From an optimization exercise on the open Yosys and OpenROAD flow, aimed at small area and a short achievable clock period; shortcuts taken in it are not production practice.
The RTL was checked by simulation tests, not by an equivalence proof against the original design.
Some runs may be left out. An edit can pass the tests and still lose a function that they never use.
Power figures rest on the tool's default switching activity, not on a simulated workload.

**flow/config.mk**
```make
export PLATFORM = sky130hd
export DESIGN_NAME = cpu_top
export DESIGN_NICKNAME = cpu_top
export VERILOG_FILES = /design/flow/design.v
export SDC_FILE = /design/flow/constraint.sdc
export NUM_CORES = 4
export LEC_CHECK = 0
export CAP_MARGIN = 20
export CORE_MARGIN = 2
export CORE_UTILIZATION = 30
export PLACE_DENSITY = 0.38
export SLEW_MARGIN = 20
```
**flow/constraint.sdc**
```tcl
create_clock -name core_clock -period 8.5 [get_ports {clk}]
set_input_delay 1.7000 -clock core_clock [delete_from_list [all_inputs] [get_ports {clk}]]
set_output_delay 1.7000 -clock core_clock [all_outputs]
set_load 0.01 [all_outputs]
```
**flow/design.v**
```verilog
module PC(
    input [31:0]npc,
    input clk,
    input rst_n,
    input stall_PC,
    output [31:0]pc
);
reg rst_n_reg;
reg [31:0]pc_reg;
assign pc=pc_reg;
always@(posedge clk)
begin
    rst_n_reg<=rst_n;    
end
always@(posedge clk or negedge rst_n)
begin
    if(~rst_n)
    begin
        pc_reg <= 0;
    end
    else if(~rst_n_reg)
    begin
        pc_reg <=0;
    end
    else if(stall_PC)
    begin
        pc_reg<=pc_reg;
    end
    else
    begin
        pc_reg <= npc;
    end
end
endmodule
module NPC(
    input [31:0]pc,
    input [31:0]c,
    input npc_op,
    output [31:0]pc_4,
    output [31:0]npc
);
reg [31:0]pc_4_reg;
reg [31:0]npc_reg;
assign pc_4=pc_4_reg;
assign npc=npc_reg;
always@(*)
begin
    pc_4_reg=pc+4;
end
always@(*)
begin
    case (npc_op)
        1'b0:
        begin
            npc_reg=pc+4;
        end 
        1'b1:
        begin
            npc_reg=c;
        end
        default: npc_reg=pc+4;
    endcase
end
endmodule
module RF(
    input [31:0]wD,
    input rst_n,
    input [4:0]wR,
    input [4:0]rR1,
    input [4:0]rR2,
    input we,
    input clk,
    output [31:0]rD1,
    output [31:0]rD2,
    output wire [31:0]rdata_19
);
reg [31:0]dataReg[31:0];
assign rD1 = (rR1 == 5'b0)?32'b0:dataReg[rR1];
assign rD2 = (rR2 == 5'b0)?32'b0:dataReg[rR2];
assign rdata_19 = dataReg[19];
always @(posedge clk or negedge rst_n) 
begin
    if(!rst_n)
    begin
        dataReg[0]  <= 32'b0;
        dataReg[1]  <= 32'b0;
        dataReg[2]  <= 32'b0;
        dataReg[3]  <= 32'b0;
        dataReg[4]  <= 32'b0;
        dataReg[5]  <= 32'b0;
        dataReg[6]  <= 32'b0;
        dataReg[7]  <= 32'b0;
        dataReg[8]  <= 32'b0;
        dataReg[9]  <= 32'b0;
        dataReg[10] <= 32'b0;
        dataReg[11] <= 32'b0;
        dataReg[12] <= 32'b0;
        dataReg[13] <= 32'b0;
        dataReg[14] <= 32'b0;
        dataReg[15] <= 32'b0;
        dataReg[16] <= 32'b0;
        dataReg[17] <= 32'b0;
        dataReg[18] <= 32'b0;
        dataReg[19] <= 32'b0;
        dataReg[20] <= 32'b0;
        dataReg[21] <= 32'b0;
        dataReg[22] <= 32'b0;
        dataReg[23] <= 32'b0;
        dataReg[24] <= 32'b0;
        dataReg[25] <= 32'b0;
        dataReg[26] <= 32'b0;
        dataReg[27] <= 32'b0;
        dataReg[28] <= 32'b0;
        dataReg[29] <= 32'b0;
        dataReg[30] <= 32'b0;
        dataReg[31] <= 32'b0;
    end
    else if(we && wR<32)
    begin
        dataReg[wR]<=wD;    
    end    
end
endmodule
module SEXT(
    input [24:0]din,
    input [2:0]sext_op,
    output [31:0]ext
);
reg [31:0] ext_reg;
assign ext=ext_reg;
always@(*)
begin
    case (sext_op)
        3'b000: 
        begin
            ext_reg={{20{din[24]}},din[24:13]};
        end
        3'b001: 
        begin
            ext_reg={{20{din[24]}},din[24:18],din[4:0]};
        end
        3'b010: 
        begin
            ext_reg={din[24:5],{12{1'b0}}};
        end
        3'b011: 
        begin
            ext_reg={{12{din[24]}},din[12:5],din[13],din[23:14],1'b0};
        end
        3'b100:
        begin
            ext_reg={{20{din[24]}},din[0],din[23:18],din[4:1],1'b0};
        end
        default: 
            ext_reg={{7{1'b0}},din[24:0]};
    endcase
end
endmodule
module Control(
    input [31:0]inst,
    input breq,
    input brlt,
    output npc_op,
    output rf_we,
    output brun,
    output asel,
    output bsel,
    output [1:0]wbsel,
    output dram_we,
    output [3:0]alu_op,
    output [2:0]sext_op,
    output reg rR1_use,
    output reg rR2_use
);
wire [10:0] op;
reg npc_op_reg;
reg rf_we_reg;
reg asel_reg;
reg bsel_reg;
reg [1:0]wbsel_reg;
reg dram_we_reg;
reg [3:0]alu_op_reg;
reg [2:0]sext_op_reg;
assign npc_op=npc_op_reg;
assign rf_we=rf_we_reg;
assign asel=asel_reg;
assign bsel=bsel_reg;
assign wbsel=wbsel_reg;
assign dram_we=dram_we_reg;
assign alu_op=alu_op_reg;
assign sext_op=sext_op_reg;
assign op = {inst[30],inst[14:12],inst[6:0]};
always@(*)
begin
    case (op)
        11'b00001100111:
        begin
            npc_op_reg=1;
        end
        11'b10001100111:
        begin
            npc_op_reg=1;
        end
        11'b00001100011:
        begin
            if (breq==1) 
            begin
                npc_op_reg=1;    
            end
            else
            begin
                npc_op_reg=0;
            end
        end
        11'b10001100011:
        begin
            if (breq==1) 
            begin
                npc_op_reg=1;    
            end
            else
            begin
                npc_op_reg=0;
            end
        end
        11'b00011100011:
        begin
            if (breq==1) 
            begin
                npc_op_reg=0;    
            end
            else
            begin
                npc_op_reg=1;
            end
        end
        11'b10011100011:
        begin
            if (breq==1) 
            begin
                npc_op_reg=0;    
            end
            else
            begin
                npc_op_reg=1;
            end
        end
        11'b01001100011:
        begin
            if (brlt==1) 
            begin
                npc_op_reg=1;    
            end
            else
            begin
                npc_op_reg=0;
            end
        end
        11'b11001100011:
        begin
            if (brlt==1) 
            begin
                npc_op_reg=1;    
            end
            else
            begin
                npc_op_reg=0;
            end
        end
        11'b01011100011:
        begin
            if (brlt==1) 
            begin
                npc_op_reg=0;    
            end
            else
            begin
                npc_op_reg=1;
            end
        end
        11'b11011100011:
        begin
            if (brlt==1) 
            begin
                npc_op_reg=0;    
            end
            else
            begin
                npc_op_reg=1;
            end
        end
        default:
        begin
            case (op[6:0])
                7'b1101111: 
                begin
                    npc_op_reg=1;
                end
                default: npc_op_reg=0;
            endcase
        end
    endcase
end
always@(*)
begin
    sext_op_reg=0;
    case(op)
        11'b00000110011:
        begin
            alu_op_reg=0;
            rf_we_reg=1;
            asel_reg=1;
            bsel_reg=0;
            dram_we_reg=0;
            wbsel_reg=1;
            rR1_use=1;
            rR2_use=1;
        end
        11'b10000110011:
        begin
            alu_op_reg=1;
            rf_we_reg=1;
            asel_reg=1;
            bsel_reg=0;
            dram_we_reg=0;
            wbsel_reg=1;
            rR1_use=1;
            rR2_use=1;
        end
        11'b01110110011:
        begin
            alu_op_reg=2;
            rf_we_reg=1;
            asel_reg=1;
            bsel_reg=0;
            dram_we_reg=0;
            wbsel_reg=1;
            rR1_use=1;
            rR2_use=1;
        end
        11'b01100110011:
        begin
            alu_op_reg=3;
            rf_we_reg=1;
            asel_reg=1;
            bsel_reg=0;
            dram_we_reg=0;
            wbsel_reg=1;
            rR1_use=1;
            rR2_use=1;
        end
        11'b01000110011:
        begin
            alu_op_reg=4;
            rf_we_reg=1;
            asel_reg=1;
            bsel_reg=0;
            dram_we_reg=0;
            wbsel_reg=1;
            rR1_use=1;
            rR2_use=1;
        end
        11'b00010110011:
        begin
            alu_op_reg=5;
            rf_we_reg=1;
            asel_reg=1;
            bsel_reg=0;
            dram_we_reg=0;
            wbsel_reg=1;
            rR1_use=1;
            rR2_use=1;
        end
        11'b01010110011:
        begin
            alu_op_reg=6;
            rf_we_reg=1;
            asel_reg=1;
            bsel_reg=0;
            dram_we_reg=0;
            wbsel_reg=1;
            rR1_use=1;
            rR2_use=1;
        end
        11'b11010110011:
        begin
            alu_op_reg=7;
            rf_we_reg=1;
            asel_reg=1;
            bsel_reg=0;
            dram_we_reg=0;
            wbsel_reg=1;
            rR1_use=1;
            rR2_use=1;
        end
        11'b00000010011:
        begin
            alu_op_reg=0;
            sext_op_reg=0;
            rf_we_reg=1;
            asel_reg=1;
            bsel_reg=1;
            dram_we_reg=0;
            wbsel_reg=1;
            rR1_use=1;
            rR2_use=0;
        end
        11'b10000010011:
        begin
            alu_op_reg=0;
            sext_op_reg=0;
            rf_we_reg=1;
            asel_reg=1;
            bsel_reg=1;
            dram_we_reg=0;
            wbsel_reg=1;
            rR1_use=1;
            rR2_use=0;
        end
        11'b01110010011:
        begin
            alu_op_reg=2;
            sext_op_reg=0;
            rf_we_reg=1;
            asel_reg=1;
            bsel_reg=1;
            dram_we_reg=0;
            wbsel_reg=1;
            rR1_use=1;
            rR2_use=0;
        end
        11'b11110010011:
        begin
            alu_op_reg=2;
            sext_op_reg=0;
            rf_we_reg=1;
            asel_reg=1;
            bsel_reg=1;
            dram_we_reg=0;
            wbsel_reg=1;
            rR1_use=1;
            rR2_use=0;
        end
        11'b01100010011:
        begin
            alu_op_reg=3;
            sext_op_reg=0;
            rf_we_reg=1;
            asel_reg=1;
            bsel_reg=1;
            dram_we_reg=0;
            wbsel_reg=1;
            rR1_use=1;
            rR2_use=0;
        end
        11'b11100010011:
        begin
            alu_op_reg=3;
            sext_op_reg=0;
            rf_we_reg=1;
            asel_reg=1;
            bsel_reg=1;
            dram_we_reg=0;
            wbsel_reg=1;
            rR1_use=1;
            rR2_use=0;
        end
        11'b01000010011:
        begin
            alu_op_reg=4;
            sext_op_reg=0;
            rf_we_reg=1;
            asel_reg=1;
            bsel_reg=1;
            dram_we_reg=0;
            wbsel_reg=1;
            rR1_use=1;
            rR2_use=0;
        end
        11'b11000010011:
        begin
            alu_op_reg=4;
            sext_op_reg=0;
            rf_we_reg=1;
            asel_reg=1;
            bsel_reg=1;
            dram_we_reg=0;
            wbsel_reg=1;
            rR1_use=1;
            rR2_use=0;
        end
        11'b00010010011:
        begin
            alu_op_reg=5;
            sext_op_reg=0;
            rf_we_reg=1;
            asel_reg=1;
            bsel_reg=1;
            dram_we_reg=0;
            wbsel_reg=1;
            rR1_use=1;
            rR2_use=0;
        end
        11'b01010010011:
        begin
            alu_op_reg=6;
            sext_op_reg=0;
            rf_we_reg=1;
            asel_reg=1;
            bsel_reg=1;
            dram_we_reg=0;
            wbsel_reg=1;
            rR1_use=1;
            rR2_use=0;
        end
        11'b11010010011:
        begin
            alu_op_reg=7;
            sext_op_reg=0;
            rf_we_reg=1;
            asel_reg=1;
            bsel_reg=1;
            dram_we_reg=0;
            wbsel_reg=1;
            rR1_use=1;
            rR2_use=0;
        end
        11'b00100000011:
        begin
            alu_op_reg=0;
            sext_op_reg=0;
            rf_we_reg=1;
            asel_reg=1;
            bsel_reg=1;
            dram_we_reg=0;
            wbsel_reg=2;
            rR1_use=1;
            rR2_use=0;
        end
        11'b10100000011:
        begin
            alu_op_reg=0;
            sext_op_reg=0;
            rf_we_reg=1;
            asel_reg=1;
            bsel_reg=1;
            dram_we_reg=0;
            wbsel_reg=2;
            rR1_use=1;
            rR2_use=0;
        end
        11'b00001100111:
        begin
            alu_op_reg=0;
            sext_op_reg=0;
            rf_we_reg=1;
            asel_reg=1;
            bsel_reg=1;
            dram_we_reg=0;
            wbsel_reg=0;
            rR1_use=1;
            rR2_use=0;
        end
        11'b10001100111:
        begin
            alu_op_reg=0;
            sext_op_reg=0;
            rf_we_reg=1;
            asel_reg=1;
            bsel_reg=1;
            dram_we_reg=0;
            wbsel_reg=0;
            rR1_use=1;
            rR2_use=0;
        end
        11'b00100100011:
        begin
            alu_op_reg=0;
            sext_op_reg=1;
            rf_we_reg=0;
            asel_reg=1;
            bsel_reg=1;
            dram_we_reg=1;
            wbsel_reg=1;
            rR1_use=1;
            rR2_use=1;
        end
        11'b10100100011:
        begin
            alu_op_reg=0;
            sext_op_reg=1;
            rf_we_reg=0;
            asel_reg=1;
            bsel_reg=1;
            dram_we_reg=1;
            wbsel_reg=1;
            rR1_use=1;
            rR2_use=1;
        end
        11'b00001100011:
        begin
            alu_op_reg=0;
            sext_op_reg=4;
            rf_we_reg=0;
            asel_reg=0;
            bsel_reg=1;
            dram_we_reg=0;
            wbsel_reg=1;
            rR1_use=1;
            rR2_use=1;
        end
        11'b10001100011:
        begin
            alu_op_reg=0;
            sext_op_reg=4;
            rf_we_reg=0;
            asel_reg=0;
            bsel_reg=1;
            dram_we_reg=0;
            wbsel_reg=1;
            rR1_use=1;
            rR2_use=1;
        end
        11'b00011100011:
        begin
            alu_op_reg=0;
            sext_op_reg=4;
            rf_we_reg=0;
            asel_reg=0;
            bsel_reg=1;
            dram_we_reg=0;
            wbsel_reg=1;
            rR1_use=1;
            rR2_use=1;
        end
        11'b10011100011:
        begin
            alu_op_reg=0;
            sext_op_reg=4;
            rf_we_reg=0;
            asel_reg=0;
            bsel_reg=1;
            dram_we_reg=0;
            wbsel_reg=1;
            rR1_use=1;
            rR2_use=1;
        end
        11'b01001100011:
        begin
            alu_op_reg=0;
            sext_op_reg=4;
            rf_we_reg=0;
            asel_reg=0;
            bsel_reg=1;
            dram_we_reg=0;
            wbsel_reg=1;
            rR1_use=1;
            rR2_use=1;
        end
        11'b11001100011:
        begin
            alu_op_reg=0;
            sext_op_reg=4;
            rf_we_reg=0;
            asel_reg=0;
            bsel_reg=1;
            dram_we_reg=0;
            wbsel_reg=1;
            rR1_use=1;
            rR2_use=1;
        end
        11'b01011100011:
        begin
            alu_op_reg=0;
            sext_op_reg=4;
            rf_we_reg=0;
            asel_reg=0;
            bsel_reg=1;
            dram_we_reg=0;
            wbsel_reg=1;
            rR1_use=1;
            rR2_use=1;
        end
        11'b11011100011:
        begin
            alu_op_reg=0;
            sext_op_reg=4;
            rf_we_reg=0;
            asel_reg=0;
            bsel_reg=1;
            dram_we_reg=0;
            wbsel_reg=1;
            rR1_use=1;
            rR2_use=1;
        end
        default:
        begin
            case (op[6:0])
                7'b0110111: 
                begin
                    alu_op_reg=8;
                    sext_op_reg=2;
                    rf_we_reg=1;
                    asel_reg=0;
                    bsel_reg=1;
                    dram_we_reg=0;
                    wbsel_reg=1;
                    rR1_use=0;
                    rR2_use=0;
                end
                7'b1101111: 
                begin
                    alu_op_reg=0;
                    sext_op_reg=3;
                    rf_we_reg=1;
                    asel_reg=0;
                    bsel_reg=1;
                    dram_we_reg=0;
                    wbsel_reg=0;
                    rR1_use=0;
                    rR2_use=0;
                end
                default:
                begin
                    alu_op_reg=15;
                    sext_op_reg=0;
                    rf_we_reg=0;
                    asel_reg=1;
                    bsel_reg=0;
                    dram_we_reg=0;
                    wbsel_reg=1;
                    rR1_use=0;
                    rR2_use=0;
                end
            endcase
        end
    endcase
end
endmodule
module BC(
    input [31:0]a,
    input [31:0]b,
    input BrUn,
    output BrEq,
    output BrLt
);
reg BrEq_reg;
reg BrLt_reg;
assign BrEq = BrEq_reg;
assign BrLt = BrLt_reg;
always@(*)
begin
    if(a==b)
    begin
        BrEq_reg = 1;
        BrLt_reg = 0;
    end
    else if($signed(a)<$signed(b))
    begin
        BrLt_reg = 1;
        BrEq_reg = 0;
    end
    else
    begin
        BrEq_reg = 0;
        BrLt_reg = 0;
    end
end
endmodule
module ALU(
    input [31:0]a,
    input [31:0]b,
    input [3:0]op,
    output [31:0]c
);
reg [31:0]c_reg;
wire [4:0] shift;
assign c=c_reg;
assign shift = b[4:0];
always@(*)
begin
    case(op)
        4'b0000:
        begin
            c_reg=a+b;
        end
        4'b0001:
        begin
            c_reg=a-b;
        end
        4'b0010:
        begin
            c_reg=a&b;
        end
        4'b0011:
        begin
            c_reg=a|b;
        end
        4'b0100:
        begin
            c_reg=a^b;
        end
        4'b0101:
        begin
            case(shift)
                5'd00: c_reg = a;
                5'd01: c_reg = a << 01;
                5'd02: c_reg = a << 02;
                5'd03: c_reg = a << 03;
                5'd04: c_reg = a << 04;
                5'd05: c_reg = a << 05;
                5'd06: c_reg = a << 06;
                5'd07: c_reg = a << 07;
                5'd08: c_reg = a << 08;
                5'd09: c_reg = a << 09;
                5'd10: c_reg = a << 10;
                5'd11: c_reg = a << 11;
                5'd12: c_reg = a << 12;
                5'd13: c_reg = a << 13;
                5'd14: c_reg = a << 14;
                5'd15: c_reg = a << 15;
                5'd16: c_reg = a << 16;
                5'd17: c_reg = a << 17;
                5'd18: c_reg = a << 18;
                5'd19: c_reg = a << 19;
                5'd20: c_reg = a << 20;
                5'd21: c_reg = a << 21;
                5'd22: c_reg = a << 22;
                5'd23: c_reg = a << 23;
                5'd24: c_reg = a << 24;
                5'd25: c_reg = a << 25;
                5'd26: c_reg = a << 26;
                5'd27: c_reg = a << 27;
                5'd28: c_reg = a << 28;
                5'd29: c_reg = a << 29;
                5'd30: c_reg = a << 30;
                5'd31: c_reg = a << 31;
                default: c_reg = a;
            endcase
        end
        4'b0110:
        begin
            case(shift)
                5'd00: c_reg = a;
                5'd01: c_reg = a >> 01;
                5'd02: c_reg = a >> 02;
                5'd03: c_reg = a >> 03;
                5'd04: c_reg = a >> 04;
                5'd05: c_reg = a >> 05;
                5'd06: c_reg = a >> 06;
                5'd07: c_reg = a >> 07;
                5'd08: c_reg = a >> 08;
                5'd09: c_reg = a >> 09;
                5'd10: c_reg = a >> 10;
                5'd11: c_reg = a >> 11;
                5'd12: c_reg = a >> 12;
                5'd13: c_reg = a >> 13;
                5'd14: c_reg = a >> 14;
                5'd15: c_reg = a >> 15;
                5'd16: c_reg = a >> 16;
                5'd17: c_reg = a >> 17;
                5'd18: c_reg = a >> 18;
                5'd19: c_reg = a >> 19;
                5'd20: c_reg = a >> 20;
                5'd21: c_reg = a >> 21;
                5'd22: c_reg = a >> 22;
                5'd23: c_reg = a >> 23;
                5'd24: c_reg = a >> 24;
                5'd25: c_reg = a >> 25;
                5'd26: c_reg = a >> 26;
                5'd27: c_reg = a >> 27;
                5'd28: c_reg = a >> 28;
                5'd29: c_reg = a >> 29;
                5'd30: c_reg = a >> 30;
                5'd31: c_reg = a >> 31;
                default: c_reg = a;
            endcase
        end
        4'b0111:
        begin
            case(shift)
                5'd00: c_reg = a;
                5'd01: c_reg = $signed(a) >>> 01;
                5'd02: c_reg = $signed(a) >>> 02;
                5'd03: c_reg = $signed(a) >>> 03;
                5'd04: c_reg = $signed(a) >>> 04;
                5'd05: c_reg = $signed(a) >>> 05;
                5'd06: c_reg = $signed(a) >>> 06;
                5'd07: c_reg = $signed(a) >>> 07;
                5'd08: c_reg = $signed(a) >>> 08;
                5'd09: c_reg = $signed(a) >>> 09;
                5'd10: c_reg = $signed(a) >>> 10;
                5'd11: c_reg = $signed(a) >>> 11;
                5'd12: c_reg = $signed(a) >>> 12;
                5'd13: c_reg = $signed(a) >>> 13;
                5'd14: c_reg = $signed(a) >>> 14;
                5'd15: c_reg = $signed(a) >>> 15;
                5'd16: c_reg = $signed(a) >>> 16;
                5'd17: c_reg = $signed(a) >>> 17;
                5'd18: c_reg = $signed(a) >>> 18;
                5'd19: c_reg = $signed(a) >>> 19;
                5'd20: c_reg = $signed(a) >>> 20;
                5'd21: c_reg = $signed(a) >>> 21;
                5'd22: c_reg = $signed(a) >>> 22;
                5'd23: c_reg = $signed(a) >>> 23;
                5'd24: c_reg = $signed(a) >>> 24;
                5'd25: c_reg = $signed(a) >>> 25;
                5'd26: c_reg = $signed(a) >>> 26;
                5'd27: c_reg = $signed(a) >>> 27;
                5'd28: c_reg = $signed(a) >>> 28;
                5'd29: c_reg = $signed(a) >>> 29;
                5'd30: c_reg = $signed(a) >>> 30;
                5'd31: c_reg = $signed(a) >>> 31;
                default: c_reg = a;
            endcase
        end
        4'b1000:
        begin
            c_reg=b;
        end
        default:c_reg=a;
    endcase
end
endmodule
module hazard_ctrl(
    input   [4:0] wR_EX,
    input   [4:0] wR_MEM,
    input   [4:0] wR_WB,
    input   rf_we_EX,
    input   rf_we_MEM,
    input   rf_we_WB,
    input   [4:0] rR1_ID,
    input   [4:0] rR2_ID,
    input   rR1_use,
    input   rR2_use,
    input   [31:0] pc4_EX,
    input   [31:0] c_EX,
    input   [31:0] wD_MEM,
    input   [31:0] wD_WB,
    input   [1:0] WBsel_EX,
    input   npc_op_EX,
    output  reg [31:0] rD1_fw,
    output  reg [31:0] rD2_fw,
    output  rD1_fw_op,
    output  rD2_fw_op,
    output  reg stall_PC,
    output  reg stall_IF_ID,
    output  reg flush_IF_ID,
    output  reg flush_ID_EX
);
wire [31:0] wD_EX = (WBsel_EX==0)?pc4_EX:c_EX;
wire r1_wb_hazard_EX,r1_wb_hazard_MEM,r1_wb_hazard_WB;
wire r2_wb_hazard_EX,r2_wb_hazard_MEM,r2_wb_hazard_WB;
assign rD1_fw_op=((r1_wb_hazard_EX&(WBsel_EX!=1))|r1_wb_hazard_MEM|r1_wb_hazard_WB);
assign rD2_fw_op=((r2_wb_hazard_EX&(WBsel_EX!=1))|r2_wb_hazard_MEM|r2_wb_hazard_WB);
assign r1_wb_hazard_EX = ((wR_EX==rR1_ID)&rf_we_EX&rR1_use&(wR_EX!=5'b0));
assign r1_wb_hazard_MEM= ((wR_MEM==rR1_ID)&rf_we_MEM&rR1_use&(wR_MEM!=5'b0));
assign r1_wb_hazard_WB = ((wR_WB==rR1_ID)&rf_we_WB&rR1_use&(wR_WB!=5'b0));
assign r2_wb_hazard_EX = ((wR_EX==rR2_ID)&rf_we_EX&rR2_use&(wR_EX!=5'b0));
assign r2_wb_hazard_MEM= ((wR_MEM==rR2_ID)&rf_we_MEM&rR2_use&(wR_MEM!=5'b0));
assign r2_wb_hazard_WB = ((wR_WB==rR2_ID)&rf_we_WB&rR2_use&(wR_WB!=5'b0));
always@(*)
begin
    if(r1_wb_hazard_EX) rD1_fw=wD_EX;
    else if(r1_wb_hazard_MEM) rD1_fw=wD_MEM;
    else if(r1_wb_hazard_WB) rD1_fw=wD_WB;
    else    rD1_fw=0;
end
always@(*)
begin
    if(r2_wb_hazard_EX) rD2_fw=wD_EX;
    else if(r2_wb_hazard_MEM) rD2_fw=wD_MEM;
    else if(r2_wb_hazard_WB) rD2_fw=wD_WB;
    else    rD2_fw=0;
end
wire load_hazard = ((r1_wb_hazard_EX | r2_wb_hazard_EX)&(WBsel_EX==1));
always@(*)
begin
    if(load_hazard) stall_PC=1;
    else    stall_PC=0;
end
always@(*)
begin
    if(load_hazard) stall_IF_ID=1;
    else    stall_IF_ID=0;
end
wire ctrl_hazard = npc_op_EX;
always@(*)
begin
    if(ctrl_hazard) flush_IF_ID=1;
    else    flush_IF_ID=0;
end
always@(*)
begin
    if(ctrl_hazard) flush_ID_EX=1;
    else if(load_hazard)    flush_ID_EX=1;
    else    flush_ID_EX=0;
end
endmodule
module Reg_IF_ID(
    input   clk,
    input   rst_n,
    input   [31:0]inst_IF,
    input   [31:0]pc_IF,
    input   [31:0]pc4_IF,
    input   stall_IF_ID,
    input   flush_IF_ID,
    output  reg [31:0]inst_ID,
    output  reg [31:0]pc_ID,
    output  reg [31:0]pc4_ID
);
always@(posedge clk or negedge rst_n)
begin
    if(~rst_n)
    begin
        inst_ID<=0;
    end
    else if(flush_IF_ID)
    begin
        inst_ID<=0;
    end
    else if(stall_IF_ID)
    begin
        inst_ID<=inst_ID;
    end
    else
    begin
        inst_ID<=inst_IF;
    end
end
always@(posedge clk or negedge rst_n)
begin
    if(~rst_n)
    begin
        pc_ID<=0;
    end
    else if(flush_IF_ID)
    begin
        pc_ID<=0;
    end
    else if(stall_IF_ID)
    begin
        pc_ID<=pc_ID;
    end
    else
    begin
        pc_ID<=pc_IF;
    end
end
always@(posedge clk or negedge rst_n)
begin
    if(~rst_n)
    begin
        pc4_ID<=0;
    end
    else if(flush_IF_ID)
    begin
        pc4_ID<=0;
    end
    else if(stall_IF_ID)
    begin
        pc4_ID<=pc4_ID;
    end
    else
    begin
        pc4_ID<=pc4_IF;
    end
end
endmodule
module Reg_ID_EX(
    input   clk,
    input   rst_n,
    input   [31:0]pc_ID,
    input   [31:0]pc4_ID,
    input   [31:0]rD1_ID,
    input   [31:0]rD2_ID,
    input   [31:0]ext_ID,
    input   [4:0]wR_ID,
    input   Bsel_ID,
    input   Asel_ID,
    input   [3:0]Alu_op_ID,
    input   RF_we_ID,
    input   Dram_we_ID,
    input   [1:0]WBsel_ID,
    input   npc_op_ID,
    input   flush_ID_EX,
    input   [31:0]rD1_fw,
    input   [31:0]rD2_fw,
    input   rD1_fw_op,
    input   rD2_fw_op,
    output  reg [31:0]pc_EX,
    output  reg [31:0]pc4_EX,
    output  reg [31:0]rD1_EX,
    output  reg [31:0]rD2_EX,
    output  reg [31:0]ext_EX,
    output  reg [4:0]wR_EX,
    output  reg Bsel_EX,
    output  reg Asel_EX,
    output  reg [3:0]Alu_op_EX,
    output  reg RF_we_EX,
    output  reg Dram_we_EX,
    output  reg [1:0]WBsel_EX,
    output  reg npc_op_EX
);
always@(posedge clk or negedge rst_n)
begin
    if(~rst_n)
    begin
        npc_op_EX<=0;
    end
    else
    begin
        npc_op_EX<=npc_op_ID;
    end
end
always@(posedge clk or negedge rst_n)
begin
    if(~rst_n)
    begin
        WBsel_EX<=0;
    end
    else if(flush_ID_EX)
    begin
        WBsel_EX<=0;
    end
    else
    begin
        WBsel_EX<=WBsel_ID;
    end
end
always@(posedge clk or negedge rst_n)
begin
    if(~rst_n)
    begin
        Dram_we_EX<=0;
    end
    else if(flush_ID_EX)
    begin
        Dram_we_EX<=0;
    end
    else
    begin
        Dram_we_EX<=Dram_we_ID;
    end
end
always@(posedge clk or negedge rst_n)
begin
    if(~rst_n)
    begin
        RF_we_EX<=0;
    end
    else if(flush_ID_EX)
    begin
        RF_we_EX<=0;
    end
    else
    begin
        RF_we_EX<=RF_we_ID;
    end
end
always@(posedge clk or negedge rst_n)
begin
    if(~rst_n)
    begin
        Alu_op_EX<=0;
    end
    else if(flush_ID_EX)
    begin
        Alu_op_EX<=0;
    end
    else
    begin
        Alu_op_EX<=Alu_op_ID;
    end
end
always@(posedge clk or negedge rst_n)
begin
    if(~rst_n)
    begin
        Asel_EX<=0;
    end
    else
    begin
        Asel_EX<=Asel_ID;
    end
end
always@(posedge clk or negedge rst_n)
begin
    if(~rst_n)
    begin
        Bsel_EX<=0;
    end
    else
    begin
        Bsel_EX<=Bsel_ID;
    end
end
always@(posedge clk or negedge rst_n)
begin
    if(~rst_n)
    begin
        wR_EX<=0;
    end
    else
    begin
        wR_EX<=wR_ID;
    end
end
always@(posedge clk or negedge rst_n)
begin
    if(~rst_n)
    begin
        pc_EX<=0;
    end
    else
    begin
        pc_EX<=pc_ID;
    end
end
always@(posedge clk or negedge rst_n)
begin
    if(~rst_n)
    begin
        pc4_EX<=0;
    end
    else
    begin
        pc4_EX<=pc4_ID;
    end
end
always@(posedge clk or negedge rst_n)
begin
    if(~rst_n)
    begin
        rD1_EX<=0;
    end
    else if(rD1_fw_op)
    begin
        rD1_EX<=rD1_fw;
    end
    else
    begin
        rD1_EX<=rD1_ID;
    end
end
always@(posedge clk or negedge rst_n)
begin
    if(~rst_n)
    begin
        rD2_EX<=0;
    end
    else if(rD2_fw_op)
    begin
        rD2_EX<=rD2_fw;
    end
    else
    begin
        rD2_EX<=rD2_ID;
    end
end
always@(posedge clk or negedge rst_n)
begin
    if(~rst_n)
    begin
        ext_EX<=0;
    end
    else
    begin
        ext_EX<=ext_ID;
    end
end
endmodule
module Reg_EX_MEM(
    input   clk,
    input   rst_n,
    input   [31:0]pc4_EX,
    input   [31:0]c_EX,
    input   [31:0]rD2_EX,
    input   [4:0]wR_EX,
    input   RF_we_EX,
    input   Dram_we_EX,
    input   [1:0]WBsel_EX,
    output  reg [31:0] pc4_MEM,
    output  reg [31:0] c_MEM,
    output  reg [31:0] rD2_MEM,
    output  reg [4:0] wR_MEM,
    output  reg RF_we_MEM,
    output  reg Dram_we_MEM,
    output  reg [1:0] WBsel_MEM
);
always@(posedge clk or negedge rst_n)
begin
    if(~rst_n)
    begin
        rD2_MEM<=0;
    end
    else
    begin
        rD2_MEM<=rD2_EX;
    end
end
always@(posedge clk or negedge rst_n)
begin
    if(~rst_n)
    begin
        pc4_MEM<=0;
    end
    else
    begin
        pc4_MEM<=pc4_EX;
    end
end
always@(posedge clk or negedge rst_n)
begin
    if(~rst_n)
    begin
        c_MEM<=0;
    end
    else
    begin
        c_MEM<=c_EX;
    end
end
always@(posedge clk or negedge rst_n)
begin
    if(~rst_n)
    begin
        wR_MEM<=0;
    end
    else
    begin
        wR_MEM<=wR_EX;
    end
end
always@(posedge clk or negedge rst_n)
begin
    if(~rst_n)
    begin
        RF_we_MEM<=0;
    end
    else
    begin
        RF_we_MEM<=RF_we_EX;
    end
end
always@(posedge clk or negedge rst_n)
begin
    if(~rst_n)
    begin
        Dram_we_MEM<=0;
    end
    else
    begin
        Dram_we_MEM<=Dram_we_EX;
    end
end
always@(posedge clk or negedge rst_n)
begin
    if(~rst_n)
    begin
        WBsel_MEM<=0;
    end
    else
    begin
        WBsel_MEM<=WBsel_EX;
    end
end
endmodule
module Reg_MEM_WB(
    input   clk,
    input   rst_n,
    input   [31:0]RF_wd_MEM,
    input   [4:0]wR_MEM,
    input   RF_we_MEM,
    output  reg [31:0] RF_wd_WB,
    output  reg [4:0] wR_WB,
    output  reg RF_we_WB
);
always@(posedge clk or negedge rst_n)
begin
    if(~rst_n)
    begin
        RF_wd_WB<=0;
    end
    else
    begin
        RF_wd_WB<=RF_wd_MEM;
    end
end
always@(posedge clk or negedge rst_n)
begin
    if(~rst_n)
    begin
        wR_WB<=0;
    end
    else
    begin
        wR_WB<=wR_MEM;
    end
end
always@(posedge clk or negedge rst_n)
begin
    if(~rst_n)
    begin
        RF_we_WB<=0;
    end
    else
    begin
        RF_we_WB<=RF_we_MEM;
    end
end
endmodule
module cpu_top(
    input wire clk,
    input wire rst_n,
    input wire [31:0] rData,
    input wire [31:0] inst,
    output wire [31:0] pc,
    output wire [31:0] display,
    output wire [31:0] addr,
    output wire [31:0] wData,
    output wire wen,
    output wire [31:0] rdata_19
);
wire [31:0] rdata_19_out;
assign rdata_19 = rdata_19_out;
assign display = inst;
wire [31:0] npc;
wire npc_op;
wire [31:0] pc_4;
wire [2:0] sext_op;
wire [31:0] ext;
wire rf_we;
wire [31:0] regData_1;
wire [31:0] regData_2;
wire [31:0] regData_wb;
wire brun;
wire breq;
wire brlt;
wire bsel;
wire asel;
wire [31:0] alu_a;
wire [31:0] alu_b;
wire [31:0] alu_c;
wire [3:0] alu_op;
wire dram_we;
wire [31:0] dram_rd;
wire [1:0] wbsel;
assign alu_a = (Asel_EX_con==1)?rD1_EX_con:pc_EX_con;
assign alu_b = (Bsel_EX_con==1)?ext_EX_con:rD2_EX_con;
assign regData_wb = (WBsel_MEM_con==0)?pc4_MEM_con:((WBsel_MEM_con==1)?c_MEM_con:dram_rd);
assign addr=c_MEM_con;
assign wData=rD2_MEM_con;
assign wen = Dram_we_MEM_con;
assign dram_rd=rData;
wire [31:0]inst_ID_con;
wire [31:0]pc_ID_con,pc_EX_con;
wire [31:0]pc4_ID_con,pc4_EX_con,pc4_MEM_con;
wire [31:0]rD1_EX_con,rD2_EX_con,rD2_MEM_con;
wire [31:0]ext_EX_con;
wire [4:0]wR_EX_con,wR_MEM_con,wR_WB_con;
wire Asel_EX_con,Bsel_EX_con;
wire [3:0]Alu_op_EX_con;
wire RF_we_EX_con,RF_we_MEM_con,RF_we_WB_con;
wire Dram_we_EX_con,Dram_we_MEM_con;
wire [1:0]WBsel_EX_con,WBsel_MEM_con;
wire [31:0]c_MEM_con;
wire [31:0]RF_wd_WB_con;
wire [31:0]rD1_fw_con,rD2_fw_con;
wire stall_PC_con,stall_IF_ID_con;
wire flush_IF_ID_con,flush_ID_EX_con;
wire rD1_fw_op_con,rD2_fw_op_con;
wire rR1_use_con,rR2_use_con;
wire npc_op_EX_con;
hazard_ctrl U_hazard_ctrl(
    .wR_EX(wR_EX_con),
    .wR_MEM(wR_MEM_con),
    .wR_WB(wR_WB_con),
    .rf_we_EX(RF_we_EX_con),
    .rf_we_MEM(RF_we_MEM_con),
    .rf_we_WB(RF_we_WB_con),
    .rR1_ID(inst_ID_con[19:15]),
    .rR2_ID(inst_ID_con[24:20]),
    .pc4_EX(pc4_EX_con),
    .c_EX(alu_c),
    .wD_MEM(regData_wb),
    .wD_WB(RF_wd_WB_con),
    .WBsel_EX(WBsel_EX_con),
    .npc_op_EX(npc_op_EX_con),
    .rR1_use(rR1_use_con),
    .rR2_use(rR2_use_con),
    .rD1_fw(rD1_fw_con),
    .rD2_fw(rD2_fw_con),
    .rD1_fw_op(rD1_fw_op_con),
    .rD2_fw_op(rD2_fw_op_con),
    .stall_PC(stall_PC_con),
    .stall_IF_ID(stall_IF_ID_con),
    .flush_IF_ID(flush_IF_ID_con),
    .flush_ID_EX(flush_ID_EX_con)
);
NPC npcImpl(
    .pc(pc),
    .c(alu_c),
    .npc_op(npc_op_EX_con),
    .pc_4(pc_4),
    .npc(npc)
);
PC pcImpl(
    .pc(pc),
    .clk(clk),
    .rst_n(rst_n),
    .stall_PC(stall_PC_con),
    .npc(npc)
);
Reg_IF_ID U_Reg_IF_ID(
    .clk(clk),
    .rst_n(rst_n),
    .inst_IF(inst),
    .pc_IF(pc),
    .pc4_IF(pc_4),
    .stall_IF_ID(stall_IF_ID_con),
    .flush_IF_ID(flush_IF_ID_con),
    .inst_ID(inst_ID_con),
    .pc_ID(pc_ID_con),
    .pc4_ID(pc4_ID_con)
);
RF rfImpl(
    .wD(RF_wd_WB_con),
    .wR(wR_WB_con),
    .rR1(inst_ID_con[19:15]),
    .rR2(inst_ID_con[24:20]),
    .we(RF_we_WB_con),
    .clk(clk),
    .rst_n(rst_n),
    .rD1(regData_1),
    .rD2(regData_2),
    .rdata_19(rdata_19_out)
);
SEXT sextImpl(
    .din(inst_ID_con[31:7]),
    .sext_op(sext_op),
    .ext(ext)
);
Reg_ID_EX U_Reg_ID_EX(
    .clk(clk),
    .rst_n(rst_n),
    .pc_ID(pc_ID_con),
    .pc4_ID(pc4_ID_con),
    .rD1_ID(regData_1),
    .rD2_ID(regData_2),
    .ext_ID(ext),
    .wR_ID(inst_ID_con[11:7]),
    .Bsel_ID(bsel),
    .Asel_ID(asel),
    .Alu_op_ID(alu_op),
    .RF_we_ID(rf_we),
    .Dram_we_ID(dram_we),
    .WBsel_ID(wbsel),
    .npc_op_ID(npc_op),
    .flush_ID_EX(flush_ID_EX_con),
    .rD1_fw(rD1_fw_con),
    .rD2_fw(rD2_fw_con),
    .rD1_fw_op(rD1_fw_op_con),
    .rD2_fw_op(rD2_fw_op_con),
    .npc_op_EX(npc_op_EX_con),
    .pc_EX(pc_EX_con),
    .pc4_EX(pc4_EX_con),
    .rD1_EX(rD1_EX_con),
    .rD2_EX(rD2_EX_con),
    .ext_EX(ext_EX_con),
    .wR_EX(wR_EX_con),
    .Bsel_EX(Bsel_EX_con),
    .Asel_EX(Asel_EX_con),
    .Alu_op_EX(Alu_op_EX_con),
    .RF_we_EX(RF_we_EX_con),
    .Dram_we_EX(Dram_we_EX_con),
    .WBsel_EX(WBsel_EX_con)
);
BC bcImpl(
    .a(regData_1),
    .b(regData_2),
    .BrUn(brun),
    .BrEq(breq),
    .BrLt(brlt)
);
ALU aluImpl(
    .a(alu_a),
    .b(alu_b),
    .op(Alu_op_EX_con),
    .c(alu_c)
);
Reg_EX_MEM U_Reg_EX_MEM(
    .clk(clk),
    .rst_n(rst_n),
    .pc4_EX(pc4_EX_con),
    .c_EX(alu_c),
    .rD2_EX(rD2_EX_con),
    .wR_EX(wR_EX_con),
    .RF_we_EX(RF_we_EX_con),
    .Dram_we_EX(Dram_we_EX_con),
    .WBsel_EX(WBsel_EX_con),
    .pc4_MEM(pc4_MEM_con),
    .c_MEM(c_MEM_con),
    .rD2_MEM(rD2_MEM_con),
    .wR_MEM(wR_MEM_con),
    .RF_we_MEM(RF_we_MEM_con),
    .Dram_we_MEM(Dram_we_MEM_con),
    .WBsel_MEM(WBsel_MEM_con)
);
Reg_MEM_WB U_Reg_MEM_WB(
    .clk(clk),
    .rst_n(rst_n),
    .RF_wd_MEM(regData_wb),
    .wR_MEM(wR_MEM_con),
    .RF_we_MEM(RF_we_MEM_con),
    .RF_wd_WB(RF_wd_WB_con),
    .wR_WB(wR_WB_con),
    .RF_we_WB(RF_we_WB_con)
);
Control controlImpl(
    .inst(inst_ID_con),
    .breq(breq),
    .brlt(brlt),
    .npc_op(npc_op),
    .rf_we(rf_we),
    .brun(brun),
    .asel(asel),
    .bsel(bsel),
    .wbsel(wbsel),
    .dram_we(dram_we),
    .alu_op(alu_op),
    .sext_op(sext_op),
    .rR1_use(rR1_use_con),
    .rR2_use(rR2_use_con)
);
endmodule
```
**flow/run.sh**
```bash
#!/bin/bash
# synth_recipe.tcl (not shown) runs the flow's synth.tcl, then flattens the netlist and writes it again
# the make line also repeats each setting of config.mk as NAME=value (left out here)
make -C /OpenROAD-flow-scripts/flow DESIGN_CONFIG=/design/flow/config.mk WORK_HOME=/design/flow/orfs CLKGATE_MAP_FILE= SYNTH_SCRIPT=/design/flow/synth_recipe.tcl finish
```
### Clock distribution, run 1

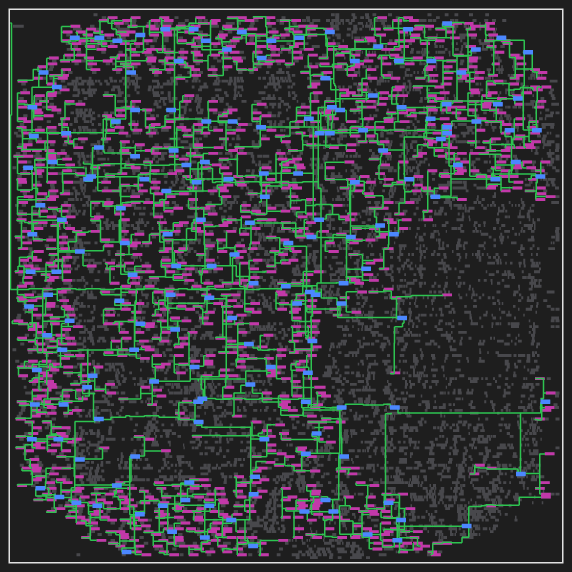
Blue shows cells driving clock nets, count 175. Magenta shows flip-flops, count 1436. Green shows clock wires, length 22.9 mm.
Position of the flops: all over the die. There are 176 routed clock nets.
worst-skew pair later-pin latency: 870 ps
share of power burned in the clock network: 46.8%

### Signal wires on met4, run 1

Bar = 200 um. Supply wires on this layer in gray.
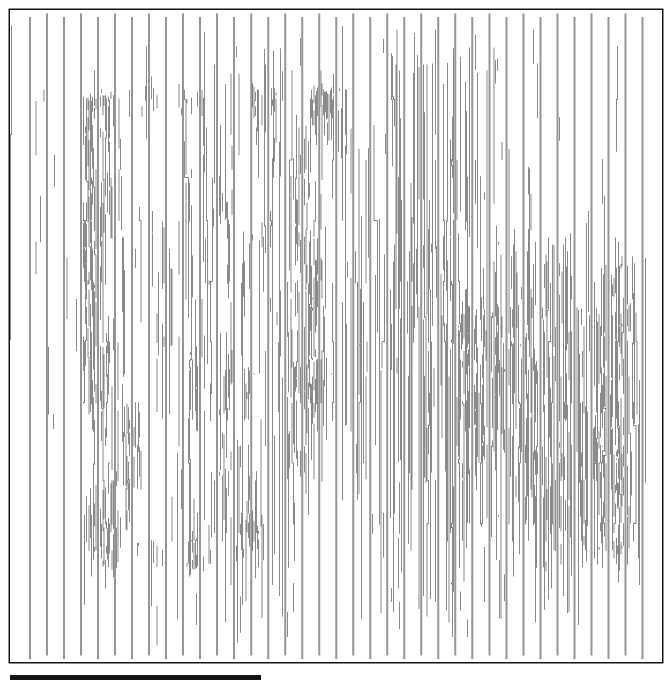
The layer holds 9.0% of the routed length. The wires run mostly vertical. The longest straight run is 362 um. 478 nets have wire on it. The layer carries 49.5 mm of wire.
total wire length: 550800 um
Vias: 77933

### Met2 routing, run 1

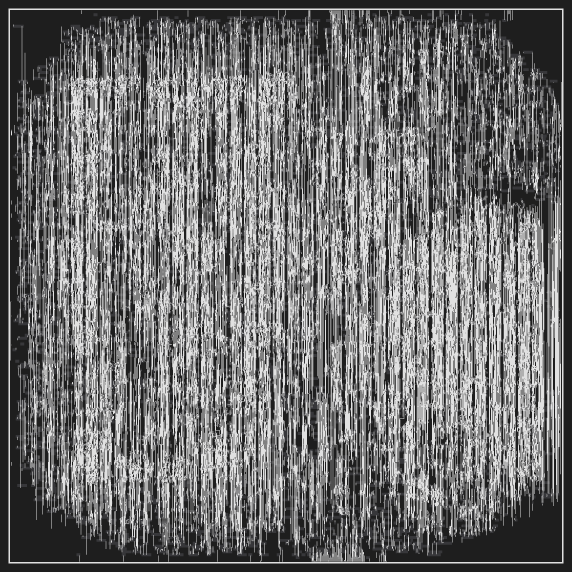
The layer carries 241 mm of wire. The wires run mostly vertical. The layer holds 44% of the routed length. 6778 nets have wire on it.
met2 routing resource usage after global routing: 60.58%

### Nets reached from selected ports, run 1

Bar = 200 um.
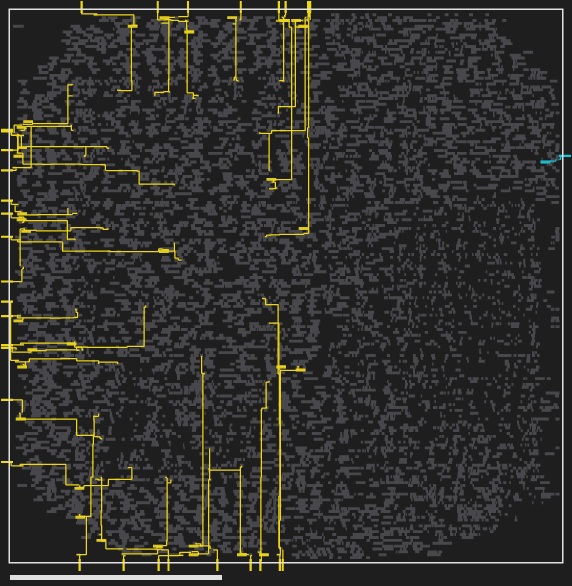
Yellow shows rdata_19, direction output, end cells 32, buffers 32, wire 4980 um. Cyan shows wen, direction output, end cells 1, buffers 1, wire 12.5 um.
I/O pins: 227
PortBufs: 226

==> run summary, run 1 <==
Status:
- The run finished with no timing, DRC or antenna violations.

Logic synthesis:
- After synthesis, the largest family of logic cells by area is compound AO/OA/AOI/OAI gates.
- The xor/xnor share of the synthesized area is approximately 1.1%.
- After synthesis, the mean cell area works out to 10.33 um^2.
- After synthesis, the cell types taking the most area are sky130_fd_sc_hd__dfrtp_1, sky130_fd_sc_hd__mux2_2, sky130_fd_sc_hd__a22oi_1.
- The number of enable flip-flop cells after synthesis is 0.
- The post-synthesis instance area is 79850 um^2.
- The number of distinct library cell variants in the gate-level netlist after synthesis is ~110.

Floorplan:
- For this configuration, the core starts out at a cell density of a little under a third.
- The row count is approximately 190.

Setup path:
- On the worst path, the slowest cell contributes a delay of 1050 ps.
- By instance count, the cell type seen most on the critical path is sky130_fd_sc_hd__o21ai_0.
- The timing endpoint of the critical path is U_Reg_ID_EX.rD2_EX[28]$_DFF_PN0_.
- In this run the worst path has a maximum fanout of 39.

STA:
- The final max-slew violation count came to 0.
- Setup violations remaining at the end of the flow were counted as 0.
- The count of final hold-check violations is 0.
- The final clock skew is approximately 65 ps.
- The remaining max-slew budget at the tightest pin is approximately 9.0%.
- Setup repair after global routing left no endpoint under its margin.

Power and ir drop:
- The leakage power total is around 41 nW.
- Of the total power, the share spent switching nets is between 20% and 30%.
- The worst vdd rail ir drop is 0.2448 mV.
- The largest share of the power goes to the clock network.
- Per report_power, the Clock row totals about 8 mW.

Layout:
- The number of flip-flops under the largest register name is between 900 and 1000.
- The ratio of cells with drive above 1 in the final layout is between 20 and 25%.
- Among all cell classes, the greatest summed area belongs to multi-input gates.
- Registers represent a cell area share of 38.31%.
- Leaving out the clock tree, the finished layout contains a buffer count of between 600 and 700.

Placement:
- In this run, placement finished with an instance count of between 10000 and 15000.
- The post-detailed-placement cell area is 87810 um^2.

CTS:
- The number of hold buffers added after CTS was 0.
- The post-cts sizing count is 0.
- TritonCTS built the clock tree.

Drt:
- The routed wire length per instance is approximately 48 um.

Global route:
- The number of antenna violations at the first check in global routing came to 43.
--- run 2 (changed files replaced; the others as in run 1) ---
==> flow/design.v <==
module cpu_top(
    input wire clk,
    input wire rst_n,
    input wire [31:0] rData,
    input wire [31:0] inst,
    output wire [31:0] pc,
    output wire [31:0] display,
    output wire [31:0] addr,
    output wire [31:0] wData,
    output wire wen,
    output wire [31:0] rdata_19
);
assign display = inst;
assign pc = pc_r;
reg         rst_n_reg;
reg  [31:0] pc_r;
reg  [31:0] inst_ID;
reg         valid_ID;
reg         first_ID;
reg  [31:0] rD1_EX;       
reg  [31:0] opB_EX;       
reg  [20:0] imm_EX;       
reg  [4:0]  wR_EX;
reg         A_reg, A_c, A_slot, A_wb;
reg         B_imm, B_reg, B_c, B_slot, B_wb;
reg         S_reg, S_c, S_slot, S_wb;
reg         H_imm, H_reg, H_c, H_slot, H_wb;
reg         op_sub, op_and, op_or, op_xor, op_sll, op_srl, op_sra;
reg         RF_we_EX, Dram_we_EX, link_EX, load_EX;
reg         br_EX, jmp_EX, brlt_EX, brinv_EX;
reg  [3:0]  eqg_EX, ltg_EX;
wire breq_EX = &eqg_EX;
wire brlt_v  = ltg_EX[3] | eqg_EX[3] & (ltg_EX[2] | eqg_EX[2] & (ltg_EX[1] | eqg_EX[1] & ltg_EX[0]));
wire npc_op_EX = jmp_EX | br_EX & ((brlt_EX ? brlt_v : breq_EX) ^ brinv_EX);
reg  [31:0] c_MEM;
reg  [31:0] slot_MEM;
reg  [4:0]  wR_MEM;
reg         RF_we_MEM, Dram_we_MEM, link_MEM, load_MEM;
reg  [31:0] RF_wd_WB;
reg  [4:0]  wR_WB;
reg         RF_we_WB;
wire [31:0] a = ({32{A_reg}}  & rD1_EX)
              | ({32{A_c}}    & c_MEM)
              | ({32{A_slot}} & slot_MEM)
              | ({32{A_wb}}   & RF_wd_WB);
wire [31:0] b = ({32{B_imm}}  & {{11{imm_EX[20]}}, imm_EX})
              | ({32{B_reg}}  & opB_EX)
              | ({32{B_c}}    & c_MEM)
              | ({32{B_slot}} & slot_MEM)
              | ({32{B_wb}}   & RF_wd_WB);
wire [31:0] rd2eff = ({32{S_reg}}  & opB_EX)
                   | ({32{S_c}}    & c_MEM)
                   | ({32{S_slot}} & slot_MEM)
                   | ({32{S_wb}}   & RF_wd_WB);
wire [32:0] sum_x = {a, 1'b1} + {b ^ {32{op_sub}}, op_sub};
wire [31:0] sum = sum_x[32:1];
wire [4:0]  shamt = ({5{H_imm}}  & imm_EX[4:0])
                  | ({5{H_reg}}  & opB_EX[4:0])
                  | ({5{H_c}}    & c_MEM[4:0])
                  | ({5{H_slot}} & slot_MEM[4:0])
                  | ({5{H_wb}}   & RF_wd_WB[4:0]);
wire [31:0] a_rev;
genvar gi;
generate for (gi = 0; gi < 32; gi = gi + 1) begin : g_rev
    assign a_rev[gi] = a[31-gi];
end endgenerate
wire [31:0] sh_in = op_sll ? a_rev : a;
wire        sh_fill = op_sra & a[31];
wire [31:0] sh_out = $signed({sh_fill, sh_in}) >>> shamt;
wire [31:0] sh_rev;
generate for (gi = 0; gi < 32; gi = gi + 1) begin : g_rev2
    assign sh_rev[gi] = sh_out[31-gi];
end endgenerate
wire op_addsub = ~(op_and | op_or | op_xor | op_sll | op_srl | op_sra);
wire [31:0] c_other = ({32{op_and}} & (a & b))
                    | ({32{op_or}}  & (a | b))
                    | ({32{op_xor}} & (a ^ b))
                    | ({32{op_sll}} & sh_rev)
                    | ({32{op_srl | op_sra}} & sh_out);
wire [31:0] c_EX = op_addsub ? sum : c_other;
wire [31:0] regData_wb = link_MEM ? slot_MEM : (load_MEM ? rData : c_MEM);
assign addr  = c_MEM;
assign wData = slot_MEM;
assign wen   = Dram_we_MEM;
reg  [31:0] R [1:31];      
reg  [31:0] R19;
reg  [31:1] rvalid;
wire [4:0]  rs1 = inst_ID[19:15];
wire [4:0]  rs2 = inst_ID[24:20];
wire [31:1] s1, s2;
generate for (gi = 1; gi < 32; gi = gi + 1) begin : g_sel
    if (gi == 19) begin : g_s19
        assign s1[gi] = (rs1 == gi);
        assign s2[gi] = (rs2 == gi);
    end else begin : g_sn
        assign s1[gi] = (rs1 == gi) & rvalid[gi];
        assign s2[gi] = (rs2 == gi) & rvalid[gi];
    end
end endgenerate
wire [31:0] rf_rd1, rf_rd2;
genvar gb;
generate for (gb = 0; gb < 32; gb = gb + 1) begin : g_rd
    wire [31:1] d;
    for (gi = 1; gi < 32; gi = gi + 1) begin : g_d
        if (gi == 19) begin : g_d19
            assign d[gi] = R19[gb];
        end else begin : g_dn
            assign d[gi] = R[gi][gb];
        end
    end
    rf_bit u_rd1(.sel(s1), .d(d), .o(rf_rd1[gb]));
    rf_bit u_rd2(.sel(s2), .d(d), .o(rf_rd2[gb]));
end endgenerate
always @(posedge clk or negedge rst_n)
    if (!rst_n) R19 <= 32'b0;
    else if (RF_we_WB && wR_WB == 5'd19) R19 <= RF_wd_WB;
generate for (gi = 1; gi < 32; gi = gi + 1) begin : g_rf
    if (gi != 19) begin : g_rn
        always @(posedge clk)
            if (RF_we_WB && wR_WB == gi) R[gi] <= RF_wd_WB;
        always @(posedge clk or negedge rst_n)
            if (!rst_n) rvalid[gi] <= 1'b0;
            else if (RF_we_WB && wR_WB == gi) rvalid[gi] <= 1'b1;
    end
end endgenerate
assign rdata_19 = R19;
wire [6:0] opc = inst_ID[6:0];
wire [2:0] f3  = inst_ID[14:12];
wire       b30 = inst_ID[30];
wire isR    = valid_ID & (opc == 7'b0110011) &
              ((f3 == 3'b000) | (f3 == 3'b101) |
               (~b30 & ((f3 == 3'b001) | (f3 == 3'b100) | (f3 == 3'b110) | (f3 == 3'b111))));
wire isI    = valid_ID & (opc == 7'b0010011) &
              ((f3 == 3'b000) | (f3 == 3'b100) | (f3 == 3'b110) | (f3 == 3'b111) |
               (f3 == 3'b101) | ((f3 == 3'b001) & ~b30));
wire isLW   = valid_ID & (opc == 7'b0000011) & (f3 == 3'b010);
wire isJALR = valid_ID & (opc == 7'b1100111) & (f3 == 3'b000);
wire isSW   = valid_ID & (opc == 7'b0100011) & (f3 == 3'b010);
wire isBR   = valid_ID & (opc == 7'b1100011) & ((f3 == 3'b000) | (f3 == 3'b001) | (f3 == 3'b100) | (f3 == 3'b101));
wire isLUI  = valid_ID & (opc == 7'b0110111);
wire isJAL  = valid_ID & (opc == 7'b1101111);
wire isDEF  = valid_ID & ~(isR | isI | isLW | isJALR | isSW | isBR | isLUI | isJAL);
wire rf_we  = isR | isI | isLW | isJALR | isLUI | isJAL;
wire use1   = isR | isI | isLW | isJALR | isSW | isBR;
wire use2   = isR | isSW | isBR;
wire asel   = isR | isI | isLW | isJALR | isSW | isDEF;
wire selImm = isI | isLW | isJALR | isSW | isBR | isJAL;
wire [3:0] eqg_ID, ltg_ID;
generate for (gi = 0; gi < 4; gi = gi + 1) begin : g_cmp
    assign eqg_ID[gi] = rf_rd1[8*gi+7:8*gi] == rf_rd2[8*gi+7:8*gi];
    if (gi == 3) begin : g_s
        assign ltg_ID[gi] = $signed(rf_rd1[31:24]) < $signed(rf_rd2[31:24]);
    end else begin : g_u
        assign ltg_ID[gi] = rf_rd1[8*gi+7:8*gi] < rf_rd2[8*gi+7:8*gi];
    end
end endgenerate
wire hE1 = RF_we_EX  & (wR_EX  == rs1) & (wR_EX  != 5'd0) & use1;
wire hM1 = RF_we_MEM & (wR_MEM == rs1) & (wR_MEM != 5'd0) & use1;
wire hW1 = RF_we_WB  & (wR_WB  == rs1) & (wR_WB  != 5'd0) & use1;
wire hE2 = RF_we_EX  & (wR_EX  == rs2) & (wR_EX  != 5'd0) & use2;
wire hM2 = RF_we_MEM & (wR_MEM == rs2) & (wR_MEM != 5'd0) & use2;
wire hW2 = RF_we_WB  & (wR_WB  == rs2) & (wR_WB  != 5'd0) & use2;
wire aluEX = ~link_EX & ~load_EX;
wire stall = (hE1 | hE2) & aluEX;
wire flushX = npc_op_EX | stall;
wire f1_slot = hE1 & link_EX;
wire f1_c    = hE1 & ~link_EX & (load_EX | hM1 | hW1);
wire f1_wbd  = ~hE1 & hM1;
wire f1_wbr  = ~hE1 & ~hM1 & hW1;           
wire f1_reg  = ~(f1_slot | f1_c | f1_wbd);
wire f2_slot = hE2 & link_EX;
wire f2_c    = hE2 & ~link_EX & (load_EX | hM2 | hW2);
wire f2_wbd  = ~hE2 & hM2;
wire f2_wbr  = ~hE2 & ~hM2 & hW2;
wire f2_reg  = ~(f2_slot | f2_c | f2_wbd);
wire [31:0] pc_ID   = first_ID ? 32'd0 : {pc_r[31:2] - 30'd1, pc_r[1:0]};
wire [31:0] link_ID = first_ID ? 32'd4 : pc_r;
wire [31:0] rd1_ID = f1_wbr ? RF_wd_WB : rf_rd1;
wire [31:0] rd2_ID = f2_wbr ? RF_wd_WB : rf_rd2;
wire [20:0] imm_I = {{9{inst_ID[31]}}, inst_ID[31:20]};
wire [20:0] imm_S = {{9{inst_ID[31]}}, inst_ID[31:25], inst_ID[11:7]};
wire [20:0] imm_B = {{9{inst_ID[31]}}, inst_ID[7], inst_ID[30:25], inst_ID[11:8], 1'b0};
wire [20:0] imm_J = {inst_ID[31], inst_ID[19:12], inst_ID[20], inst_ID[30:21], 1'b0};
wire [20:0] imm_ID = isSW ? imm_S : isBR ? imm_B : isJAL ? imm_J : imm_I;
wire a_on  = valid_ID & ~(isLUI & ~flushX);
wire a_fw  = asel;
wire b_on  = valid_ID & ~(isDEF & ~flushX);
wire aluI  = (isR | isI) & ~flushX;
wire d_sub = aluI & isR & (f3 == 3'b000) & b30;
wire d_and = aluI & (f3 == 3'b111);
wire d_or  = aluI & (f3 == 3'b110);
wire d_xor = aluI & (f3 == 3'b100);
wire d_sll = aluI & (f3 == 3'b001);
wire d_srl = aluI & (f3 == 3'b101) & ~b30;
wire d_sra = aluI & (f3 == 3'b101) & b30;
wire d_shift = d_sll | d_srl | d_sra;
always @(posedge clk) rst_n_reg <= rst_n;
always @(posedge clk or negedge rst_n)
    if (!rst_n)          pc_r <= 32'b0;
    else if (!rst_n_reg) pc_r <= 32'b0;
    else if (!stall)     pc_r <= npc_op_EX ? c_EX : pc_r + 32'd4;
always @(posedge clk)
    if (!stall) begin
        inst_ID  <= inst;
        first_ID <= ~rst_n_reg;
    end
always @(posedge clk or negedge rst_n)
    if (!rst_n)          valid_ID <= 1'b0;
    else if (npc_op_EX)  valid_ID <= 1'b0;
    else if (!stall)     valid_ID <= 1'b1;
always @(posedge clk) begin
    rD1_EX <= a_fw ? rd1_ID : pc_ID;
    opB_EX <= isLUI ? {inst_ID[31:12], 12'b0} : ((isJAL | isJALR) ? link_ID : rd2_ID);
    imm_EX <= imm_ID;
    eqg_EX <= eqg_ID;
    ltg_EX <= ltg_ID;
    brlt_EX  <= f3[2];
    brinv_EX <= f3[0];
    wR_EX  <= inst_ID[11:7];
end
always @(posedge clk or negedge rst_n)
    if (!rst_n) begin
        A_reg <= 1'b0; A_c <= 1'b0; A_slot <= 1'b0; A_wb <= 1'b0;
        B_reg <= 1'b0; B_c <= 1'b0; B_slot <= 1'b0; B_wb <= 1'b0;
        B_imm <= 1'b0;
        S_reg <= 1'b0; S_c <= 1'b0; S_slot <= 1'b0; S_wb <= 1'b0;
        H_imm <= 1'b0; H_reg <= 1'b0; H_c <= 1'b0; H_slot <= 1'b0; H_wb <= 1'b0;
        op_sub <= 1'b0; op_and <= 1'b0; op_or <= 1'b0; op_xor <= 1'b0;
        op_sll <= 1'b0; op_srl <= 1'b0; op_sra <= 1'b0;
        RF_we_EX <= 1'b0; Dram_we_EX <= 1'b0; link_EX <= 1'b0; load_EX <= 1'b0;
        br_EX <= 1'b0; jmp_EX <= 1'b0;
    end else begin
        A_reg  <= a_on & (~a_fw | f1_reg);
        A_c    <= a_on &   a_fw & f1_c;
        A_slot <= a_on &   a_fw & f1_slot;
        A_wb   <= a_on &   a_fw & f1_wbd;
        B_imm  <= selImm;
        B_reg  <= b_on & ~selImm & f2_reg;
        B_c    <= b_on & ~selImm & f2_c;
        B_slot <= b_on & ~selImm & f2_slot;
        B_wb   <= b_on & ~selImm & f2_wbd;
        H_imm  <= d_shift & selImm;
        H_reg  <= d_shift & ~selImm & f2_reg;
        H_c    <= d_shift & ~selImm & f2_c;
        H_slot <= d_shift & ~selImm & f2_slot;
        H_wb   <= d_shift & ~selImm & f2_wbd;
        S_reg  <= b_on & f2_reg;
        S_c    <= b_on & f2_c;
        S_slot <= b_on & f2_slot;
        S_wb   <= b_on & f2_wbd;
        op_sub <= d_sub; op_and <= d_and; op_or <= d_or; op_xor <= d_xor;
        op_sll <= d_sll; op_srl <= d_srl; op_sra <= d_sra;
        RF_we_EX   <= rf_we & ~flushX;
        Dram_we_EX <= isSW  & ~flushX;
        link_EX    <= isJAL | isJALR;
        load_EX    <= isLW;
        br_EX      <= isBR;
        jmp_EX     <= isJAL | isJALR;
    end
always @(posedge clk or negedge rst_n)
    if (!rst_n) begin
        c_MEM <= 32'b0;
        RF_we_MEM <= 1'b0; Dram_we_MEM <= 1'b0;
    end else begin
        c_MEM <= c_EX;
        RF_we_MEM <= RF_we_EX; Dram_we_MEM <= Dram_we_EX;
    end
always @(posedge clk) begin
    slot_MEM <= rd2eff;
    wR_MEM   <= wR_EX;
    link_MEM <= link_EX;
    load_MEM <= load_EX;
end
always @(posedge clk or negedge rst_n)
    if (!rst_n) RF_we_WB <= 1'b0;
    else        RF_we_WB <= RF_we_MEM;
always @(posedge clk) begin
    RF_wd_WB <= regData_wb;
    wR_WB    <= wR_MEM;
end
endmodule
module rf_bit(
    input  wire [31:1] sel,
    input  wire [31:1] d,
    output wire        o
);
assign o = |(sel & d);
endmodule
==> flow/config.mk <==
export PLATFORM = sky130hd
export DESIGN_NAME = cpu_top
export DESIGN_NICKNAME = cpu_top
export VERILOG_FILES = /design/flow/design.v
export SDC_FILE = /design/flow/constraint.sdc
export NUM_CORES = 4
export LEC_CHECK = 0
export CAP_MARGIN = 20
export CORE_MARGIN = 2
export CORE_UTILIZATION = 40
export CTS_BUF_LIST = sky130_fd_sc_hd__clkbuf_8
export PLACE_DENSITY = 0.5
export SETUP_SLACK_MARGIN = 4.7
export SLEW_MARGIN = 20
### Clock distribution, run 2

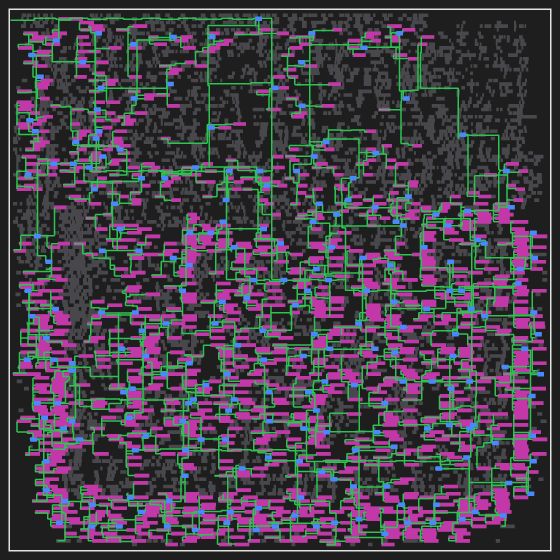
Magenta shows flip-flops, count 1330. Green shows clock wires, length 19200 um. Blue shows cells driving clock nets, count 223.
Position of the flops: all over the die.
share of power burned in the clock network: 43.3%
worst clock skew on the final layout: 95.24 ps

### Met2 routing, run 2

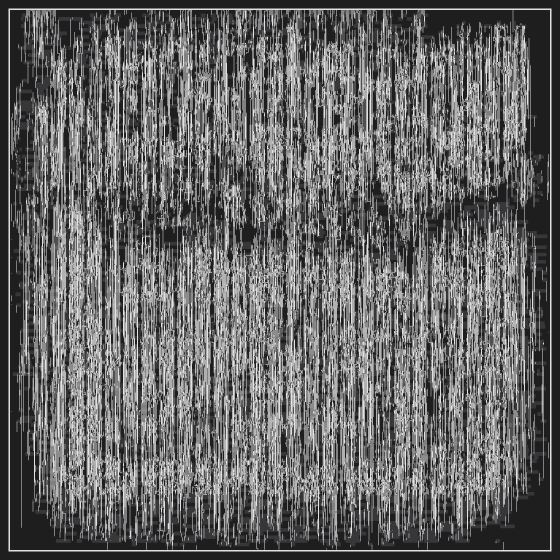
The longest straight run is 174 um. 5222 nets have wire on it. The layer holds 39% of the routed length.
Vias: 61130
met2 routing resource usage after global routing: 61.46%
total wire length: 387800 um

==> run summary, run 2 <==
STA:
- The count of final hold-check violations is 0 (unchanged).
- The final max-slew violation count is 0 (unchanged).
- The remaining max-slew budget at the tightest pin is 16.57% (+7.6 points).
- The number of failing setup endpoints in the final timing report is 0 (unchanged).

Layout:
- Across the whole layout, multi-input logic makes up around a third of the cell area.
- In the finished design the tool counted flip-flops and latches totalling roughly 1300.
- The biggest cell category by area in the final layout is registers.
- The proportion of cell area occupied by registers is 47.73% (+9.4 points).
- The ratio of cells with drive above 1 in the final layout is 22.75% (-1.9 points).
- The number of flip-flops under the largest register name is 960 (-3.2%).
- The number of buffers other than clock buffers in the final layout is 686 (+4.1%).

Logic synthesis:
- The xor/xnor share of the synthesized area is 1.620% (+0.54 points).
- The number of enable flip-flop cells after synthesis is 993 (+993).
- After synthesis, the largest family of logic cells by area is compound AO/OA/AOI/OAI gates.
- By area the synthesized netlist is led by sky130_fd_sc_hd__edfxtp_1, sky130_fd_sc_hd__a22oi_1, sky130_fd_sc_hd__dfrtp_1.
- The post-synthesis instance area is 64350 um^2 (-19%).
- The synthesized area per cell is 11.87 um^2 (+15%).
- The number of distinct library cell variants in the gate-level netlist after synthesis is 97 (-11%).

Min path:
- The tightest min-delay check is of the register to register type.

Floorplan:
- The number of ports placed on the die boundary is 227 (unchanged).
- The row count came to 147 (-22%).

Status:
- The run finished with no timing, DRC or antenna violations.

Setup path:
- The startpoint identified for the worst register-to-register timing path is B_wb$_DFF_PN0_.
- Traced cell by cell, the critical path runs through buf_12 -> a222oi_1 -> nand2_1 -> xor2_1 -> ha_1 -> and3_1 -> and3_2 -> a211oi_4 -> o21a_4 -> o311a_4 -> nor2_2 -> or4_1 -> a31o_1 -> a21o_1 -> a21oi_2.
- The critical-path maximum fanout is 32 (-18%).
- The timing endpoint of the critical path is pc_r[31]$_DFFE_PN0P_.

Placement:
- The number of cells in the design after placement is 7512 (-32%).
- Routability-driven placement finished with a final weighted congestion of ~1.1.
- The number of buffer cells added on primary ports is 226 (unchanged).
- The post-detailed-placement cell area was 69200 um^2 (-21%).

Global route:
- The number of global-route vias before repair is 56493.
- The met1 capacity usage during global routing is 59.94%.

Power and ir drop:
- The leakage power total is 28.97 nW (-30%).
- The worst vdd rail ir drop is 0.1884 mV (-23%).
- The clock network power came to 6.11 mW (-22%).
- The switching share of total power is 25.29% (-3.9 points).

CTS:
- The post-cts sizing count was 637 (+637).
- The number of buffers inserted for hold repair after clock tree synthesis was 0 (unchanged).
- The CTS tree is yes.
- The clock latency reported for the late side of the worst-skew pair is 1040 ps (+170 ps).

Drt:
- The routed wire length per instance is 47.22 um (-1.8%).
### Signal wires on met4, run 2

Bar = 100 um. Supply wires on this layer in gray.
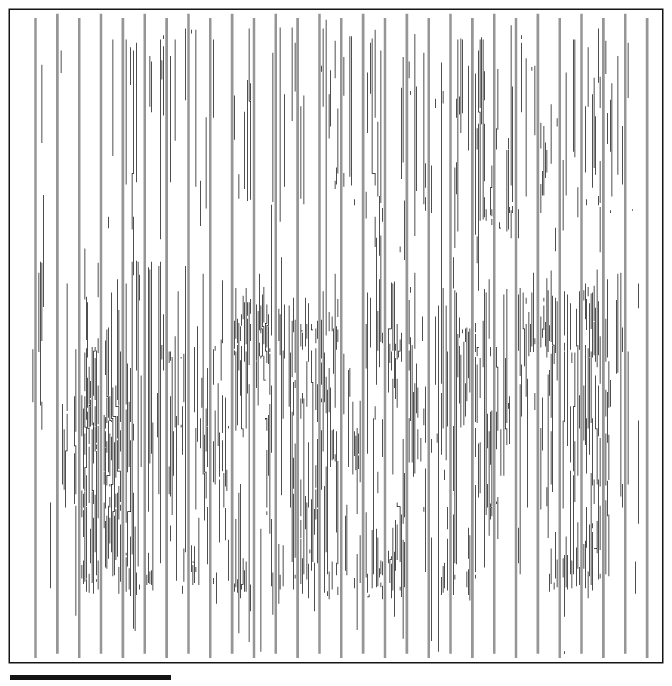
The longest straight run is 215 um. The layer holds 7.1% of the routed length. 390 nets have wire on it.

==> run 3: changes to the inputs <==
--- a/flow/design.v
+++ b/flow/design.v
@@ -19,17 +19,20 @@
 reg         first_ID;
 reg  [31:0] rD1_EX;       
-reg  [31:0] opB_EX;       
-reg  [20:0] imm_EX;       
+reg  [31:0] bq_EX;        
+reg  [31:0] sd_EX;        
 reg  [4:0]  wR_EX;
 reg         A_reg, A_c, A_slot, A_wb;
-reg         B_imm, B_reg, B_c, B_slot, B_wb;
+reg         B_q, B_c, B_cn, B_slot, B_slotn, B_wb, B_wbn;
 reg         S_reg, S_c, S_slot, S_wb;
-reg         H_imm, H_reg, H_c, H_slot, H_wb;
+reg         H_q, H_c, H_slot, H_wb;
 reg         op_sub, op_and, op_or, op_xor, op_sll, op_srl, op_sra;
 reg         RF_we_EX, Dram_we_EX, link_EX, load_EX;
 reg         br_EX, jmp_EX, brlt_EX, brinv_EX;
-reg  [3:0]  eqg_EX, ltg_EX;
+reg  [7:0]  eqg_EX, ltg_EX;
 wire breq_EX = &eqg_EX;
-wire brlt_v  = ltg_EX[3] | eqg_EX[3] & (ltg_EX[2] | eqg_EX[2] & (ltg_EX[1] | eqg_EX[1] & ltg_EX[0]));
+wire [3:0] eqh = {eqg_EX[7] & eqg_EX[6], eqg_EX[5] & eqg_EX[4], eqg_EX[3] & eqg_EX[2], eqg_EX[1] & eqg_EX[0]};
+wire [3:0] lth = {ltg_EX[7] | eqg_EX[7] & ltg_EX[6], ltg_EX[5] | eqg_EX[5] & ltg_EX[4],
+                  ltg_EX[3] | eqg_EX[3] & ltg_EX[2], ltg_EX[1] | eqg_EX[1] & ltg_EX[0]};
+wire brlt_v  = lth[3] | eqh[3] & (lth[2] | eqh[2] & (lth[1] | eqh[1] & lth[0]));
 wire npc_op_EX = jmp_EX | br_EX & ((brlt_EX ? brlt_v : breq_EX) ^ brinv_EX);
 reg  [31:0] c_MEM;
@@ -44,17 +47,35 @@
               | ({32{A_slot}} & slot_MEM)
               | ({32{A_wb}}   & RF_wd_WB);
-wire [31:0] b = ({32{B_imm}}  & {{11{imm_EX[20]}}, imm_EX})
-              | ({32{B_reg}}  & opB_EX)
-              | ({32{B_c}}    & c_MEM)
-              | ({32{B_slot}} & slot_MEM)
-              | ({32{B_wb}}   & RF_wd_WB);
-wire [31:0] rd2eff = ({32{S_reg}}  & opB_EX)
+wire [31:0] b = ({32{B_q}}     & bq_EX)
+              | ({32{B_c}}     & c_MEM)
+              | ({32{B_cn}}    & ~c_MEM)
+              | ({32{B_slot}}  & slot_MEM)
+              | ({32{B_slotn}} & ~slot_MEM)
+              | ({32{B_wb}}    & RF_wd_WB)
+              | ({32{B_wbn}}   & ~RF_wd_WB);
+wire [31:0] rd2eff = ({32{S_reg}}  & sd_EX)
                    | ({32{S_c}}    & c_MEM)
                    | ({32{S_slot}} & slot_MEM)
                    | ({32{S_wb}}   & RF_wd_WB);
-wire [32:0] sum_x = {a, 1'b1} + {b ^ {32{op_sub}}, op_sub};
-wire [31:0] sum = sum_x[32:1];
-wire [4:0]  shamt = ({5{H_imm}}  & imm_EX[4:0])
-                  | ({5{H_reg}}  & opB_EX[4:0])
+wire [31:0] ad_p = a ^ b;
+wire [31:0] ad_g = a & b;
+wire [32:0] ad_G [0:5];
+wire [32:0] ad_P [0:5];
+assign ad_G[0] = {ad_g, op_sub};
+assign ad_P[0] = {ad_p, 1'b0};
+genvar gl;
+generate for (gl = 0; gl < 5; gl = gl + 1) begin : g_pfx
+    for (gi = 0; gi < 33; gi = gi + 1) begin : g_bit
+        if ((gi >> gl) & 1) begin : g_node
+            assign ad_G[gl+1][gi] = ad_G[gl][gi] | (ad_P[gl][gi] & ad_G[gl][((gi >> gl) << gl) - 1]);
+            assign ad_P[gl+1][gi] = ad_P[gl][gi] & ad_P[gl][((gi >> gl) << gl) - 1];
+        end else begin : g_pass
+            assign ad_G[gl+1][gi] = ad_G[gl][gi];
+            assign ad_P[gl+1][gi] = ad_P[gl][gi];
+        end
+    end
+end endgenerate
+wire [31:0] sum = ad_p ^ ad_G[5][31:0];
+wire [4:0]  shamt = ({5{H_q}}    & bq_EX[4:0])
                   | ({5{H_c}}    & c_MEM[4:0])
                   | ({5{H_slot}} & slot_MEM[4:0])
@@ -146,11 +167,11 @@
 wire asel   = isR | isI | isLW | isJALR | isSW | isDEF;
 wire selImm = isI | isLW | isJALR | isSW | isBR | isJAL;
-wire [3:0] eqg_ID, ltg_ID;
-generate for (gi = 0; gi < 4; gi = gi + 1) begin : g_cmp
-    assign eqg_ID[gi] = rf_rd1[8*gi+7:8*gi] == rf_rd2[8*gi+7:8*gi];
-    if (gi == 3) begin : g_s
-        assign ltg_ID[gi] = $signed(rf_rd1[31:24]) < $signed(rf_rd2[31:24]);
+wire [7:0] eqg_ID, ltg_ID;
+generate for (gi = 0; gi < 8; gi = gi + 1) begin : g_cmp
+    assign eqg_ID[gi] = rf_rd1[4*gi+3:4*gi] == rf_rd2[4*gi+3:4*gi];
+    if (gi == 7) begin : g_s
+        assign ltg_ID[gi] = $signed(rf_rd1[31:28]) < $signed(rf_rd2[31:28]);
     end else begin : g_u
-        assign ltg_ID[gi] = rf_rd1[8*gi+7:8*gi] < rf_rd2[8*gi+7:8*gi];
+        assign ltg_ID[gi] = rf_rd1[4*gi+3:4*gi] < rf_rd2[4*gi+3:4*gi];
     end
 end endgenerate
@@ -199,5 +220,5 @@
     if (!rst_n)          pc_r <= 32'b0;
     else if (!rst_n_reg) pc_r <= 32'b0;
-    else if (!stall)     pc_r <= npc_op_EX ? c_EX : pc_r + 32'd4;
+    else if (!stall)     pc_r <= npc_op_EX ? sum : pc_r + 32'd4;    
 always @(posedge clk)
     if (!stall) begin
@@ -211,6 +232,8 @@
 always @(posedge clk) begin
     rD1_EX <= a_fw ? rd1_ID : pc_ID;
-    opB_EX <= isLUI ? {inst_ID[31:12], 12'b0} : ((isJAL | isJALR) ? link_ID : rd2_ID);
-    imm_EX <= imm_ID;
+    bq_EX  <= selImm ? {{11{imm_ID[20]}}, imm_ID} :
+              isLUI  ? {inst_ID[31:12], 12'b0} :
+              d_sub  ? ~rd2_ID : rd2_ID;
+    sd_EX  <= (isJAL | isJALR) ? link_ID : rd2_ID;
     eqg_EX <= eqg_ID;
     ltg_EX <= ltg_ID;
@@ -222,8 +245,8 @@
     if (!rst_n) begin
         A_reg <= 1'b0; A_c <= 1'b0; A_slot <= 1'b0; A_wb <= 1'b0;
-        B_reg <= 1'b0; B_c <= 1'b0; B_slot <= 1'b0; B_wb <= 1'b0;
-        B_imm <= 1'b0;
+        B_q <= 1'b0; B_c <= 1'b0; B_cn <= 1'b0; B_slot <= 1'b0; B_slotn <= 1'b0;
+        B_wb <= 1'b0; B_wbn <= 1'b0;
         S_reg <= 1'b0; S_c <= 1'b0; S_slot <= 1'b0; S_wb <= 1'b0;
-        H_imm <= 1'b0; H_reg <= 1'b0; H_c <= 1'b0; H_slot <= 1'b0; H_wb <= 1'b0;
+        H_q <= 1'b0; H_c <= 1'b0; H_slot <= 1'b0; H_wb <= 1'b0;
         op_sub <= 1'b0; op_and <= 1'b0; op_or <= 1'b0; op_xor <= 1'b0;
         op_sll <= 1'b0; op_srl <= 1'b0; op_sra <= 1'b0;
@@ -235,11 +258,12 @@
         A_slot <= a_on &   a_fw & f1_slot;
         A_wb   <= a_on &   a_fw & f1_wbd;
-        B_imm  <= selImm;
-        B_reg  <= b_on & ~selImm & f2_reg;
-        B_c    <= b_on & ~selImm & f2_c;
-        B_slot <= b_on & ~selImm & f2_slot;
-        B_wb   <= b_on & ~selImm & f2_wbd;
-        H_imm  <= d_shift & selImm;
-        H_reg  <= d_shift & ~selImm & f2_reg;
+        B_q     <= selImm | (b_on & f2_reg);
+        B_c     <= b_on & ~selImm & f2_c    & ~d_sub;
+        B_cn    <= b_on & ~selImm & f2_c    &  d_sub;
+        B_slot  <= b_on & ~selImm & f2_slot & ~d_sub;
+        B_slotn <= b_on & ~selImm & f2_slot &  d_sub;
+        B_wb    <= b_on & ~selImm & f2_wbd  & ~d_sub;
+        B_wbn   <= b_on & ~selImm & f2_wbd  &  d_sub;
+        H_q     <= d_shift & (selImm | f2_reg);
         H_c    <= d_shift & ~selImm & f2_c;
         H_slot <= d_shift & ~selImm & f2_slot;
@@ -285,4 +309,23 @@
     output wire        o
 );
-assign o = |(sel & d);
+wire [10:0] g;
+genvar i;
+generate for (i = 0; i < 10; i = i + 1) begin : g_grp
+    rf_aoi3 u_aoi(.s(sel[3*i+3:3*i+1]), .d(d[3*i+3:3*i+1]), .o(g[i]));
+end endgenerate
+assign g[10] = ~(sel[31] & d[31]);
+rf_nand11 u_nand(.x(g), .o(o));
+endmodule
+module rf_aoi3(
+    input  wire [2:0] s,
+    input  wire [2:0] d,
+    output wire       o
+);
+assign o = ~|(s & d);
+endmodule
+module rf_nand11(
+    input  wire [10:0] x,
+    output wire        o
+);
+assign o = ~&x;
 endmodule
--- a/flow/config.mk
+++ b/flow/config.mk
@@ -9,6 +9,9 @@
 export CORE_MARGIN = 2
 export CORE_UTILIZATION = 40
-export CTS_BUF_LIST = sky130_fd_sc_hd__clkbuf_8
+export CTS_CLUSTER_DIAMETER = 90
+export CTS_CLUSTER_SIZE = 25
 export PLACE_DENSITY = 0.5
 export SETUP_SLACK_MARGIN = 4.7
 export SLEW_MARGIN = 20
+export SYNTH_HIERARCHICAL = 1
+export SYNTH_MINIMUM_KEEP_SIZE = 0
### Clock distribution, run 3

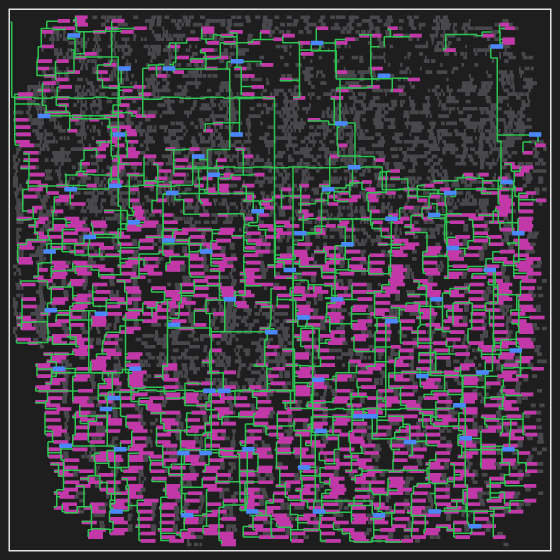
Green shows clock wires, length 16200 um. Magenta shows flip-flops, count 1350. Blue shows cells driving clock nets, count 74.
Position of the flops: all over the die. There are 75 routed clock nets.
worst clock skew on the final layout: 63.94 ps
power drawn by the clock network: 4.28 mW

### Nets reached from selected ports, run 3

Bar = 100 um.
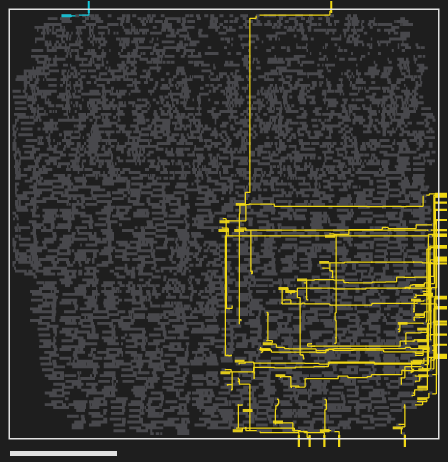
Yellow shows rdata_19, direction output, end cells 32, buffers 32, wire 5200 um. Cyan shows wen, direction output, end cells 1, buffers 1, wire 18.6 um.

==> run summary, run 3 <==
Placement:
- The number of buffer cells added on primary ports is 226 (unchanged).
- The post-detailed-placement cell area is 68400 um^2 (-1.2%).
- The number of cells in the design after placement is 7085 (-5.7%).
- The final weighted congestion in routability-driven placement came to 1.003 (-4.6%).

Power and ir drop:
- The power group with the largest share is registers.
- The leakage power total came to 25.21 nW (-13%).
- The worst vdd rail ir drop is 0.1764 mV (-6.4%).
- The switching share of total power was 26.98% (+1.7 points).
- The share of power burned in the clock network is 32.6% (-11 points).
- For this design the total switching power over the nets is ~3.5 mW.

Flow run:
- Across the run, the number of max-cap violations was 0.

Layout:
- The number of buffers other than clock buffers in the final layout is 508 (-26%).
- The count of inserted antenna diode cells is 11.
- The number of flip-flops under the largest register name came to 960 (unchanged).
- The post-route standard cell area excluding fillers is about 73000 um^2.
- The count of flip-flops and latches is 1350 (+1.5%).
- The proportion of cell area occupied by registers is 51.49% (+3.8 points).
- The ratio of cells with drive above 1 in the final layout is 16.49% (-6.3 points).
- The fraction of standard cell area in multi-input logic is 34.22% (+0.45 points).
- The biggest cell category by area in the final layout is registers.

Floorplan:
- The row count is 145 (-1.4%).
- The number of ports placed on the die boundary came to 227 (unchanged).

STA:
- The count of final hold-check violations is 0 (unchanged).
- The final max-slew violation count is 0 (unchanged).
- The final setup TNS is 0 ps.
- The remaining max-slew budget at the tightest pin is 22.23% (+5.7 points).
- The number of failing setup endpoints in the final timing report is 0 (unchanged).

Setup path:
- The critical-path maximum fanout came to 32 (unchanged).
- The timing endpoint of the critical path is ltg_EX[1]$_DFF_P_.
- The worst setup path is captured at a register.
- Walking the worst path, the cells encountered are buf_6 -> and3_1 -> and3_1 -> buf_6 -> a222oi_1 -> nand4_1 -> or3_4 -> inv_2 -> ha_4 -> nor2b_1 -> o21ai_1 -> nand2b_1 -> a21oi_1.
- The startpoint of the lowest-slack register-to-register path is inst_ID[24]$_DFFE_PN_.

Logic synthesis:
- The number of distinct library cell variants in the gate-level netlist after synthesis is 95 (-2.1%).
- After synthesis, the cell types taking the most area are sky130_fd_sc_hd__edfxtp_1, sky130_fd_sc_hd__a222oi_1, sky130_fd_sc_hd__dfrtp_1.
- The post-synthesis instance area is 63090 um^2 (-2.0%).
- By area, the combinational part of the netlist is dominated by compound AO/OA/AOI/OAI gates.
- The xor/xnor share of the synthesized area is 1.569% (-0.051 points).
- The number of enable flip-flop cells after synthesis is 993 (unchanged).
- The synthesized area per cell is 12.97 um^2 (+9.2%).

Min path:
- For hold timing, the worst endpoint is Dram_we_MEM$_DFF_PN0_.
- In this run the worst hold path is classified as register to register.

CTS:
- The clock latency reported for the late side of the worst-skew pair is 740 ps (-300 ps).
- The number of post-CTS setup repair buffers is between 50 and 60.
- TritonCTS built the clock tree.
- The post-cts sizing count came to 384 (-40%).
- The number of buffers inserted for hold repair after clock tree synthesis is 0 (unchanged).

Global route:
- The met1 capacity usage during global routing is 53.57% (-6.4 points).
- The first global-routing pass estimated 415700 um of wire.
- The number of global-route vias before repair is 47795 (-15%).

Status:
- The flow ran to the end and the layout has no timing, DRC or antenna violations.

Drt:
- The routed wire length per instance is 42.41 um (-10%).
### Met2 routing, run 3

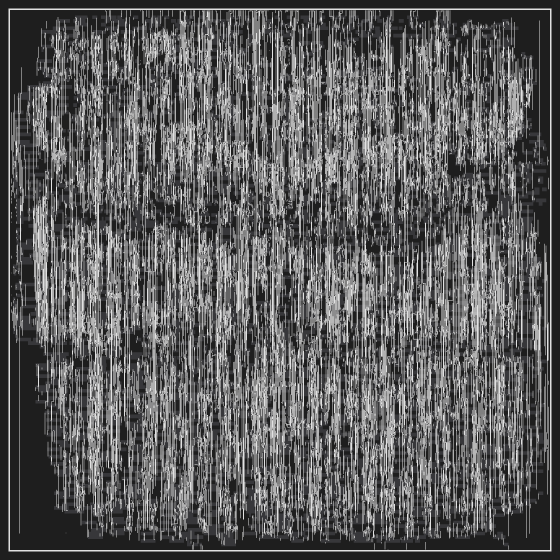
The wires run mostly vertical. 4617 nets have wire on it. The layer carries 128 mm of wire. The layer holds 41% of the routed length.
met2 routing resource usage after global routing: 52.86%
total wire length: 311300 um
Vias: 52301

==> run 4: changes to the inputs <==
==> flow/flow/run.sh (new file) <==
#!/bin/bash
set -uo pipefail
export BUFFER_PORTS_ARGS="-buffer_cell sky130_fd_sc_hd__buf_1"
export CTS_ARGS="-sink_clustering_enable -repair_clock_nets -sink_clustering_size 25 -sink_clustering_max_diameter 90 -dont_use_dummy_load"
bash standard.sh > standard.log 2>&1
status=$?
echo "standard.sh exited with $status"
exit $status
==> flow/standard.sh (new file) <==
#!/bin/bash
# synth_recipe.tcl (not shown) runs the flow's synth.tcl, then flattens the netlist and writes it again
# the make line also repeats each setting of config.mk as NAME=value (left out here)
make -C /OpenROAD-flow-scripts/flow DESIGN_CONFIG=/design/flow/config.mk WORK_HOME=/design/flow/orfs CLKGATE_MAP_FILE= SYNTH_SCRIPT=/design/flow/synth_recipe.tcl "${@:-finish}"
removed: flow/run.sh
### Worst path highlighted, run 4

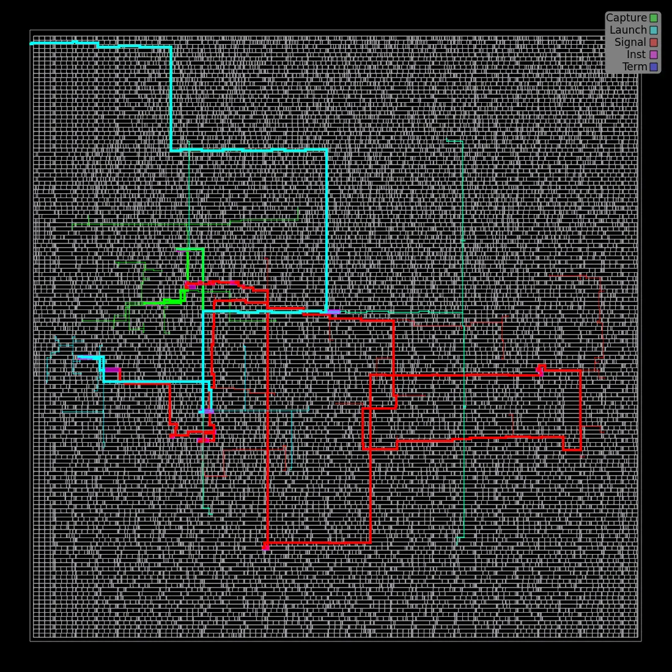
setup TNS: 0 ps
post-route worst setup slack: 4597 ps
final critical-path required period: 3903 ps
final non-filler cell total: 7244
final standard cell utilization of the core: 45.37%

### Clock distribution, run 4

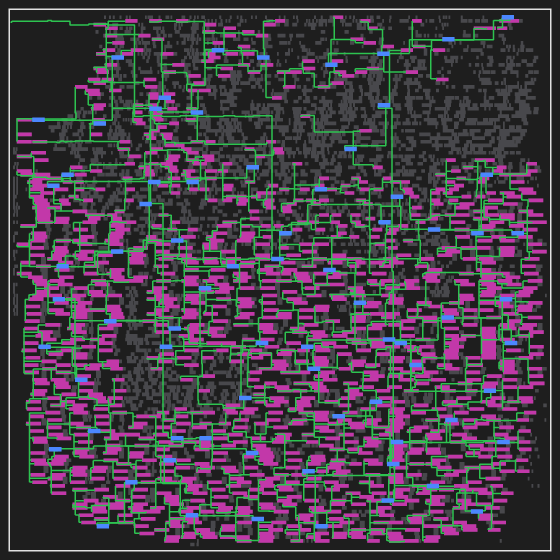
Blue shows cells driving clock nets, count 74. Magenta shows flip-flops, count 1350. Green shows clock wires, length 16100 um.
There are 75 routed clock nets.
worst clock skew on the final layout: 130.8 ps
power drawn by the clock network: 3.74 mW
worst-skew pair later-pin latency: 740 ps
share of power burned in the clock network: 30.0%

==> run summary, run 4 <==
Drt:
- After detailed routing, no signal wire sits above met5.
- The routed wire length per instance came to 41.91 um (-1.2%).
- The detailed router put a total of between 100000 and 150000 um of wire on met1.
- In this run, the number of DRC markers left after iteration 0 of detailed routing was roughly 12000.

Layout:
- By area, registers come first.
- The proportion of cell area occupied by registers is 53.26% (+1.8 points).
- Leaving out fill and tap cells, the most frequent cell in the layout is sky130_fd_sc_hd__edfxtp_1.
- The number of flip-flops under the largest register name is 960 (unchanged).
- The ratio of cells with drive above 1 in the final layout is 14.30% (-2.2 points).
- The post-route standard cell area excluding fillers is 70960 um^2 (-3.4%).
- The count of inserted antenna diode cells is 5 (-6).
- The fraction of standard cell area in multi-input logic is 35.21% (+0.99 points).
- The number of buffers other than clock buffers in the final layout is 481 (-5.3%).
- The count of flip-flops and latches is 1350 (unchanged).

STA:
- The number of failing setup endpoints in the final timing report was 0 (unchanged).
- The final max-slew violation count was 0 (unchanged).
- The count of final hold-check violations is 0 (unchanged).
- The remaining max-slew budget at the tightest pin is 18.06% (-4.2 points).

Flow run:
- The max capacitance violation total came to 0 (unchanged).

Setup path:
- In this run the critical register-to-register path is launched from inst_ID[16]$_DFFE_PN_.
- The critical-path maximum fanout was 32 (unchanged).
- STA classifies the critical path startpoint as a register.
- Data on the critical path is required at its endpoint by slightly above 9000 ps.
- The signal on the critical path passes through buf_4 -> nor2_1 -> and3_2 -> buf_4 -> a222oi_1 -> nand4_1 -> or3_4 -> inv_1 -> ha_1 -> nor2b_1 -> o21ai_0 -> nand2b_1 -> a21oi_1.
- The timing endpoint of the critical path is ltg_EX[0]$_DFF_P_.

CTS:
- Counting along the longest clock path gives a buffer depth of 3.
- The number of post-CTS setup repair buffers is 49 (-5.8%).
- The post-cts sizing count is 142 (-63%).
- The CTS tree is yes.
- The post-CTS clock slew at the launch and capture registers of the worst setup and hold paths is approximately 100 ps.

Min path:
- The class of the tightest hold or removal check is register to register.
- The end point of the worst hold path is Dram_we_MEM$_DFF_PN0_.

Global route:
- The overall track demand over capacity in global routing is 36.05%.
- The first-pass GRT wire length is 405300 um (-2.5%).
- The met1 capacity usage during global routing came to 52.53% (-1.0 points).
- The number of global-route vias before repair is 47225 (-1.2%).

Placement:
- The number of cells in the design after placement came to 7074 (-0.16%).
- The final weighted congestion in routability-driven placement is 1.021 (+1.8%).
- The post-detailed-placement cell area is 66900 um^2 (-2.2%).

Status:
- The run finished with no timing, DRC or antenna violations.

Logic synthesis:
- The largest family of logic cells by synthesized area is compound AO/OA/AOI/OAI gates.
- By area the synthesized netlist is led by sky130_fd_sc_hd__edfxtp_1, sky130_fd_sc_hd__a222oi_1, sky130_fd_sc_hd__dfrtp_1.
- The number of distinct library cell variants in the gate-level netlist after synthesis is 95 (unchanged).
- The synthesized area per cell came to 12.97 um^2 (unchanged).
- The post-synthesis instance area is 63090 um^2 (unchanged).
- The number of enable flip-flop cells after synthesis is 993 (unchanged).
- Sequential cells were found to cover 59.87% of the synthesized design area.

Power and ir drop:
- The relative contribution of combinational cells to total power is approximately a tenth.
- The net switching power figure was 3.276 mW (-7.4%).
- The largest share of the power goes to registers.
- The switching share of total power is 26.26% (-0.72 points).
- The worst vdd rail ir drop is 0.1388 mV (-21%).
- The leakage power total is 24.19 nW (-4.0%).

Floorplan:
- The number of ports placed on the die boundary is 227 (unchanged).
- The row count is 145 (unchanged).
### Met2 routing, run 4

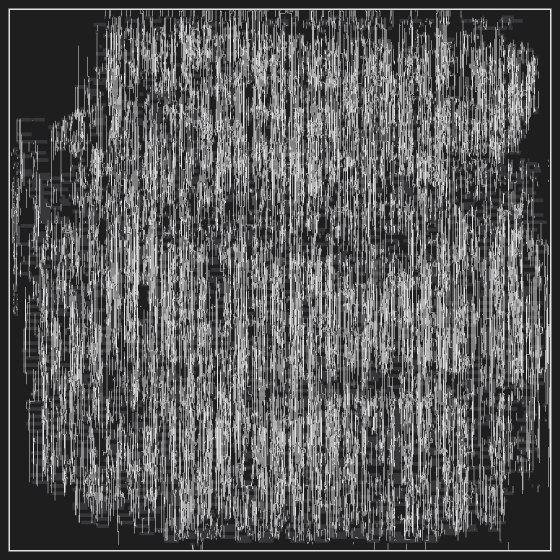
The layer holds 41% of the routed length. 4569 nets have wire on it.
Vias: 52107
total wire length: 303600 um
met2 routing resource usage after global routing: 51.20%

==> run 5: changes to the inputs <==
--- a/flow/design.v
+++ b/flow/design.v
@@ -119,5 +119,7 @@
     end
 end endgenerate
-wire [31:0] rf_rd1, rf_rd2;
+wire [31:0] rf_rd1_n, rf_rd2_n;       
+wire [31:0] rf_rd1 = ~rf_rd1_n;
+wire [31:0] rf_rd2 = ~rf_rd2_n;
 genvar gb;
 generate for (gb = 0; gb < 32; gb = gb + 1) begin : g_rd
@@ -130,6 +132,6 @@
         end
     end
-    rf_bit u_rd1(.sel(s1), .d(d), .o(rf_rd1[gb]));
-    rf_bit u_rd2(.sel(s2), .d(d), .o(rf_rd2[gb]));
+    rf_bit u_rd1(.sel(s1), .d(d), .o_n(rf_rd1_n[gb]));
+    rf_bit u_rd2(.sel(s2), .d(d), .o_n(rf_rd2_n[gb]));
 end endgenerate
 always @(posedge clk or negedge rst_n)
@@ -307,5 +309,5 @@
     input  wire [31:1] sel,
     input  wire [31:1] d,
-    output wire        o
+    output wire        o_n
 );
 wire [10:0] g;
@@ -315,5 +317,5 @@
 end endgenerate
 assign g[10] = ~(sel[31] & d[31]);
-rf_nand11 u_nand(.x(g), .o(o));
+rf_and11 u_and(.x(g), .o(o_n));
 endmodule
 module rf_aoi3(
@@ -324,8 +326,8 @@
 assign o = ~|(s & d);
 endmodule
-module rf_nand11(
+module rf_and11(
     input  wire [10:0] x,
     output wire        o
 );
-assign o = ~&x;
+assign o = &x;
 endmodule
### Clock distribution, run 5

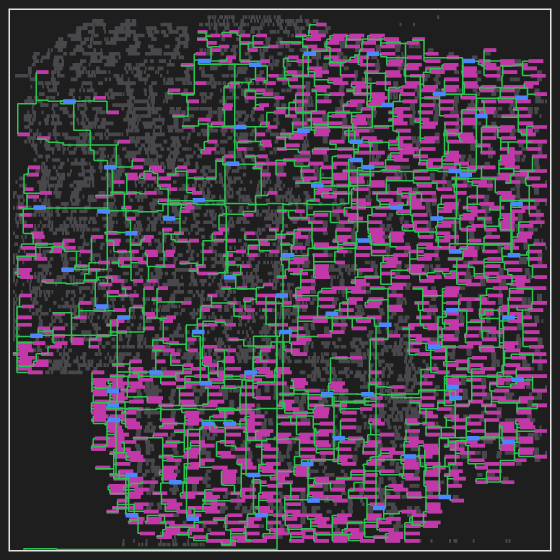
Blue shows cells driving clock nets, count 72. Magenta shows flip-flops, count 1350. Green shows clock wires, length 15900 um.
Position of the flops: all over the die. There are 73 routed clock nets.
power drawn by the clock network: 3.67 mW
worst clock skew on the final layout: 115.8 ps
share of power burned in the clock network: 30.5%

### Met2 routing, run 5

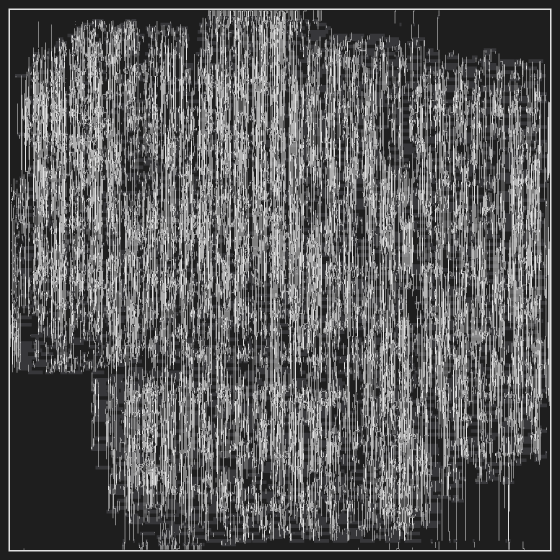
The wires run mostly vertical. The longest straight run is 179 um. The layer carries 128 mm of wire. 4579 nets have wire on it. The layer holds 44% of the routed length.
total wire length: 294200 um
met2 routing resource usage after global routing: 52.89%
Vias: 51872

==> run summary, run 5 <==
Status:
- The flow ran to the end and the layout has no timing, DRC or antenna violations.

Logic synthesis:
- The share of the yosys chip area belonging to registers is 59.89% (about the same).
- The number of enable flip-flop cells after synthesis came to 993 (unchanged).

Power and ir drop:
- The dominant power group in this design is registers.
- The net switching power figure is 3.009 mW (-8.2%).
- The worst vdd rail ir drop was 0.1552 mV (+12%).

Setup path:
- The startpoint identified for the worst register-to-register timing path is inst_ID[22]$_DFFE_PN_.
- The endpoint required time on the critical path is 9160 ps (+40 ps).
- Walking the worst path, the cells encountered are buf_6 -> nor2b_1 -> and2_1 -> and3_4 -> buf_4 -> a222oi_1 -> nand4_1 -> nor3_4 -> buf_4 -> buf_12 -> ha_1 -> o21ai_0 -> nand2b_1 -> a21oi_1.
- The type of origin of the critical path is a register.

Layout:
- The commonest non-fill, non-tap cell in the layout is sky130_fd_sc_hd__edfxtp_1.
- The fraction of standard cell area in multi-input logic is 34.99% (-0.22 points).
- The count of flip-flops and latches is 1350 (unchanged).
- The count of inserted antenna diode cells is 3 (-2).
- The count of non-filler cells in the finished layout was 7251 (+0.097%).
- The biggest cell category by area in the final layout is registers.

Placement:
- The post-detailed-placement cell area is 67000 um^2 (+0.15%).
- The number of cells in the design after placement was 7133 (+0.83%).
- The final weighted congestion in routability-driven placement came to 0.9672 (-5.3%).

Flow run:
- The max capacitance violation total is 0 (unchanged).

STA:
- The final setup TNS was 0 ps (unchanged).
- The count of final hold-check violations is 0 (unchanged).

CTS:
- The maximum buffer depth of the clock tree came to 3 (unchanged).
- The clock latency reported for the late side of the worst-skew pair is 740 ps (about the same).
- The post-CTS clock slew at the launch and capture registers of the worst setup and hold paths came to 100 ps (about the same).
- The number of post-CTS setup repair buffers is 22 (-55%).

Min path:
- The path with the worst hold slack has its endpoint at Dram_we_MEM$_DFF_PN0_.
- The class of the tightest hold or removal check is register to register.

Global route:
- The met1 capacity usage during global routing came to 48.03% (-4.5 points).
- The overall track demand over capacity in global routing is 35.18% (-0.87 points).
### Worst path highlighted, run 5

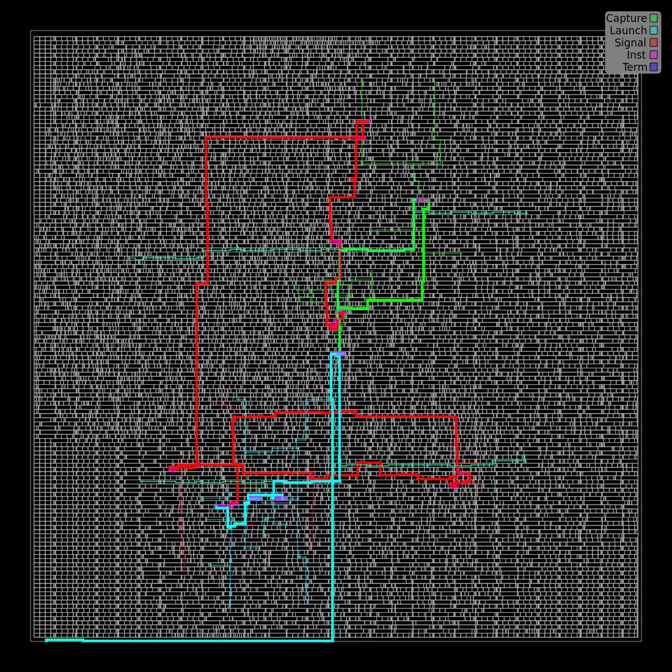
final standard cell utilization of the core: 44.80%
final critical-path required period: 3837 ps

==> run 6: changes to the inputs <==
--- a/flow/config.mk
+++ b/flow/config.mk
@@ -12,5 +12,5 @@
 export CTS_CLUSTER_SIZE = 25
 export PLACE_DENSITY = 0.5
-export SETUP_SLACK_MARGIN = 4.7
+export SETUP_SLACK_MARGIN = 4.8
 export SLEW_MARGIN = 20
 export SYNTH_HIERARCHICAL = 1
### Met2 routing, run 6

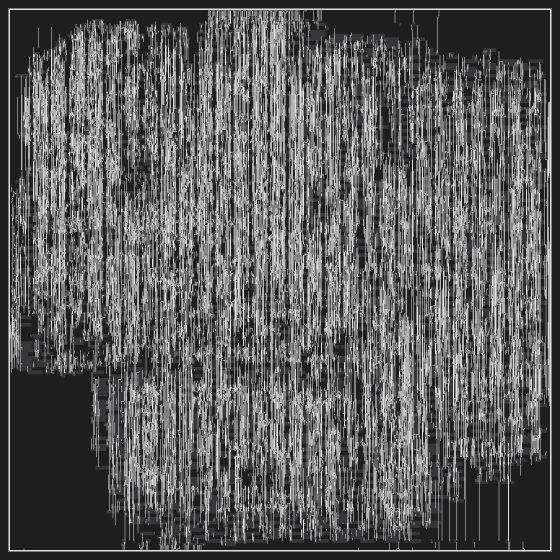
The longest straight run is 148 um. 4644 nets have wire on it. The layer carries 131 mm of wire. The layer holds 44% of the routed length. The wires run mostly vertical.
total wire length: 298600 um
met2 routing resource usage after global routing: 53.19%
Vias: 52356

### Worst path highlighted, run 6

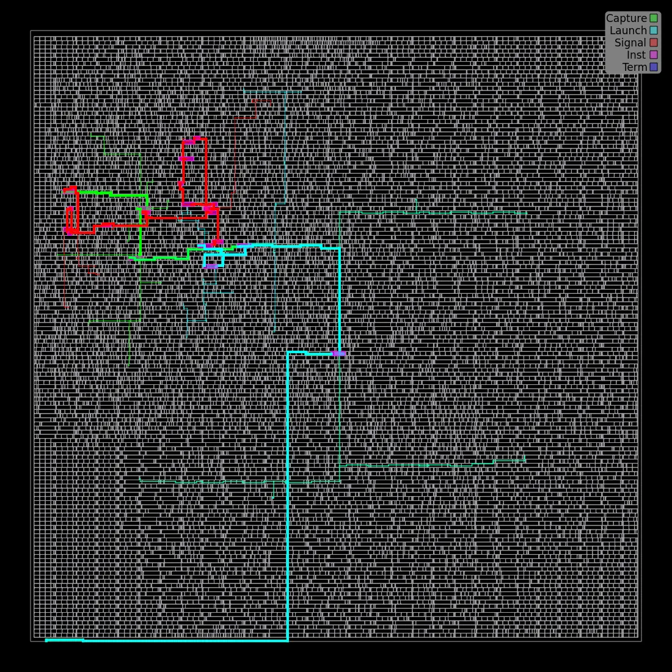
final non-filler cell total: 7304
final critical-path required period: 3747 ps

==> run summary, run 6 <==
Layout:
- The biggest cell category by area in the final layout is registers.
- The count of flip-flops and latches is 1350 (unchanged).
- The count of inserted antenna diode cells is 5 (+2).
- The fraction of the core area covered by cells at the end of the flow is 45.53% (+0.74 points).
- The number of flip-flops under the largest register name is 960.

Power and ir drop:
- The power dissipated in sequential cells is 7.40 mW.
- In this run the static leakage power is roughly 25 nW.
- The share of power burned in the clock network came to 30.5% (about the same).
- The power drawn by the combinational cells is 991 uW.
- The net switching power figure is 3.033 mW (+0.80%).
- The biggest slice of the total power is consumed by registers.
- The worst vdd rail ir drop was 0.1553 mV (about the same).

Setup path:
- STA classifies the critical path startpoint as a register.
- The startpoint of the lowest-slack register-to-register path is B_cn$_DFF_PN0_.
- Walking the worst path, the cells encountered are buf_12 -> nor2b_4 -> a221oi_2 -> nand3_2 -> fa_2 -> a211o_1 -> a221oi_4 -> a211oi_4 -> buf_6 -> o21ai_4 -> o21ai_4 -> a21o_1 -> a21oi_2 -> xor2_2 -> a32oi_1.
- The endpoint required time on the critical path is 9010 ps (-150 ps).

Logic synthesis:
- The number of enable flip-flop cells after synthesis is 993 (unchanged).
- After synthesis, the cell types taking the most area are sky130_fd_sc_hd__edfxtp_1, sky130_fd_sc_hd__a222oi_1, sky130_fd_sc_hd__dfrtp_1.
- The share of the yosys chip area belonging to registers is 59.89% (unchanged).
- After synthesis, the share of flip-flops with an asynchronous set or reset is a little under an eighth.
- The largest family of logic cells by synthesized area is compound AO/OA/AOI/OAI gates.
- Yosys mapped the design onto 89 distinct sky130hd cell types.

Global route:
- The first global-routing pass estimated ~400000 um of wire.
- The met1 capacity usage during global routing is 47.84% (-0.19 points).
- The overall track demand over capacity in global routing was 35.22% (+0.045 points).

STA:
- The count of final hold-check violations is 0 (unchanged).
- Setup repair after global routing could not meet its margin everywhere.
- The final setup TNS is 0 ps (unchanged).

Placement:
- The number of cells in the design after placement is 7133 (unchanged).
- The final weighted congestion in routability-driven placement was 0.9672 (unchanged).
- The count of buffers added on input and output ports is between 200 and 250.

Min path:
- The path class of the tightest hold or removal check is register to register.
- The worst hold path terminates at Dram_we_MEM$_DFF_PN0_.

CTS:
- TritonCTS built the clock tree.
- The maximum buffer depth of the clock tree is 3 (unchanged).

Status:
- The run finished with no timing, DRC or antenna violations.
### Clock distribution, run 6

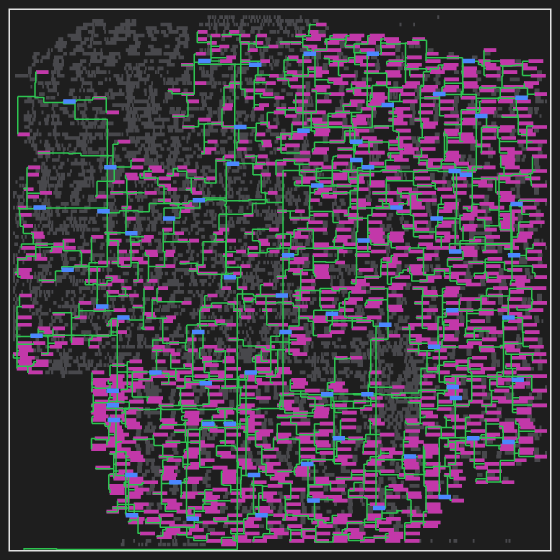
Magenta shows flip-flops, count 1350. Green shows clock wires, length 15900 um. Blue shows cells driving clock nets, count 72.
Position of the flops: all over the die.
worst clock skew on the final layout: 111.0 ps
power drawn by the clock network: 3.68 mW

==> run 7: changes to the inputs <==
--- a/flow/config.mk
+++ b/flow/config.mk
@@ -8,9 +8,9 @@
 export CAP_MARGIN = 20
 export CORE_MARGIN = 2
-export CORE_UTILIZATION = 40
+export CORE_UTILIZATION = 50
 export CTS_CLUSTER_DIAMETER = 90
 export CTS_CLUSTER_SIZE = 25
-export PLACE_DENSITY = 0.5
-export SETUP_SLACK_MARGIN = 4.8
+export PLACE_DENSITY = 0.62
+export SETUP_SLACK_MARGIN = 4.7
 export SLEW_MARGIN = 20
 export SYNTH_HIERARCHICAL = 1
### Nets reached from selected ports, run 7

Bar = 100 um.
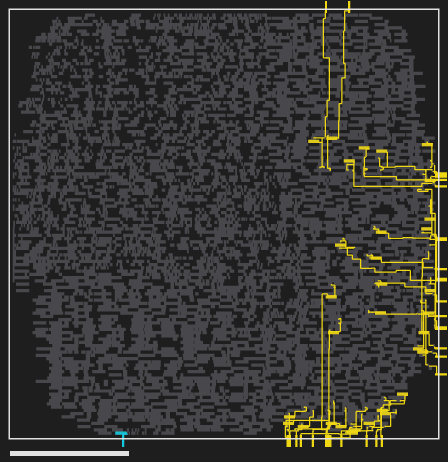
Cyan shows wen, direction output, end cells 1, buffers 1, wire 7.40 um. Yellow shows rdata_19, direction output, end cells 32, buffers 32, wire 2540 um.

### Worst path highlighted, run 7

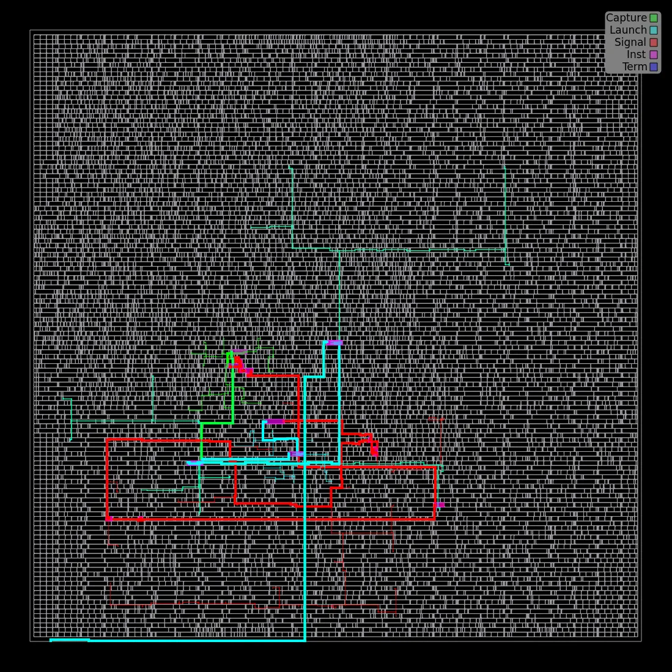
final critical-path required period: 3885 ps
final non-filler cell total: 6841
final standard cell utilization of the core: 55.29%
post-route worst setup slack: 4615 ps

==> run summary, run 7 <==
Min path:
- The tightest min-delay check is of the register to register type.
- The end point of the worst hold path is Dram_we_MEM$_DFF_PN0_.

Placement:
- The number of buffer cells added on primary ports came to 226 (unchanged).
- The final weighted congestion in routability-driven placement is 1.050 (+8.5%).

STA:
- The final clock skew is 74.62 ps (-36.40 ps).
- The final setup TNS is 0 ps (unchanged).
- The count of final hold-check violations is 0 (unchanged).

Logic synthesis:
- The share of flip-flops with an asynchronous set or reset after synthesis is 11.93% (unchanged).
- The number of enable flip-flop cells after synthesis came to 993 (unchanged).
- Counting flops and latches in the post-synthesis netlist gives roughly 1400.
- The number of distinct library cell variants in the gate-level netlist after synthesis was 89 (unchanged).
- In this run the biggest area consumer among cell types represents roughly 47% of the synthesized area.
- The share of the yosys chip area belonging to registers was 59.89% (unchanged).
- Ranked by total cell area, the synthesized netlist is headed by sky130_fd_sc_hd__edfxtp_1, sky130_fd_sc_hd__a222oi_1, sky130_fd_sc_hd__dfrtp_1.
- The synthesized netlist devotes a little under a fifth of its cell area to compound gates.
- The largest family of logic cells by synthesized area is compound AO/OA/AOI/OAI gates.

Layout:
- The number of flip-flops under the largest register name is 960 (unchanged).
- The count of inserted antenna diode cells is 3 (-2).
- The count of flip-flops and latches is 1350 (unchanged).
- The biggest cell category by area in the final layout is registers.

Global route:
- The fraction of met2 tracks used by global routing is 61.01% (+7.8 points).
- The overall track demand over capacity in global routing is 42.53% (+7.3 points).
- The global-route layer with the greatest usage is met2.
- The met1 capacity usage during global routing is 56.30% (+8.5 points).
- The first-pass GRT wire length is 386900 um (-3.1%).

Power and ir drop:
- The power drawn by the combinational cells is 976 uW (-2%).
- The worst vdd rail ir drop is 0.1519 mV (-2.2%).
- The net switching power figure was 2.959 mW (-2.4%).
- The power dissipated in sequential cells was 7.38 mW (about the same).
- The share of power burned in the clock network came to 29.7% (-0.8 points).
- The leakage power total is 24.22 nW (-1.8%).

Setup path:
- The type of origin of the critical path is a register.
- The endpoint required time on the critical path came to 9090 ps (+80 ps).
- The startpoint identified for the worst register-to-register timing path is inst_ID[16]$_DFFE_PN_.
- Walking the worst path, the cells encountered are and2_1 -> and3_1 -> buf_4 -> a222oi_1 -> nand4_1 -> nor3_4 -> inv_1 -> ha_1 -> nand3_1 -> nor2_1 -> a21oi_1.

CTS:
- The maximum buffer depth of the clock tree is 3 (unchanged).

Drt:
- Using the TritonRoute via totals, the vias-per-cell ratio works out to between 7 and 8.

Status:
- The flow ran to the end and the layout has no timing, DRC or antenna violations.
### Signal wires on met4, run 7

Bar = 100 um. Supply wires on this layer in gray.
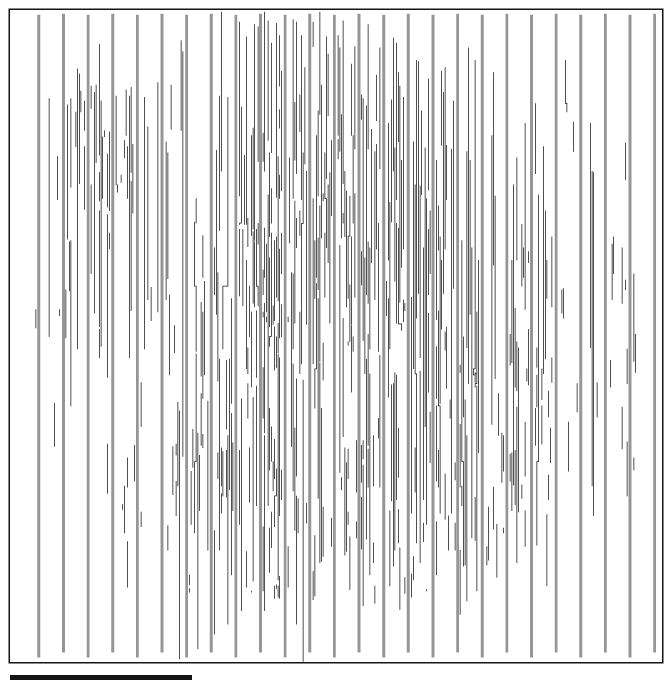
The longest straight run is 223 um. 344 nets have wire on it.
Vias: 52994
total wire length: 284600 um

==> run 8: changes to the inputs <==
--- a/flow/design.v
+++ b/flow/design.v
@@ -16,4 +16,5 @@
 reg  [31:0] pc_r;
 reg  [31:0] inst_ID;
+reg  [3:0]  rs1_hi, rs2_hi;    
 reg         valid_ID;
 reg         first_ID;
@@ -112,9 +113,9 @@
 generate for (gi = 1; gi < 32; gi = gi + 1) begin : g_sel
     if (gi == 19) begin : g_s19
-        assign s1[gi] = (rs1 == gi);
-        assign s2[gi] = (rs2 == gi);
+        assign s1[gi] = rs1_hi[gi >> 3] & (rs1[2:0] == (gi & 7));
+        assign s2[gi] = rs2_hi[gi >> 3] & (rs2[2:0] == (gi & 7));
     end else begin : g_sn
-        assign s1[gi] = (rs1 == gi) & rvalid[gi];
-        assign s2[gi] = (rs2 == gi) & rvalid[gi];
+        assign s1[gi] = rs1_hi[gi >> 3] & (rs1[2:0] == (gi & 7)) & rvalid[gi];
+        assign s2[gi] = rs2_hi[gi >> 3] & (rs2[2:0] == (gi & 7)) & rvalid[gi];
     end
 end endgenerate
@@ -226,4 +227,6 @@
     if (!stall) begin
         inst_ID  <= inst;
+        rs1_hi   <= 4'b0001 << inst[19:18];
+        rs2_hi   <= 4'b0001 << inst[24:23];
         first_ID <= ~rst_n_reg;
     end
--- a/flow/config.mk
+++ b/flow/config.mk
@@ -8,8 +8,8 @@
 export CAP_MARGIN = 20
 export CORE_MARGIN = 2
-export CORE_UTILIZATION = 50
+export CORE_UTILIZATION = 40
 export CTS_CLUSTER_DIAMETER = 90
 export CTS_CLUSTER_SIZE = 25
-export PLACE_DENSITY = 0.62
+export PLACE_DENSITY = 0.5
 export SETUP_SLACK_MARGIN = 4.7
 export SLEW_MARGIN = 20
### Nets reached from selected ports, run 8

Bar = 100 um.
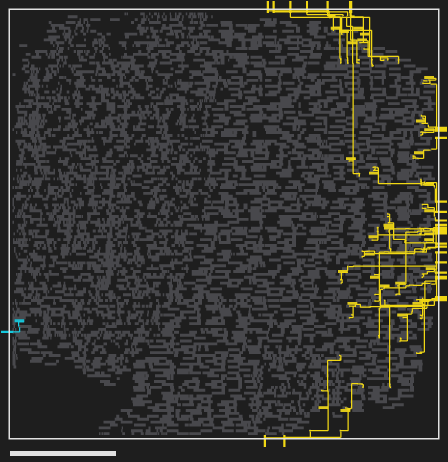
Yellow shows rdata_19, direction output, end cells 32, buffers 32, wire 2910 um. Cyan shows wen, direction output, end cells 1, buffers 1, wire 22.2 um.

### Signal wires on met4, run 8

Bar = 100 um. Supply wires on this layer in gray.
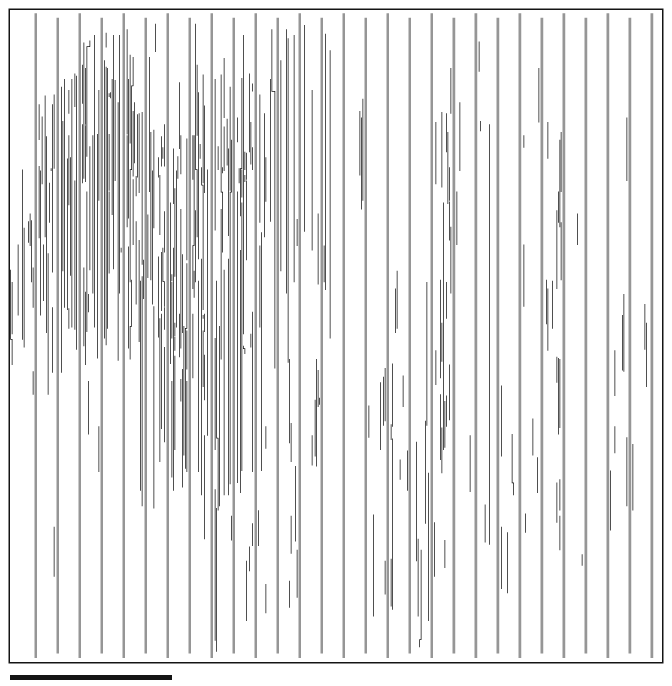
219 nets have wire on it. The layer carries 17800 um of wire. The wires run mostly vertical. The longest straight run is 259 um.
total wire length: 285100 um
Vias: 51585

==> run summary, run 8 <==
Logic synthesis:
- The largest family of logic cells by synthesized area is compound AO/OA/AOI/OAI gates.
- The share of flip-flops with an asynchronous set or reset after synthesis is 11.86% (-0.070 points).
- In the post-synthesis netlist, the biggest area contributors are sky130_fd_sc_hd__edfxtp_1, sky130_fd_sc_hd__a222oi_1, sky130_fd_sc_hd__dfrtp_1.
- The share of the synthesized area in the top cell type came to 47.42% (+0.14 points).
- The post-synthesis register bit count came to 1358 (+0.59%).
- The fraction of the mapped netlist area in compound gates came to 18.32% (+0.075 points).

Layout:
- The number of flip-flops under the largest register name came to 960 (unchanged).
- The count of inserted antenna diode cells was 3 (unchanged).
- The count of flip-flops and latches is 1358 (+0.59%).

STA:
- The final clock skew was 72.78 ps (-1.841 ps).
- The final setup TNS was 0 ps (unchanged).
- The count of final hold-check violations is 0 (unchanged).

Power and ir drop:
- The leakage power total is 24.48 nW (+1.1%).
- The power dissipated in sequential cells is 7.43 mW (+0.7%).
- The power drawn by the combinational cells was 999 uW (+2.4%).
- The net switching power figure came to 3.013 mW (+1.8%).
- The worst vdd rail ir drop is 0.1488 mV (-2.0%).

Global route:
- The first-pass GRT wire length is 388500 um (+0.43%).
- The met1 capacity usage during global routing is 44.24% (-12 points).
- The overall track demand over capacity in global routing is 33.95% (-8.6 points).
- The global routing stage identified its most utilized layer as met2.

CTS:
- The maximum buffer depth of the clock tree came to 3 (unchanged).

Status:
- The flow ran to the end and the layout has no timing, DRC or antenna violations.

Setup path:
- The endpoint required time on the critical path is 9000 ps (-90 ps).
- The worst setup path is launched from a register.

Drt:
- The ratio of routed vias to standard cells is 7.055 (-8.9%).

Min path:
- The path with the worst hold slack has its endpoint at Dram_we_MEM$_DFF_PN0_.
- The class of the tightest hold or removal check is register to register.

Placement:
- The final weighted congestion in routability-driven placement is 1.066 (+1.6%).
### Worst path highlighted, run 8

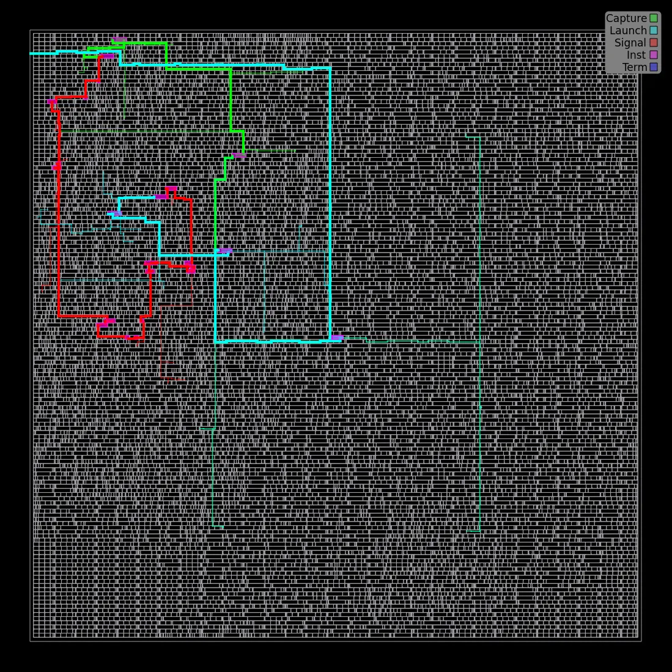
final non-filler cell total: 7312
final critical-path required period: 3824 ps

==> run 9: changes to the inputs <==
--- a/flow/design.v
+++ b/flow/design.v
@@ -16,5 +16,4 @@
 reg  [31:0] pc_r;
 reg  [31:0] inst_ID;
-reg  [3:0]  rs1_hi, rs2_hi;    
 reg         valid_ID;
 reg         first_ID;
@@ -30,10 +29,7 @@
 reg         RF_we_EX, Dram_we_EX, link_EX, load_EX;
 reg         br_EX, jmp_EX, brlt_EX, brinv_EX;
-reg  [7:0]  eqg_EX, ltg_EX;
-wire breq_EX = &eqg_EX;
-wire [3:0] eqh = {eqg_EX[7] & eqg_EX[6], eqg_EX[5] & eqg_EX[4], eqg_EX[3] & eqg_EX[2], eqg_EX[1] & eqg_EX[0]};
-wire [3:0] lth = {ltg_EX[7] | eqg_EX[7] & ltg_EX[6], ltg_EX[5] | eqg_EX[5] & ltg_EX[4],
-                  ltg_EX[3] | eqg_EX[3] & ltg_EX[2], ltg_EX[1] | eqg_EX[1] & ltg_EX[0]};
-wire brlt_v  = lth[3] | eqh[3] & (lth[2] | eqh[2] & (lth[1] | eqh[1] & lth[0]));
+reg  [31:0] rs1raw_EX;    
+wire breq_EX = (rs1raw_EX == sd_EX);
+wire brlt_v  = $signed(rs1raw_EX) < $signed(sd_EX);
 wire npc_op_EX = jmp_EX | br_EX & ((brlt_EX ? brlt_v : breq_EX) ^ brinv_EX);
 reg  [31:0] c_MEM;
@@ -113,9 +109,9 @@
 generate for (gi = 1; gi < 32; gi = gi + 1) begin : g_sel
     if (gi == 19) begin : g_s19
-        assign s1[gi] = rs1_hi[gi >> 3] & (rs1[2:0] == (gi & 7));
-        assign s2[gi] = rs2_hi[gi >> 3] & (rs2[2:0] == (gi & 7));
+        assign s1[gi] = (rs1 == gi);
+        assign s2[gi] = (rs2 == gi);
     end else begin : g_sn
-        assign s1[gi] = rs1_hi[gi >> 3] & (rs1[2:0] == (gi & 7)) & rvalid[gi];
-        assign s2[gi] = rs2_hi[gi >> 3] & (rs2[2:0] == (gi & 7)) & rvalid[gi];
+        assign s1[gi] = (rs1 == gi) & rvalid[gi];
+        assign s2[gi] = (rs2 == gi) & rvalid[gi];
     end
 end endgenerate
@@ -170,13 +166,4 @@
 wire asel   = isR | isI | isLW | isJALR | isSW | isDEF;
 wire selImm = isI | isLW | isJALR | isSW | isBR | isJAL;
-wire [7:0] eqg_ID, ltg_ID;
-generate for (gi = 0; gi < 8; gi = gi + 1) begin : g_cmp
-    assign eqg_ID[gi] = rf_rd1[4*gi+3:4*gi] == rf_rd2[4*gi+3:4*gi];
-    if (gi == 7) begin : g_s
-        assign ltg_ID[gi] = $signed(rf_rd1[31:28]) < $signed(rf_rd2[31:28]);
-    end else begin : g_u
-        assign ltg_ID[gi] = rf_rd1[4*gi+3:4*gi] < rf_rd2[4*gi+3:4*gi];
-    end
-end endgenerate
 wire hE1 = RF_we_EX  & (wR_EX  == rs1) & (wR_EX  != 5'd0) & use1;
 wire hM1 = RF_we_MEM & (wR_MEM == rs1) & (wR_MEM != 5'd0) & use1;
@@ -227,6 +214,4 @@
     if (!stall) begin
         inst_ID  <= inst;
-        rs1_hi   <= 4'b0001 << inst[19:18];
-        rs2_hi   <= 4'b0001 << inst[24:23];
         first_ID <= ~rst_n_reg;
     end
@@ -240,7 +225,6 @@
               isLUI  ? {inst_ID[31:12], 12'b0} :
               d_sub  ? ~rd2_ID : rd2_ID;
-    sd_EX  <= (isJAL | isJALR) ? link_ID : rd2_ID;
-    eqg_EX <= eqg_ID;
-    ltg_EX <= ltg_ID;
+    sd_EX  <= (isJAL | isJALR) ? link_ID : (isBR ? rf_rd2 : rd2_ID);
+    rs1raw_EX <= rf_rd1;
     brlt_EX  <= f3[2];
     brinv_EX <= f3[0];
### Nets reached from selected ports, run 9

Bar = 100 um.
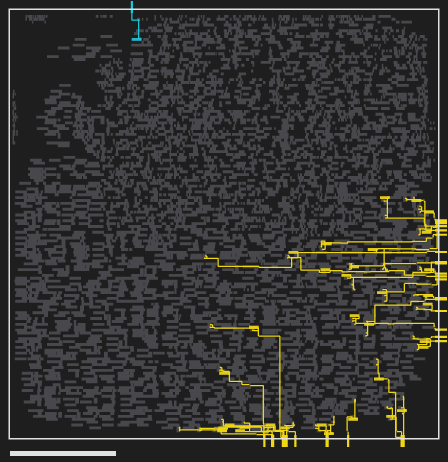
Cyan shows wen, direction output, end cells 1, buffers 1, wire 37.0 um. Yellow shows rdata_19, direction output, end cells 32, buffers 32, wire 2540 um.

### Worst path highlighted, run 9

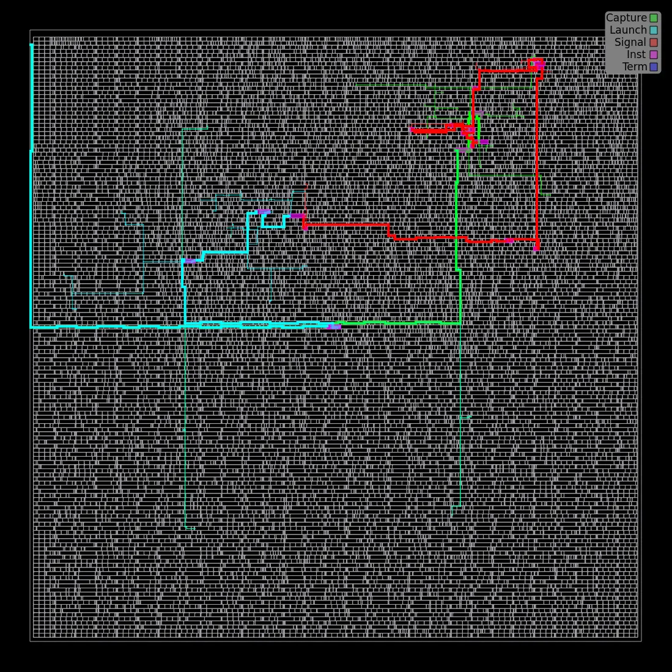
final non-filler cell total: 7412
final standard cell utilization of the core: 45.16%
post-route worst setup slack: 4525 ps

==> run summary, run 9 <==
STA:
- The final setup TNS is 0 ps (unchanged).
- Setup repair after global routing could not meet its margin everywhere.
- The final clock skew is 133.5 ps (+60.71 ps).
- The time the final worst path needs with I/O delays and setup is 3975 ps (+150.6 ps).
- The count of final hold-check violations is 0 (unchanged).

Global route:
- The first-pass GRT wire length is 406100 um (+4.5%).
- The global-route layer with the greatest usage is met2.
- The met1 capacity usage during global routing is 50.62% (+6.4 points).
- The overall track demand over capacity in global routing is 35.70% (+1.7 points).
- Entering global routing, the biggest net connects 65 pins.

Logic synthesis:
- The share of synthesized area spent on multiplexers is under 10%.
- The post-synthesis register bit count is 1366 (+0.59%).
- By area the synthesized netlist is led by sky130_fd_sc_hd__edfxtp_1, sky130_fd_sc_hd__a222oi_1, sky130_fd_sc_hd__dfxtp_1.
- The mapped netlist covers roughly 64000 um^2.
- The share of the yosys chip area belonging to registers is slightly below 60%.
- The largest family of logic cells by synthesized area is compound AO/OA/AOI/OAI gates.
- The share of the synthesized area in the top cell type was 46.48% (-0.95 points).
- The fraction of the mapped netlist area in compound gates was 18.12% (-0.20 points).
- The share of flip-flops with an asynchronous set or reset after synthesis came to 11.79% (-0.069 points).
- In this run, distinct cell masters in the synthesized netlist total 96.

Setup path:
- The endpoint required time on the critical path is 9080 ps (+80 ps).
- The critical path data arrival time is 4560 ps.
- The type of origin of the critical path is a register.
- For this run, the slowest stage of the critical path takes 510 ps.
- The timing endpoint of the critical path is c_MEM[30]$_DFF_PN0_.
- Across all register-to-register paths, the minimum setup slack is around 4500 ps.

Min path:
- The class of the tightest hold or removal check is register to register.

Layout:
- The count of inserted antenna diode cells came to 6 (+3).
- In the layout the commonest cells are sky130_fd_sc_hd__edfxtp_1, sky130_fd_sc_hd__a222oi_1, sky130_fd_sc_hd__nand2_1.
- The count of flip-flops and latches was 1366 (+0.59%).
- The inverter count is between 150 and 200.
- The number of flip-flops under the largest register name is 960 (unchanged).

Power and ir drop:
- The leakage power total is 24.90 nW (+1.7%).
- The power drawn by the combinational cells is 970 uW (-2.9%).
- The share of power burned in the clock network is between 30% and 40%.
- The worst vdd rail ir drop came to 0.1425 mV (-4.2%).
- The net switching power figure is 3.080 mW (+2.2%).
- The power dissipated in sequential cells is 7.49 mW (+0.8%).
- Cell internal power was estimated by the tool at 9.111 mW.

Status:
- The run finished with no timing, DRC or antenna violations.

Placement:
- The final weighted congestion in routability-driven placement is 1.004 (-5.8%).
- OpenSTA, run right after detailed placement, puts the worst setup slack at between 3000 and 4000 ps.

CTS:
- The post-cts sizing count is 136.
- The maximum buffer depth of the clock tree was 3 (unchanged).

Floorplan:
- The core region is ~160000 um^2.
- The die width is ~400 um.

Drt:
- The ratio of routed vias to standard cells is 7.166 (+1.6%).
- The amount of wire on met3 after detailed routing is between 40000 and 50000 um.
### Met2 routing, run 9

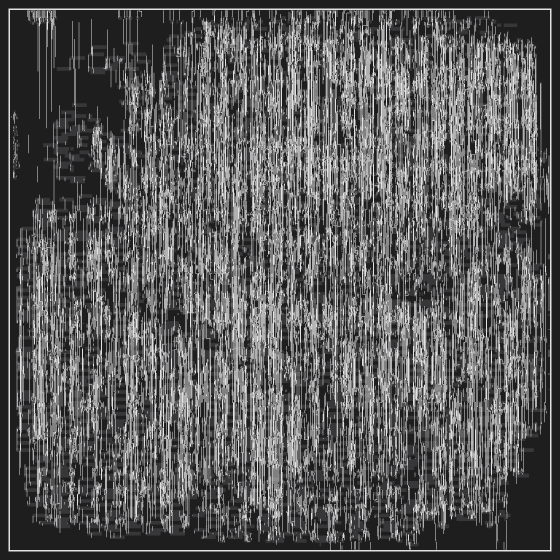
The layer holds 42% of the routed length. The longest straight run is 165 um. The wires run mostly vertical. 4670 nets have wire on it. The layer carries 126 mm of wire.
met2 routing resource usage after global routing: 50.93%
total wire length: 303000 um
Vias: 53117

==> static timing again, ports no longer ideal <==
In the flow no input, the clock included, has a driving cell. The finished layouts below were timed again as built, in two steps. Step 1 assumes that a clkbuf_16 drives the clock port and a buf_2 every other input. Step 2 adds t to the input delays and takes it off the output delays; t is the mean of the earliest and latest rising clock arrival at the registers after step 1. Input paths then give back, and output paths get back, about the clock's delay inside the block. a / b / c = ideal ports / drivers / drivers and shift; a / b = the first two.
run | t (ns) | slack for setup (ns) | worst setup path at the end | slew at the worst register clock pin (ns) | worst slew at a driven data input, ns
run 1 | 0.935 | 1.298 / 1.298 / 1.298 | register to register | 0.07 / 0.07 | 0.08
run 2 | 1.091 | 4.315 / 4.315 / 4.315 | register to register | 0.10 / 0.10 | 0.15
run 3 | 0.798 | 4.583 / 4.583 / 4.583 | register to register | 0.11 / 0.11 | 0.08
run 4 | 0.758 | 4.597 / 4.597 / 4.597 | register to register | 0.11 / 0.11 | 0.07
run 5 | 0.761 | 4.663 / 4.663 / 4.663 | register to register | 0.11 / 0.11 | 0.05
run 6 | 0.763 | 4.753 / 4.753 / 4.753 | register to register | 0.11 / 0.11 | 0.05
run 7 | 0.744 | 4.615 / 4.615 / 4.615 | register to register | 0.11 / 0.11 | 0.05
run 8 | 0.772 | 4.676 / 4.676 / 4.676 | register to register | 0.11 / 0.11 | 0.09
run 9 | 0.784 | 4.525 / 4.525 / 4.525 | register to register | 0.11 / 0.11 | 0.07
After both steps setup and hold are still met in every run listed.
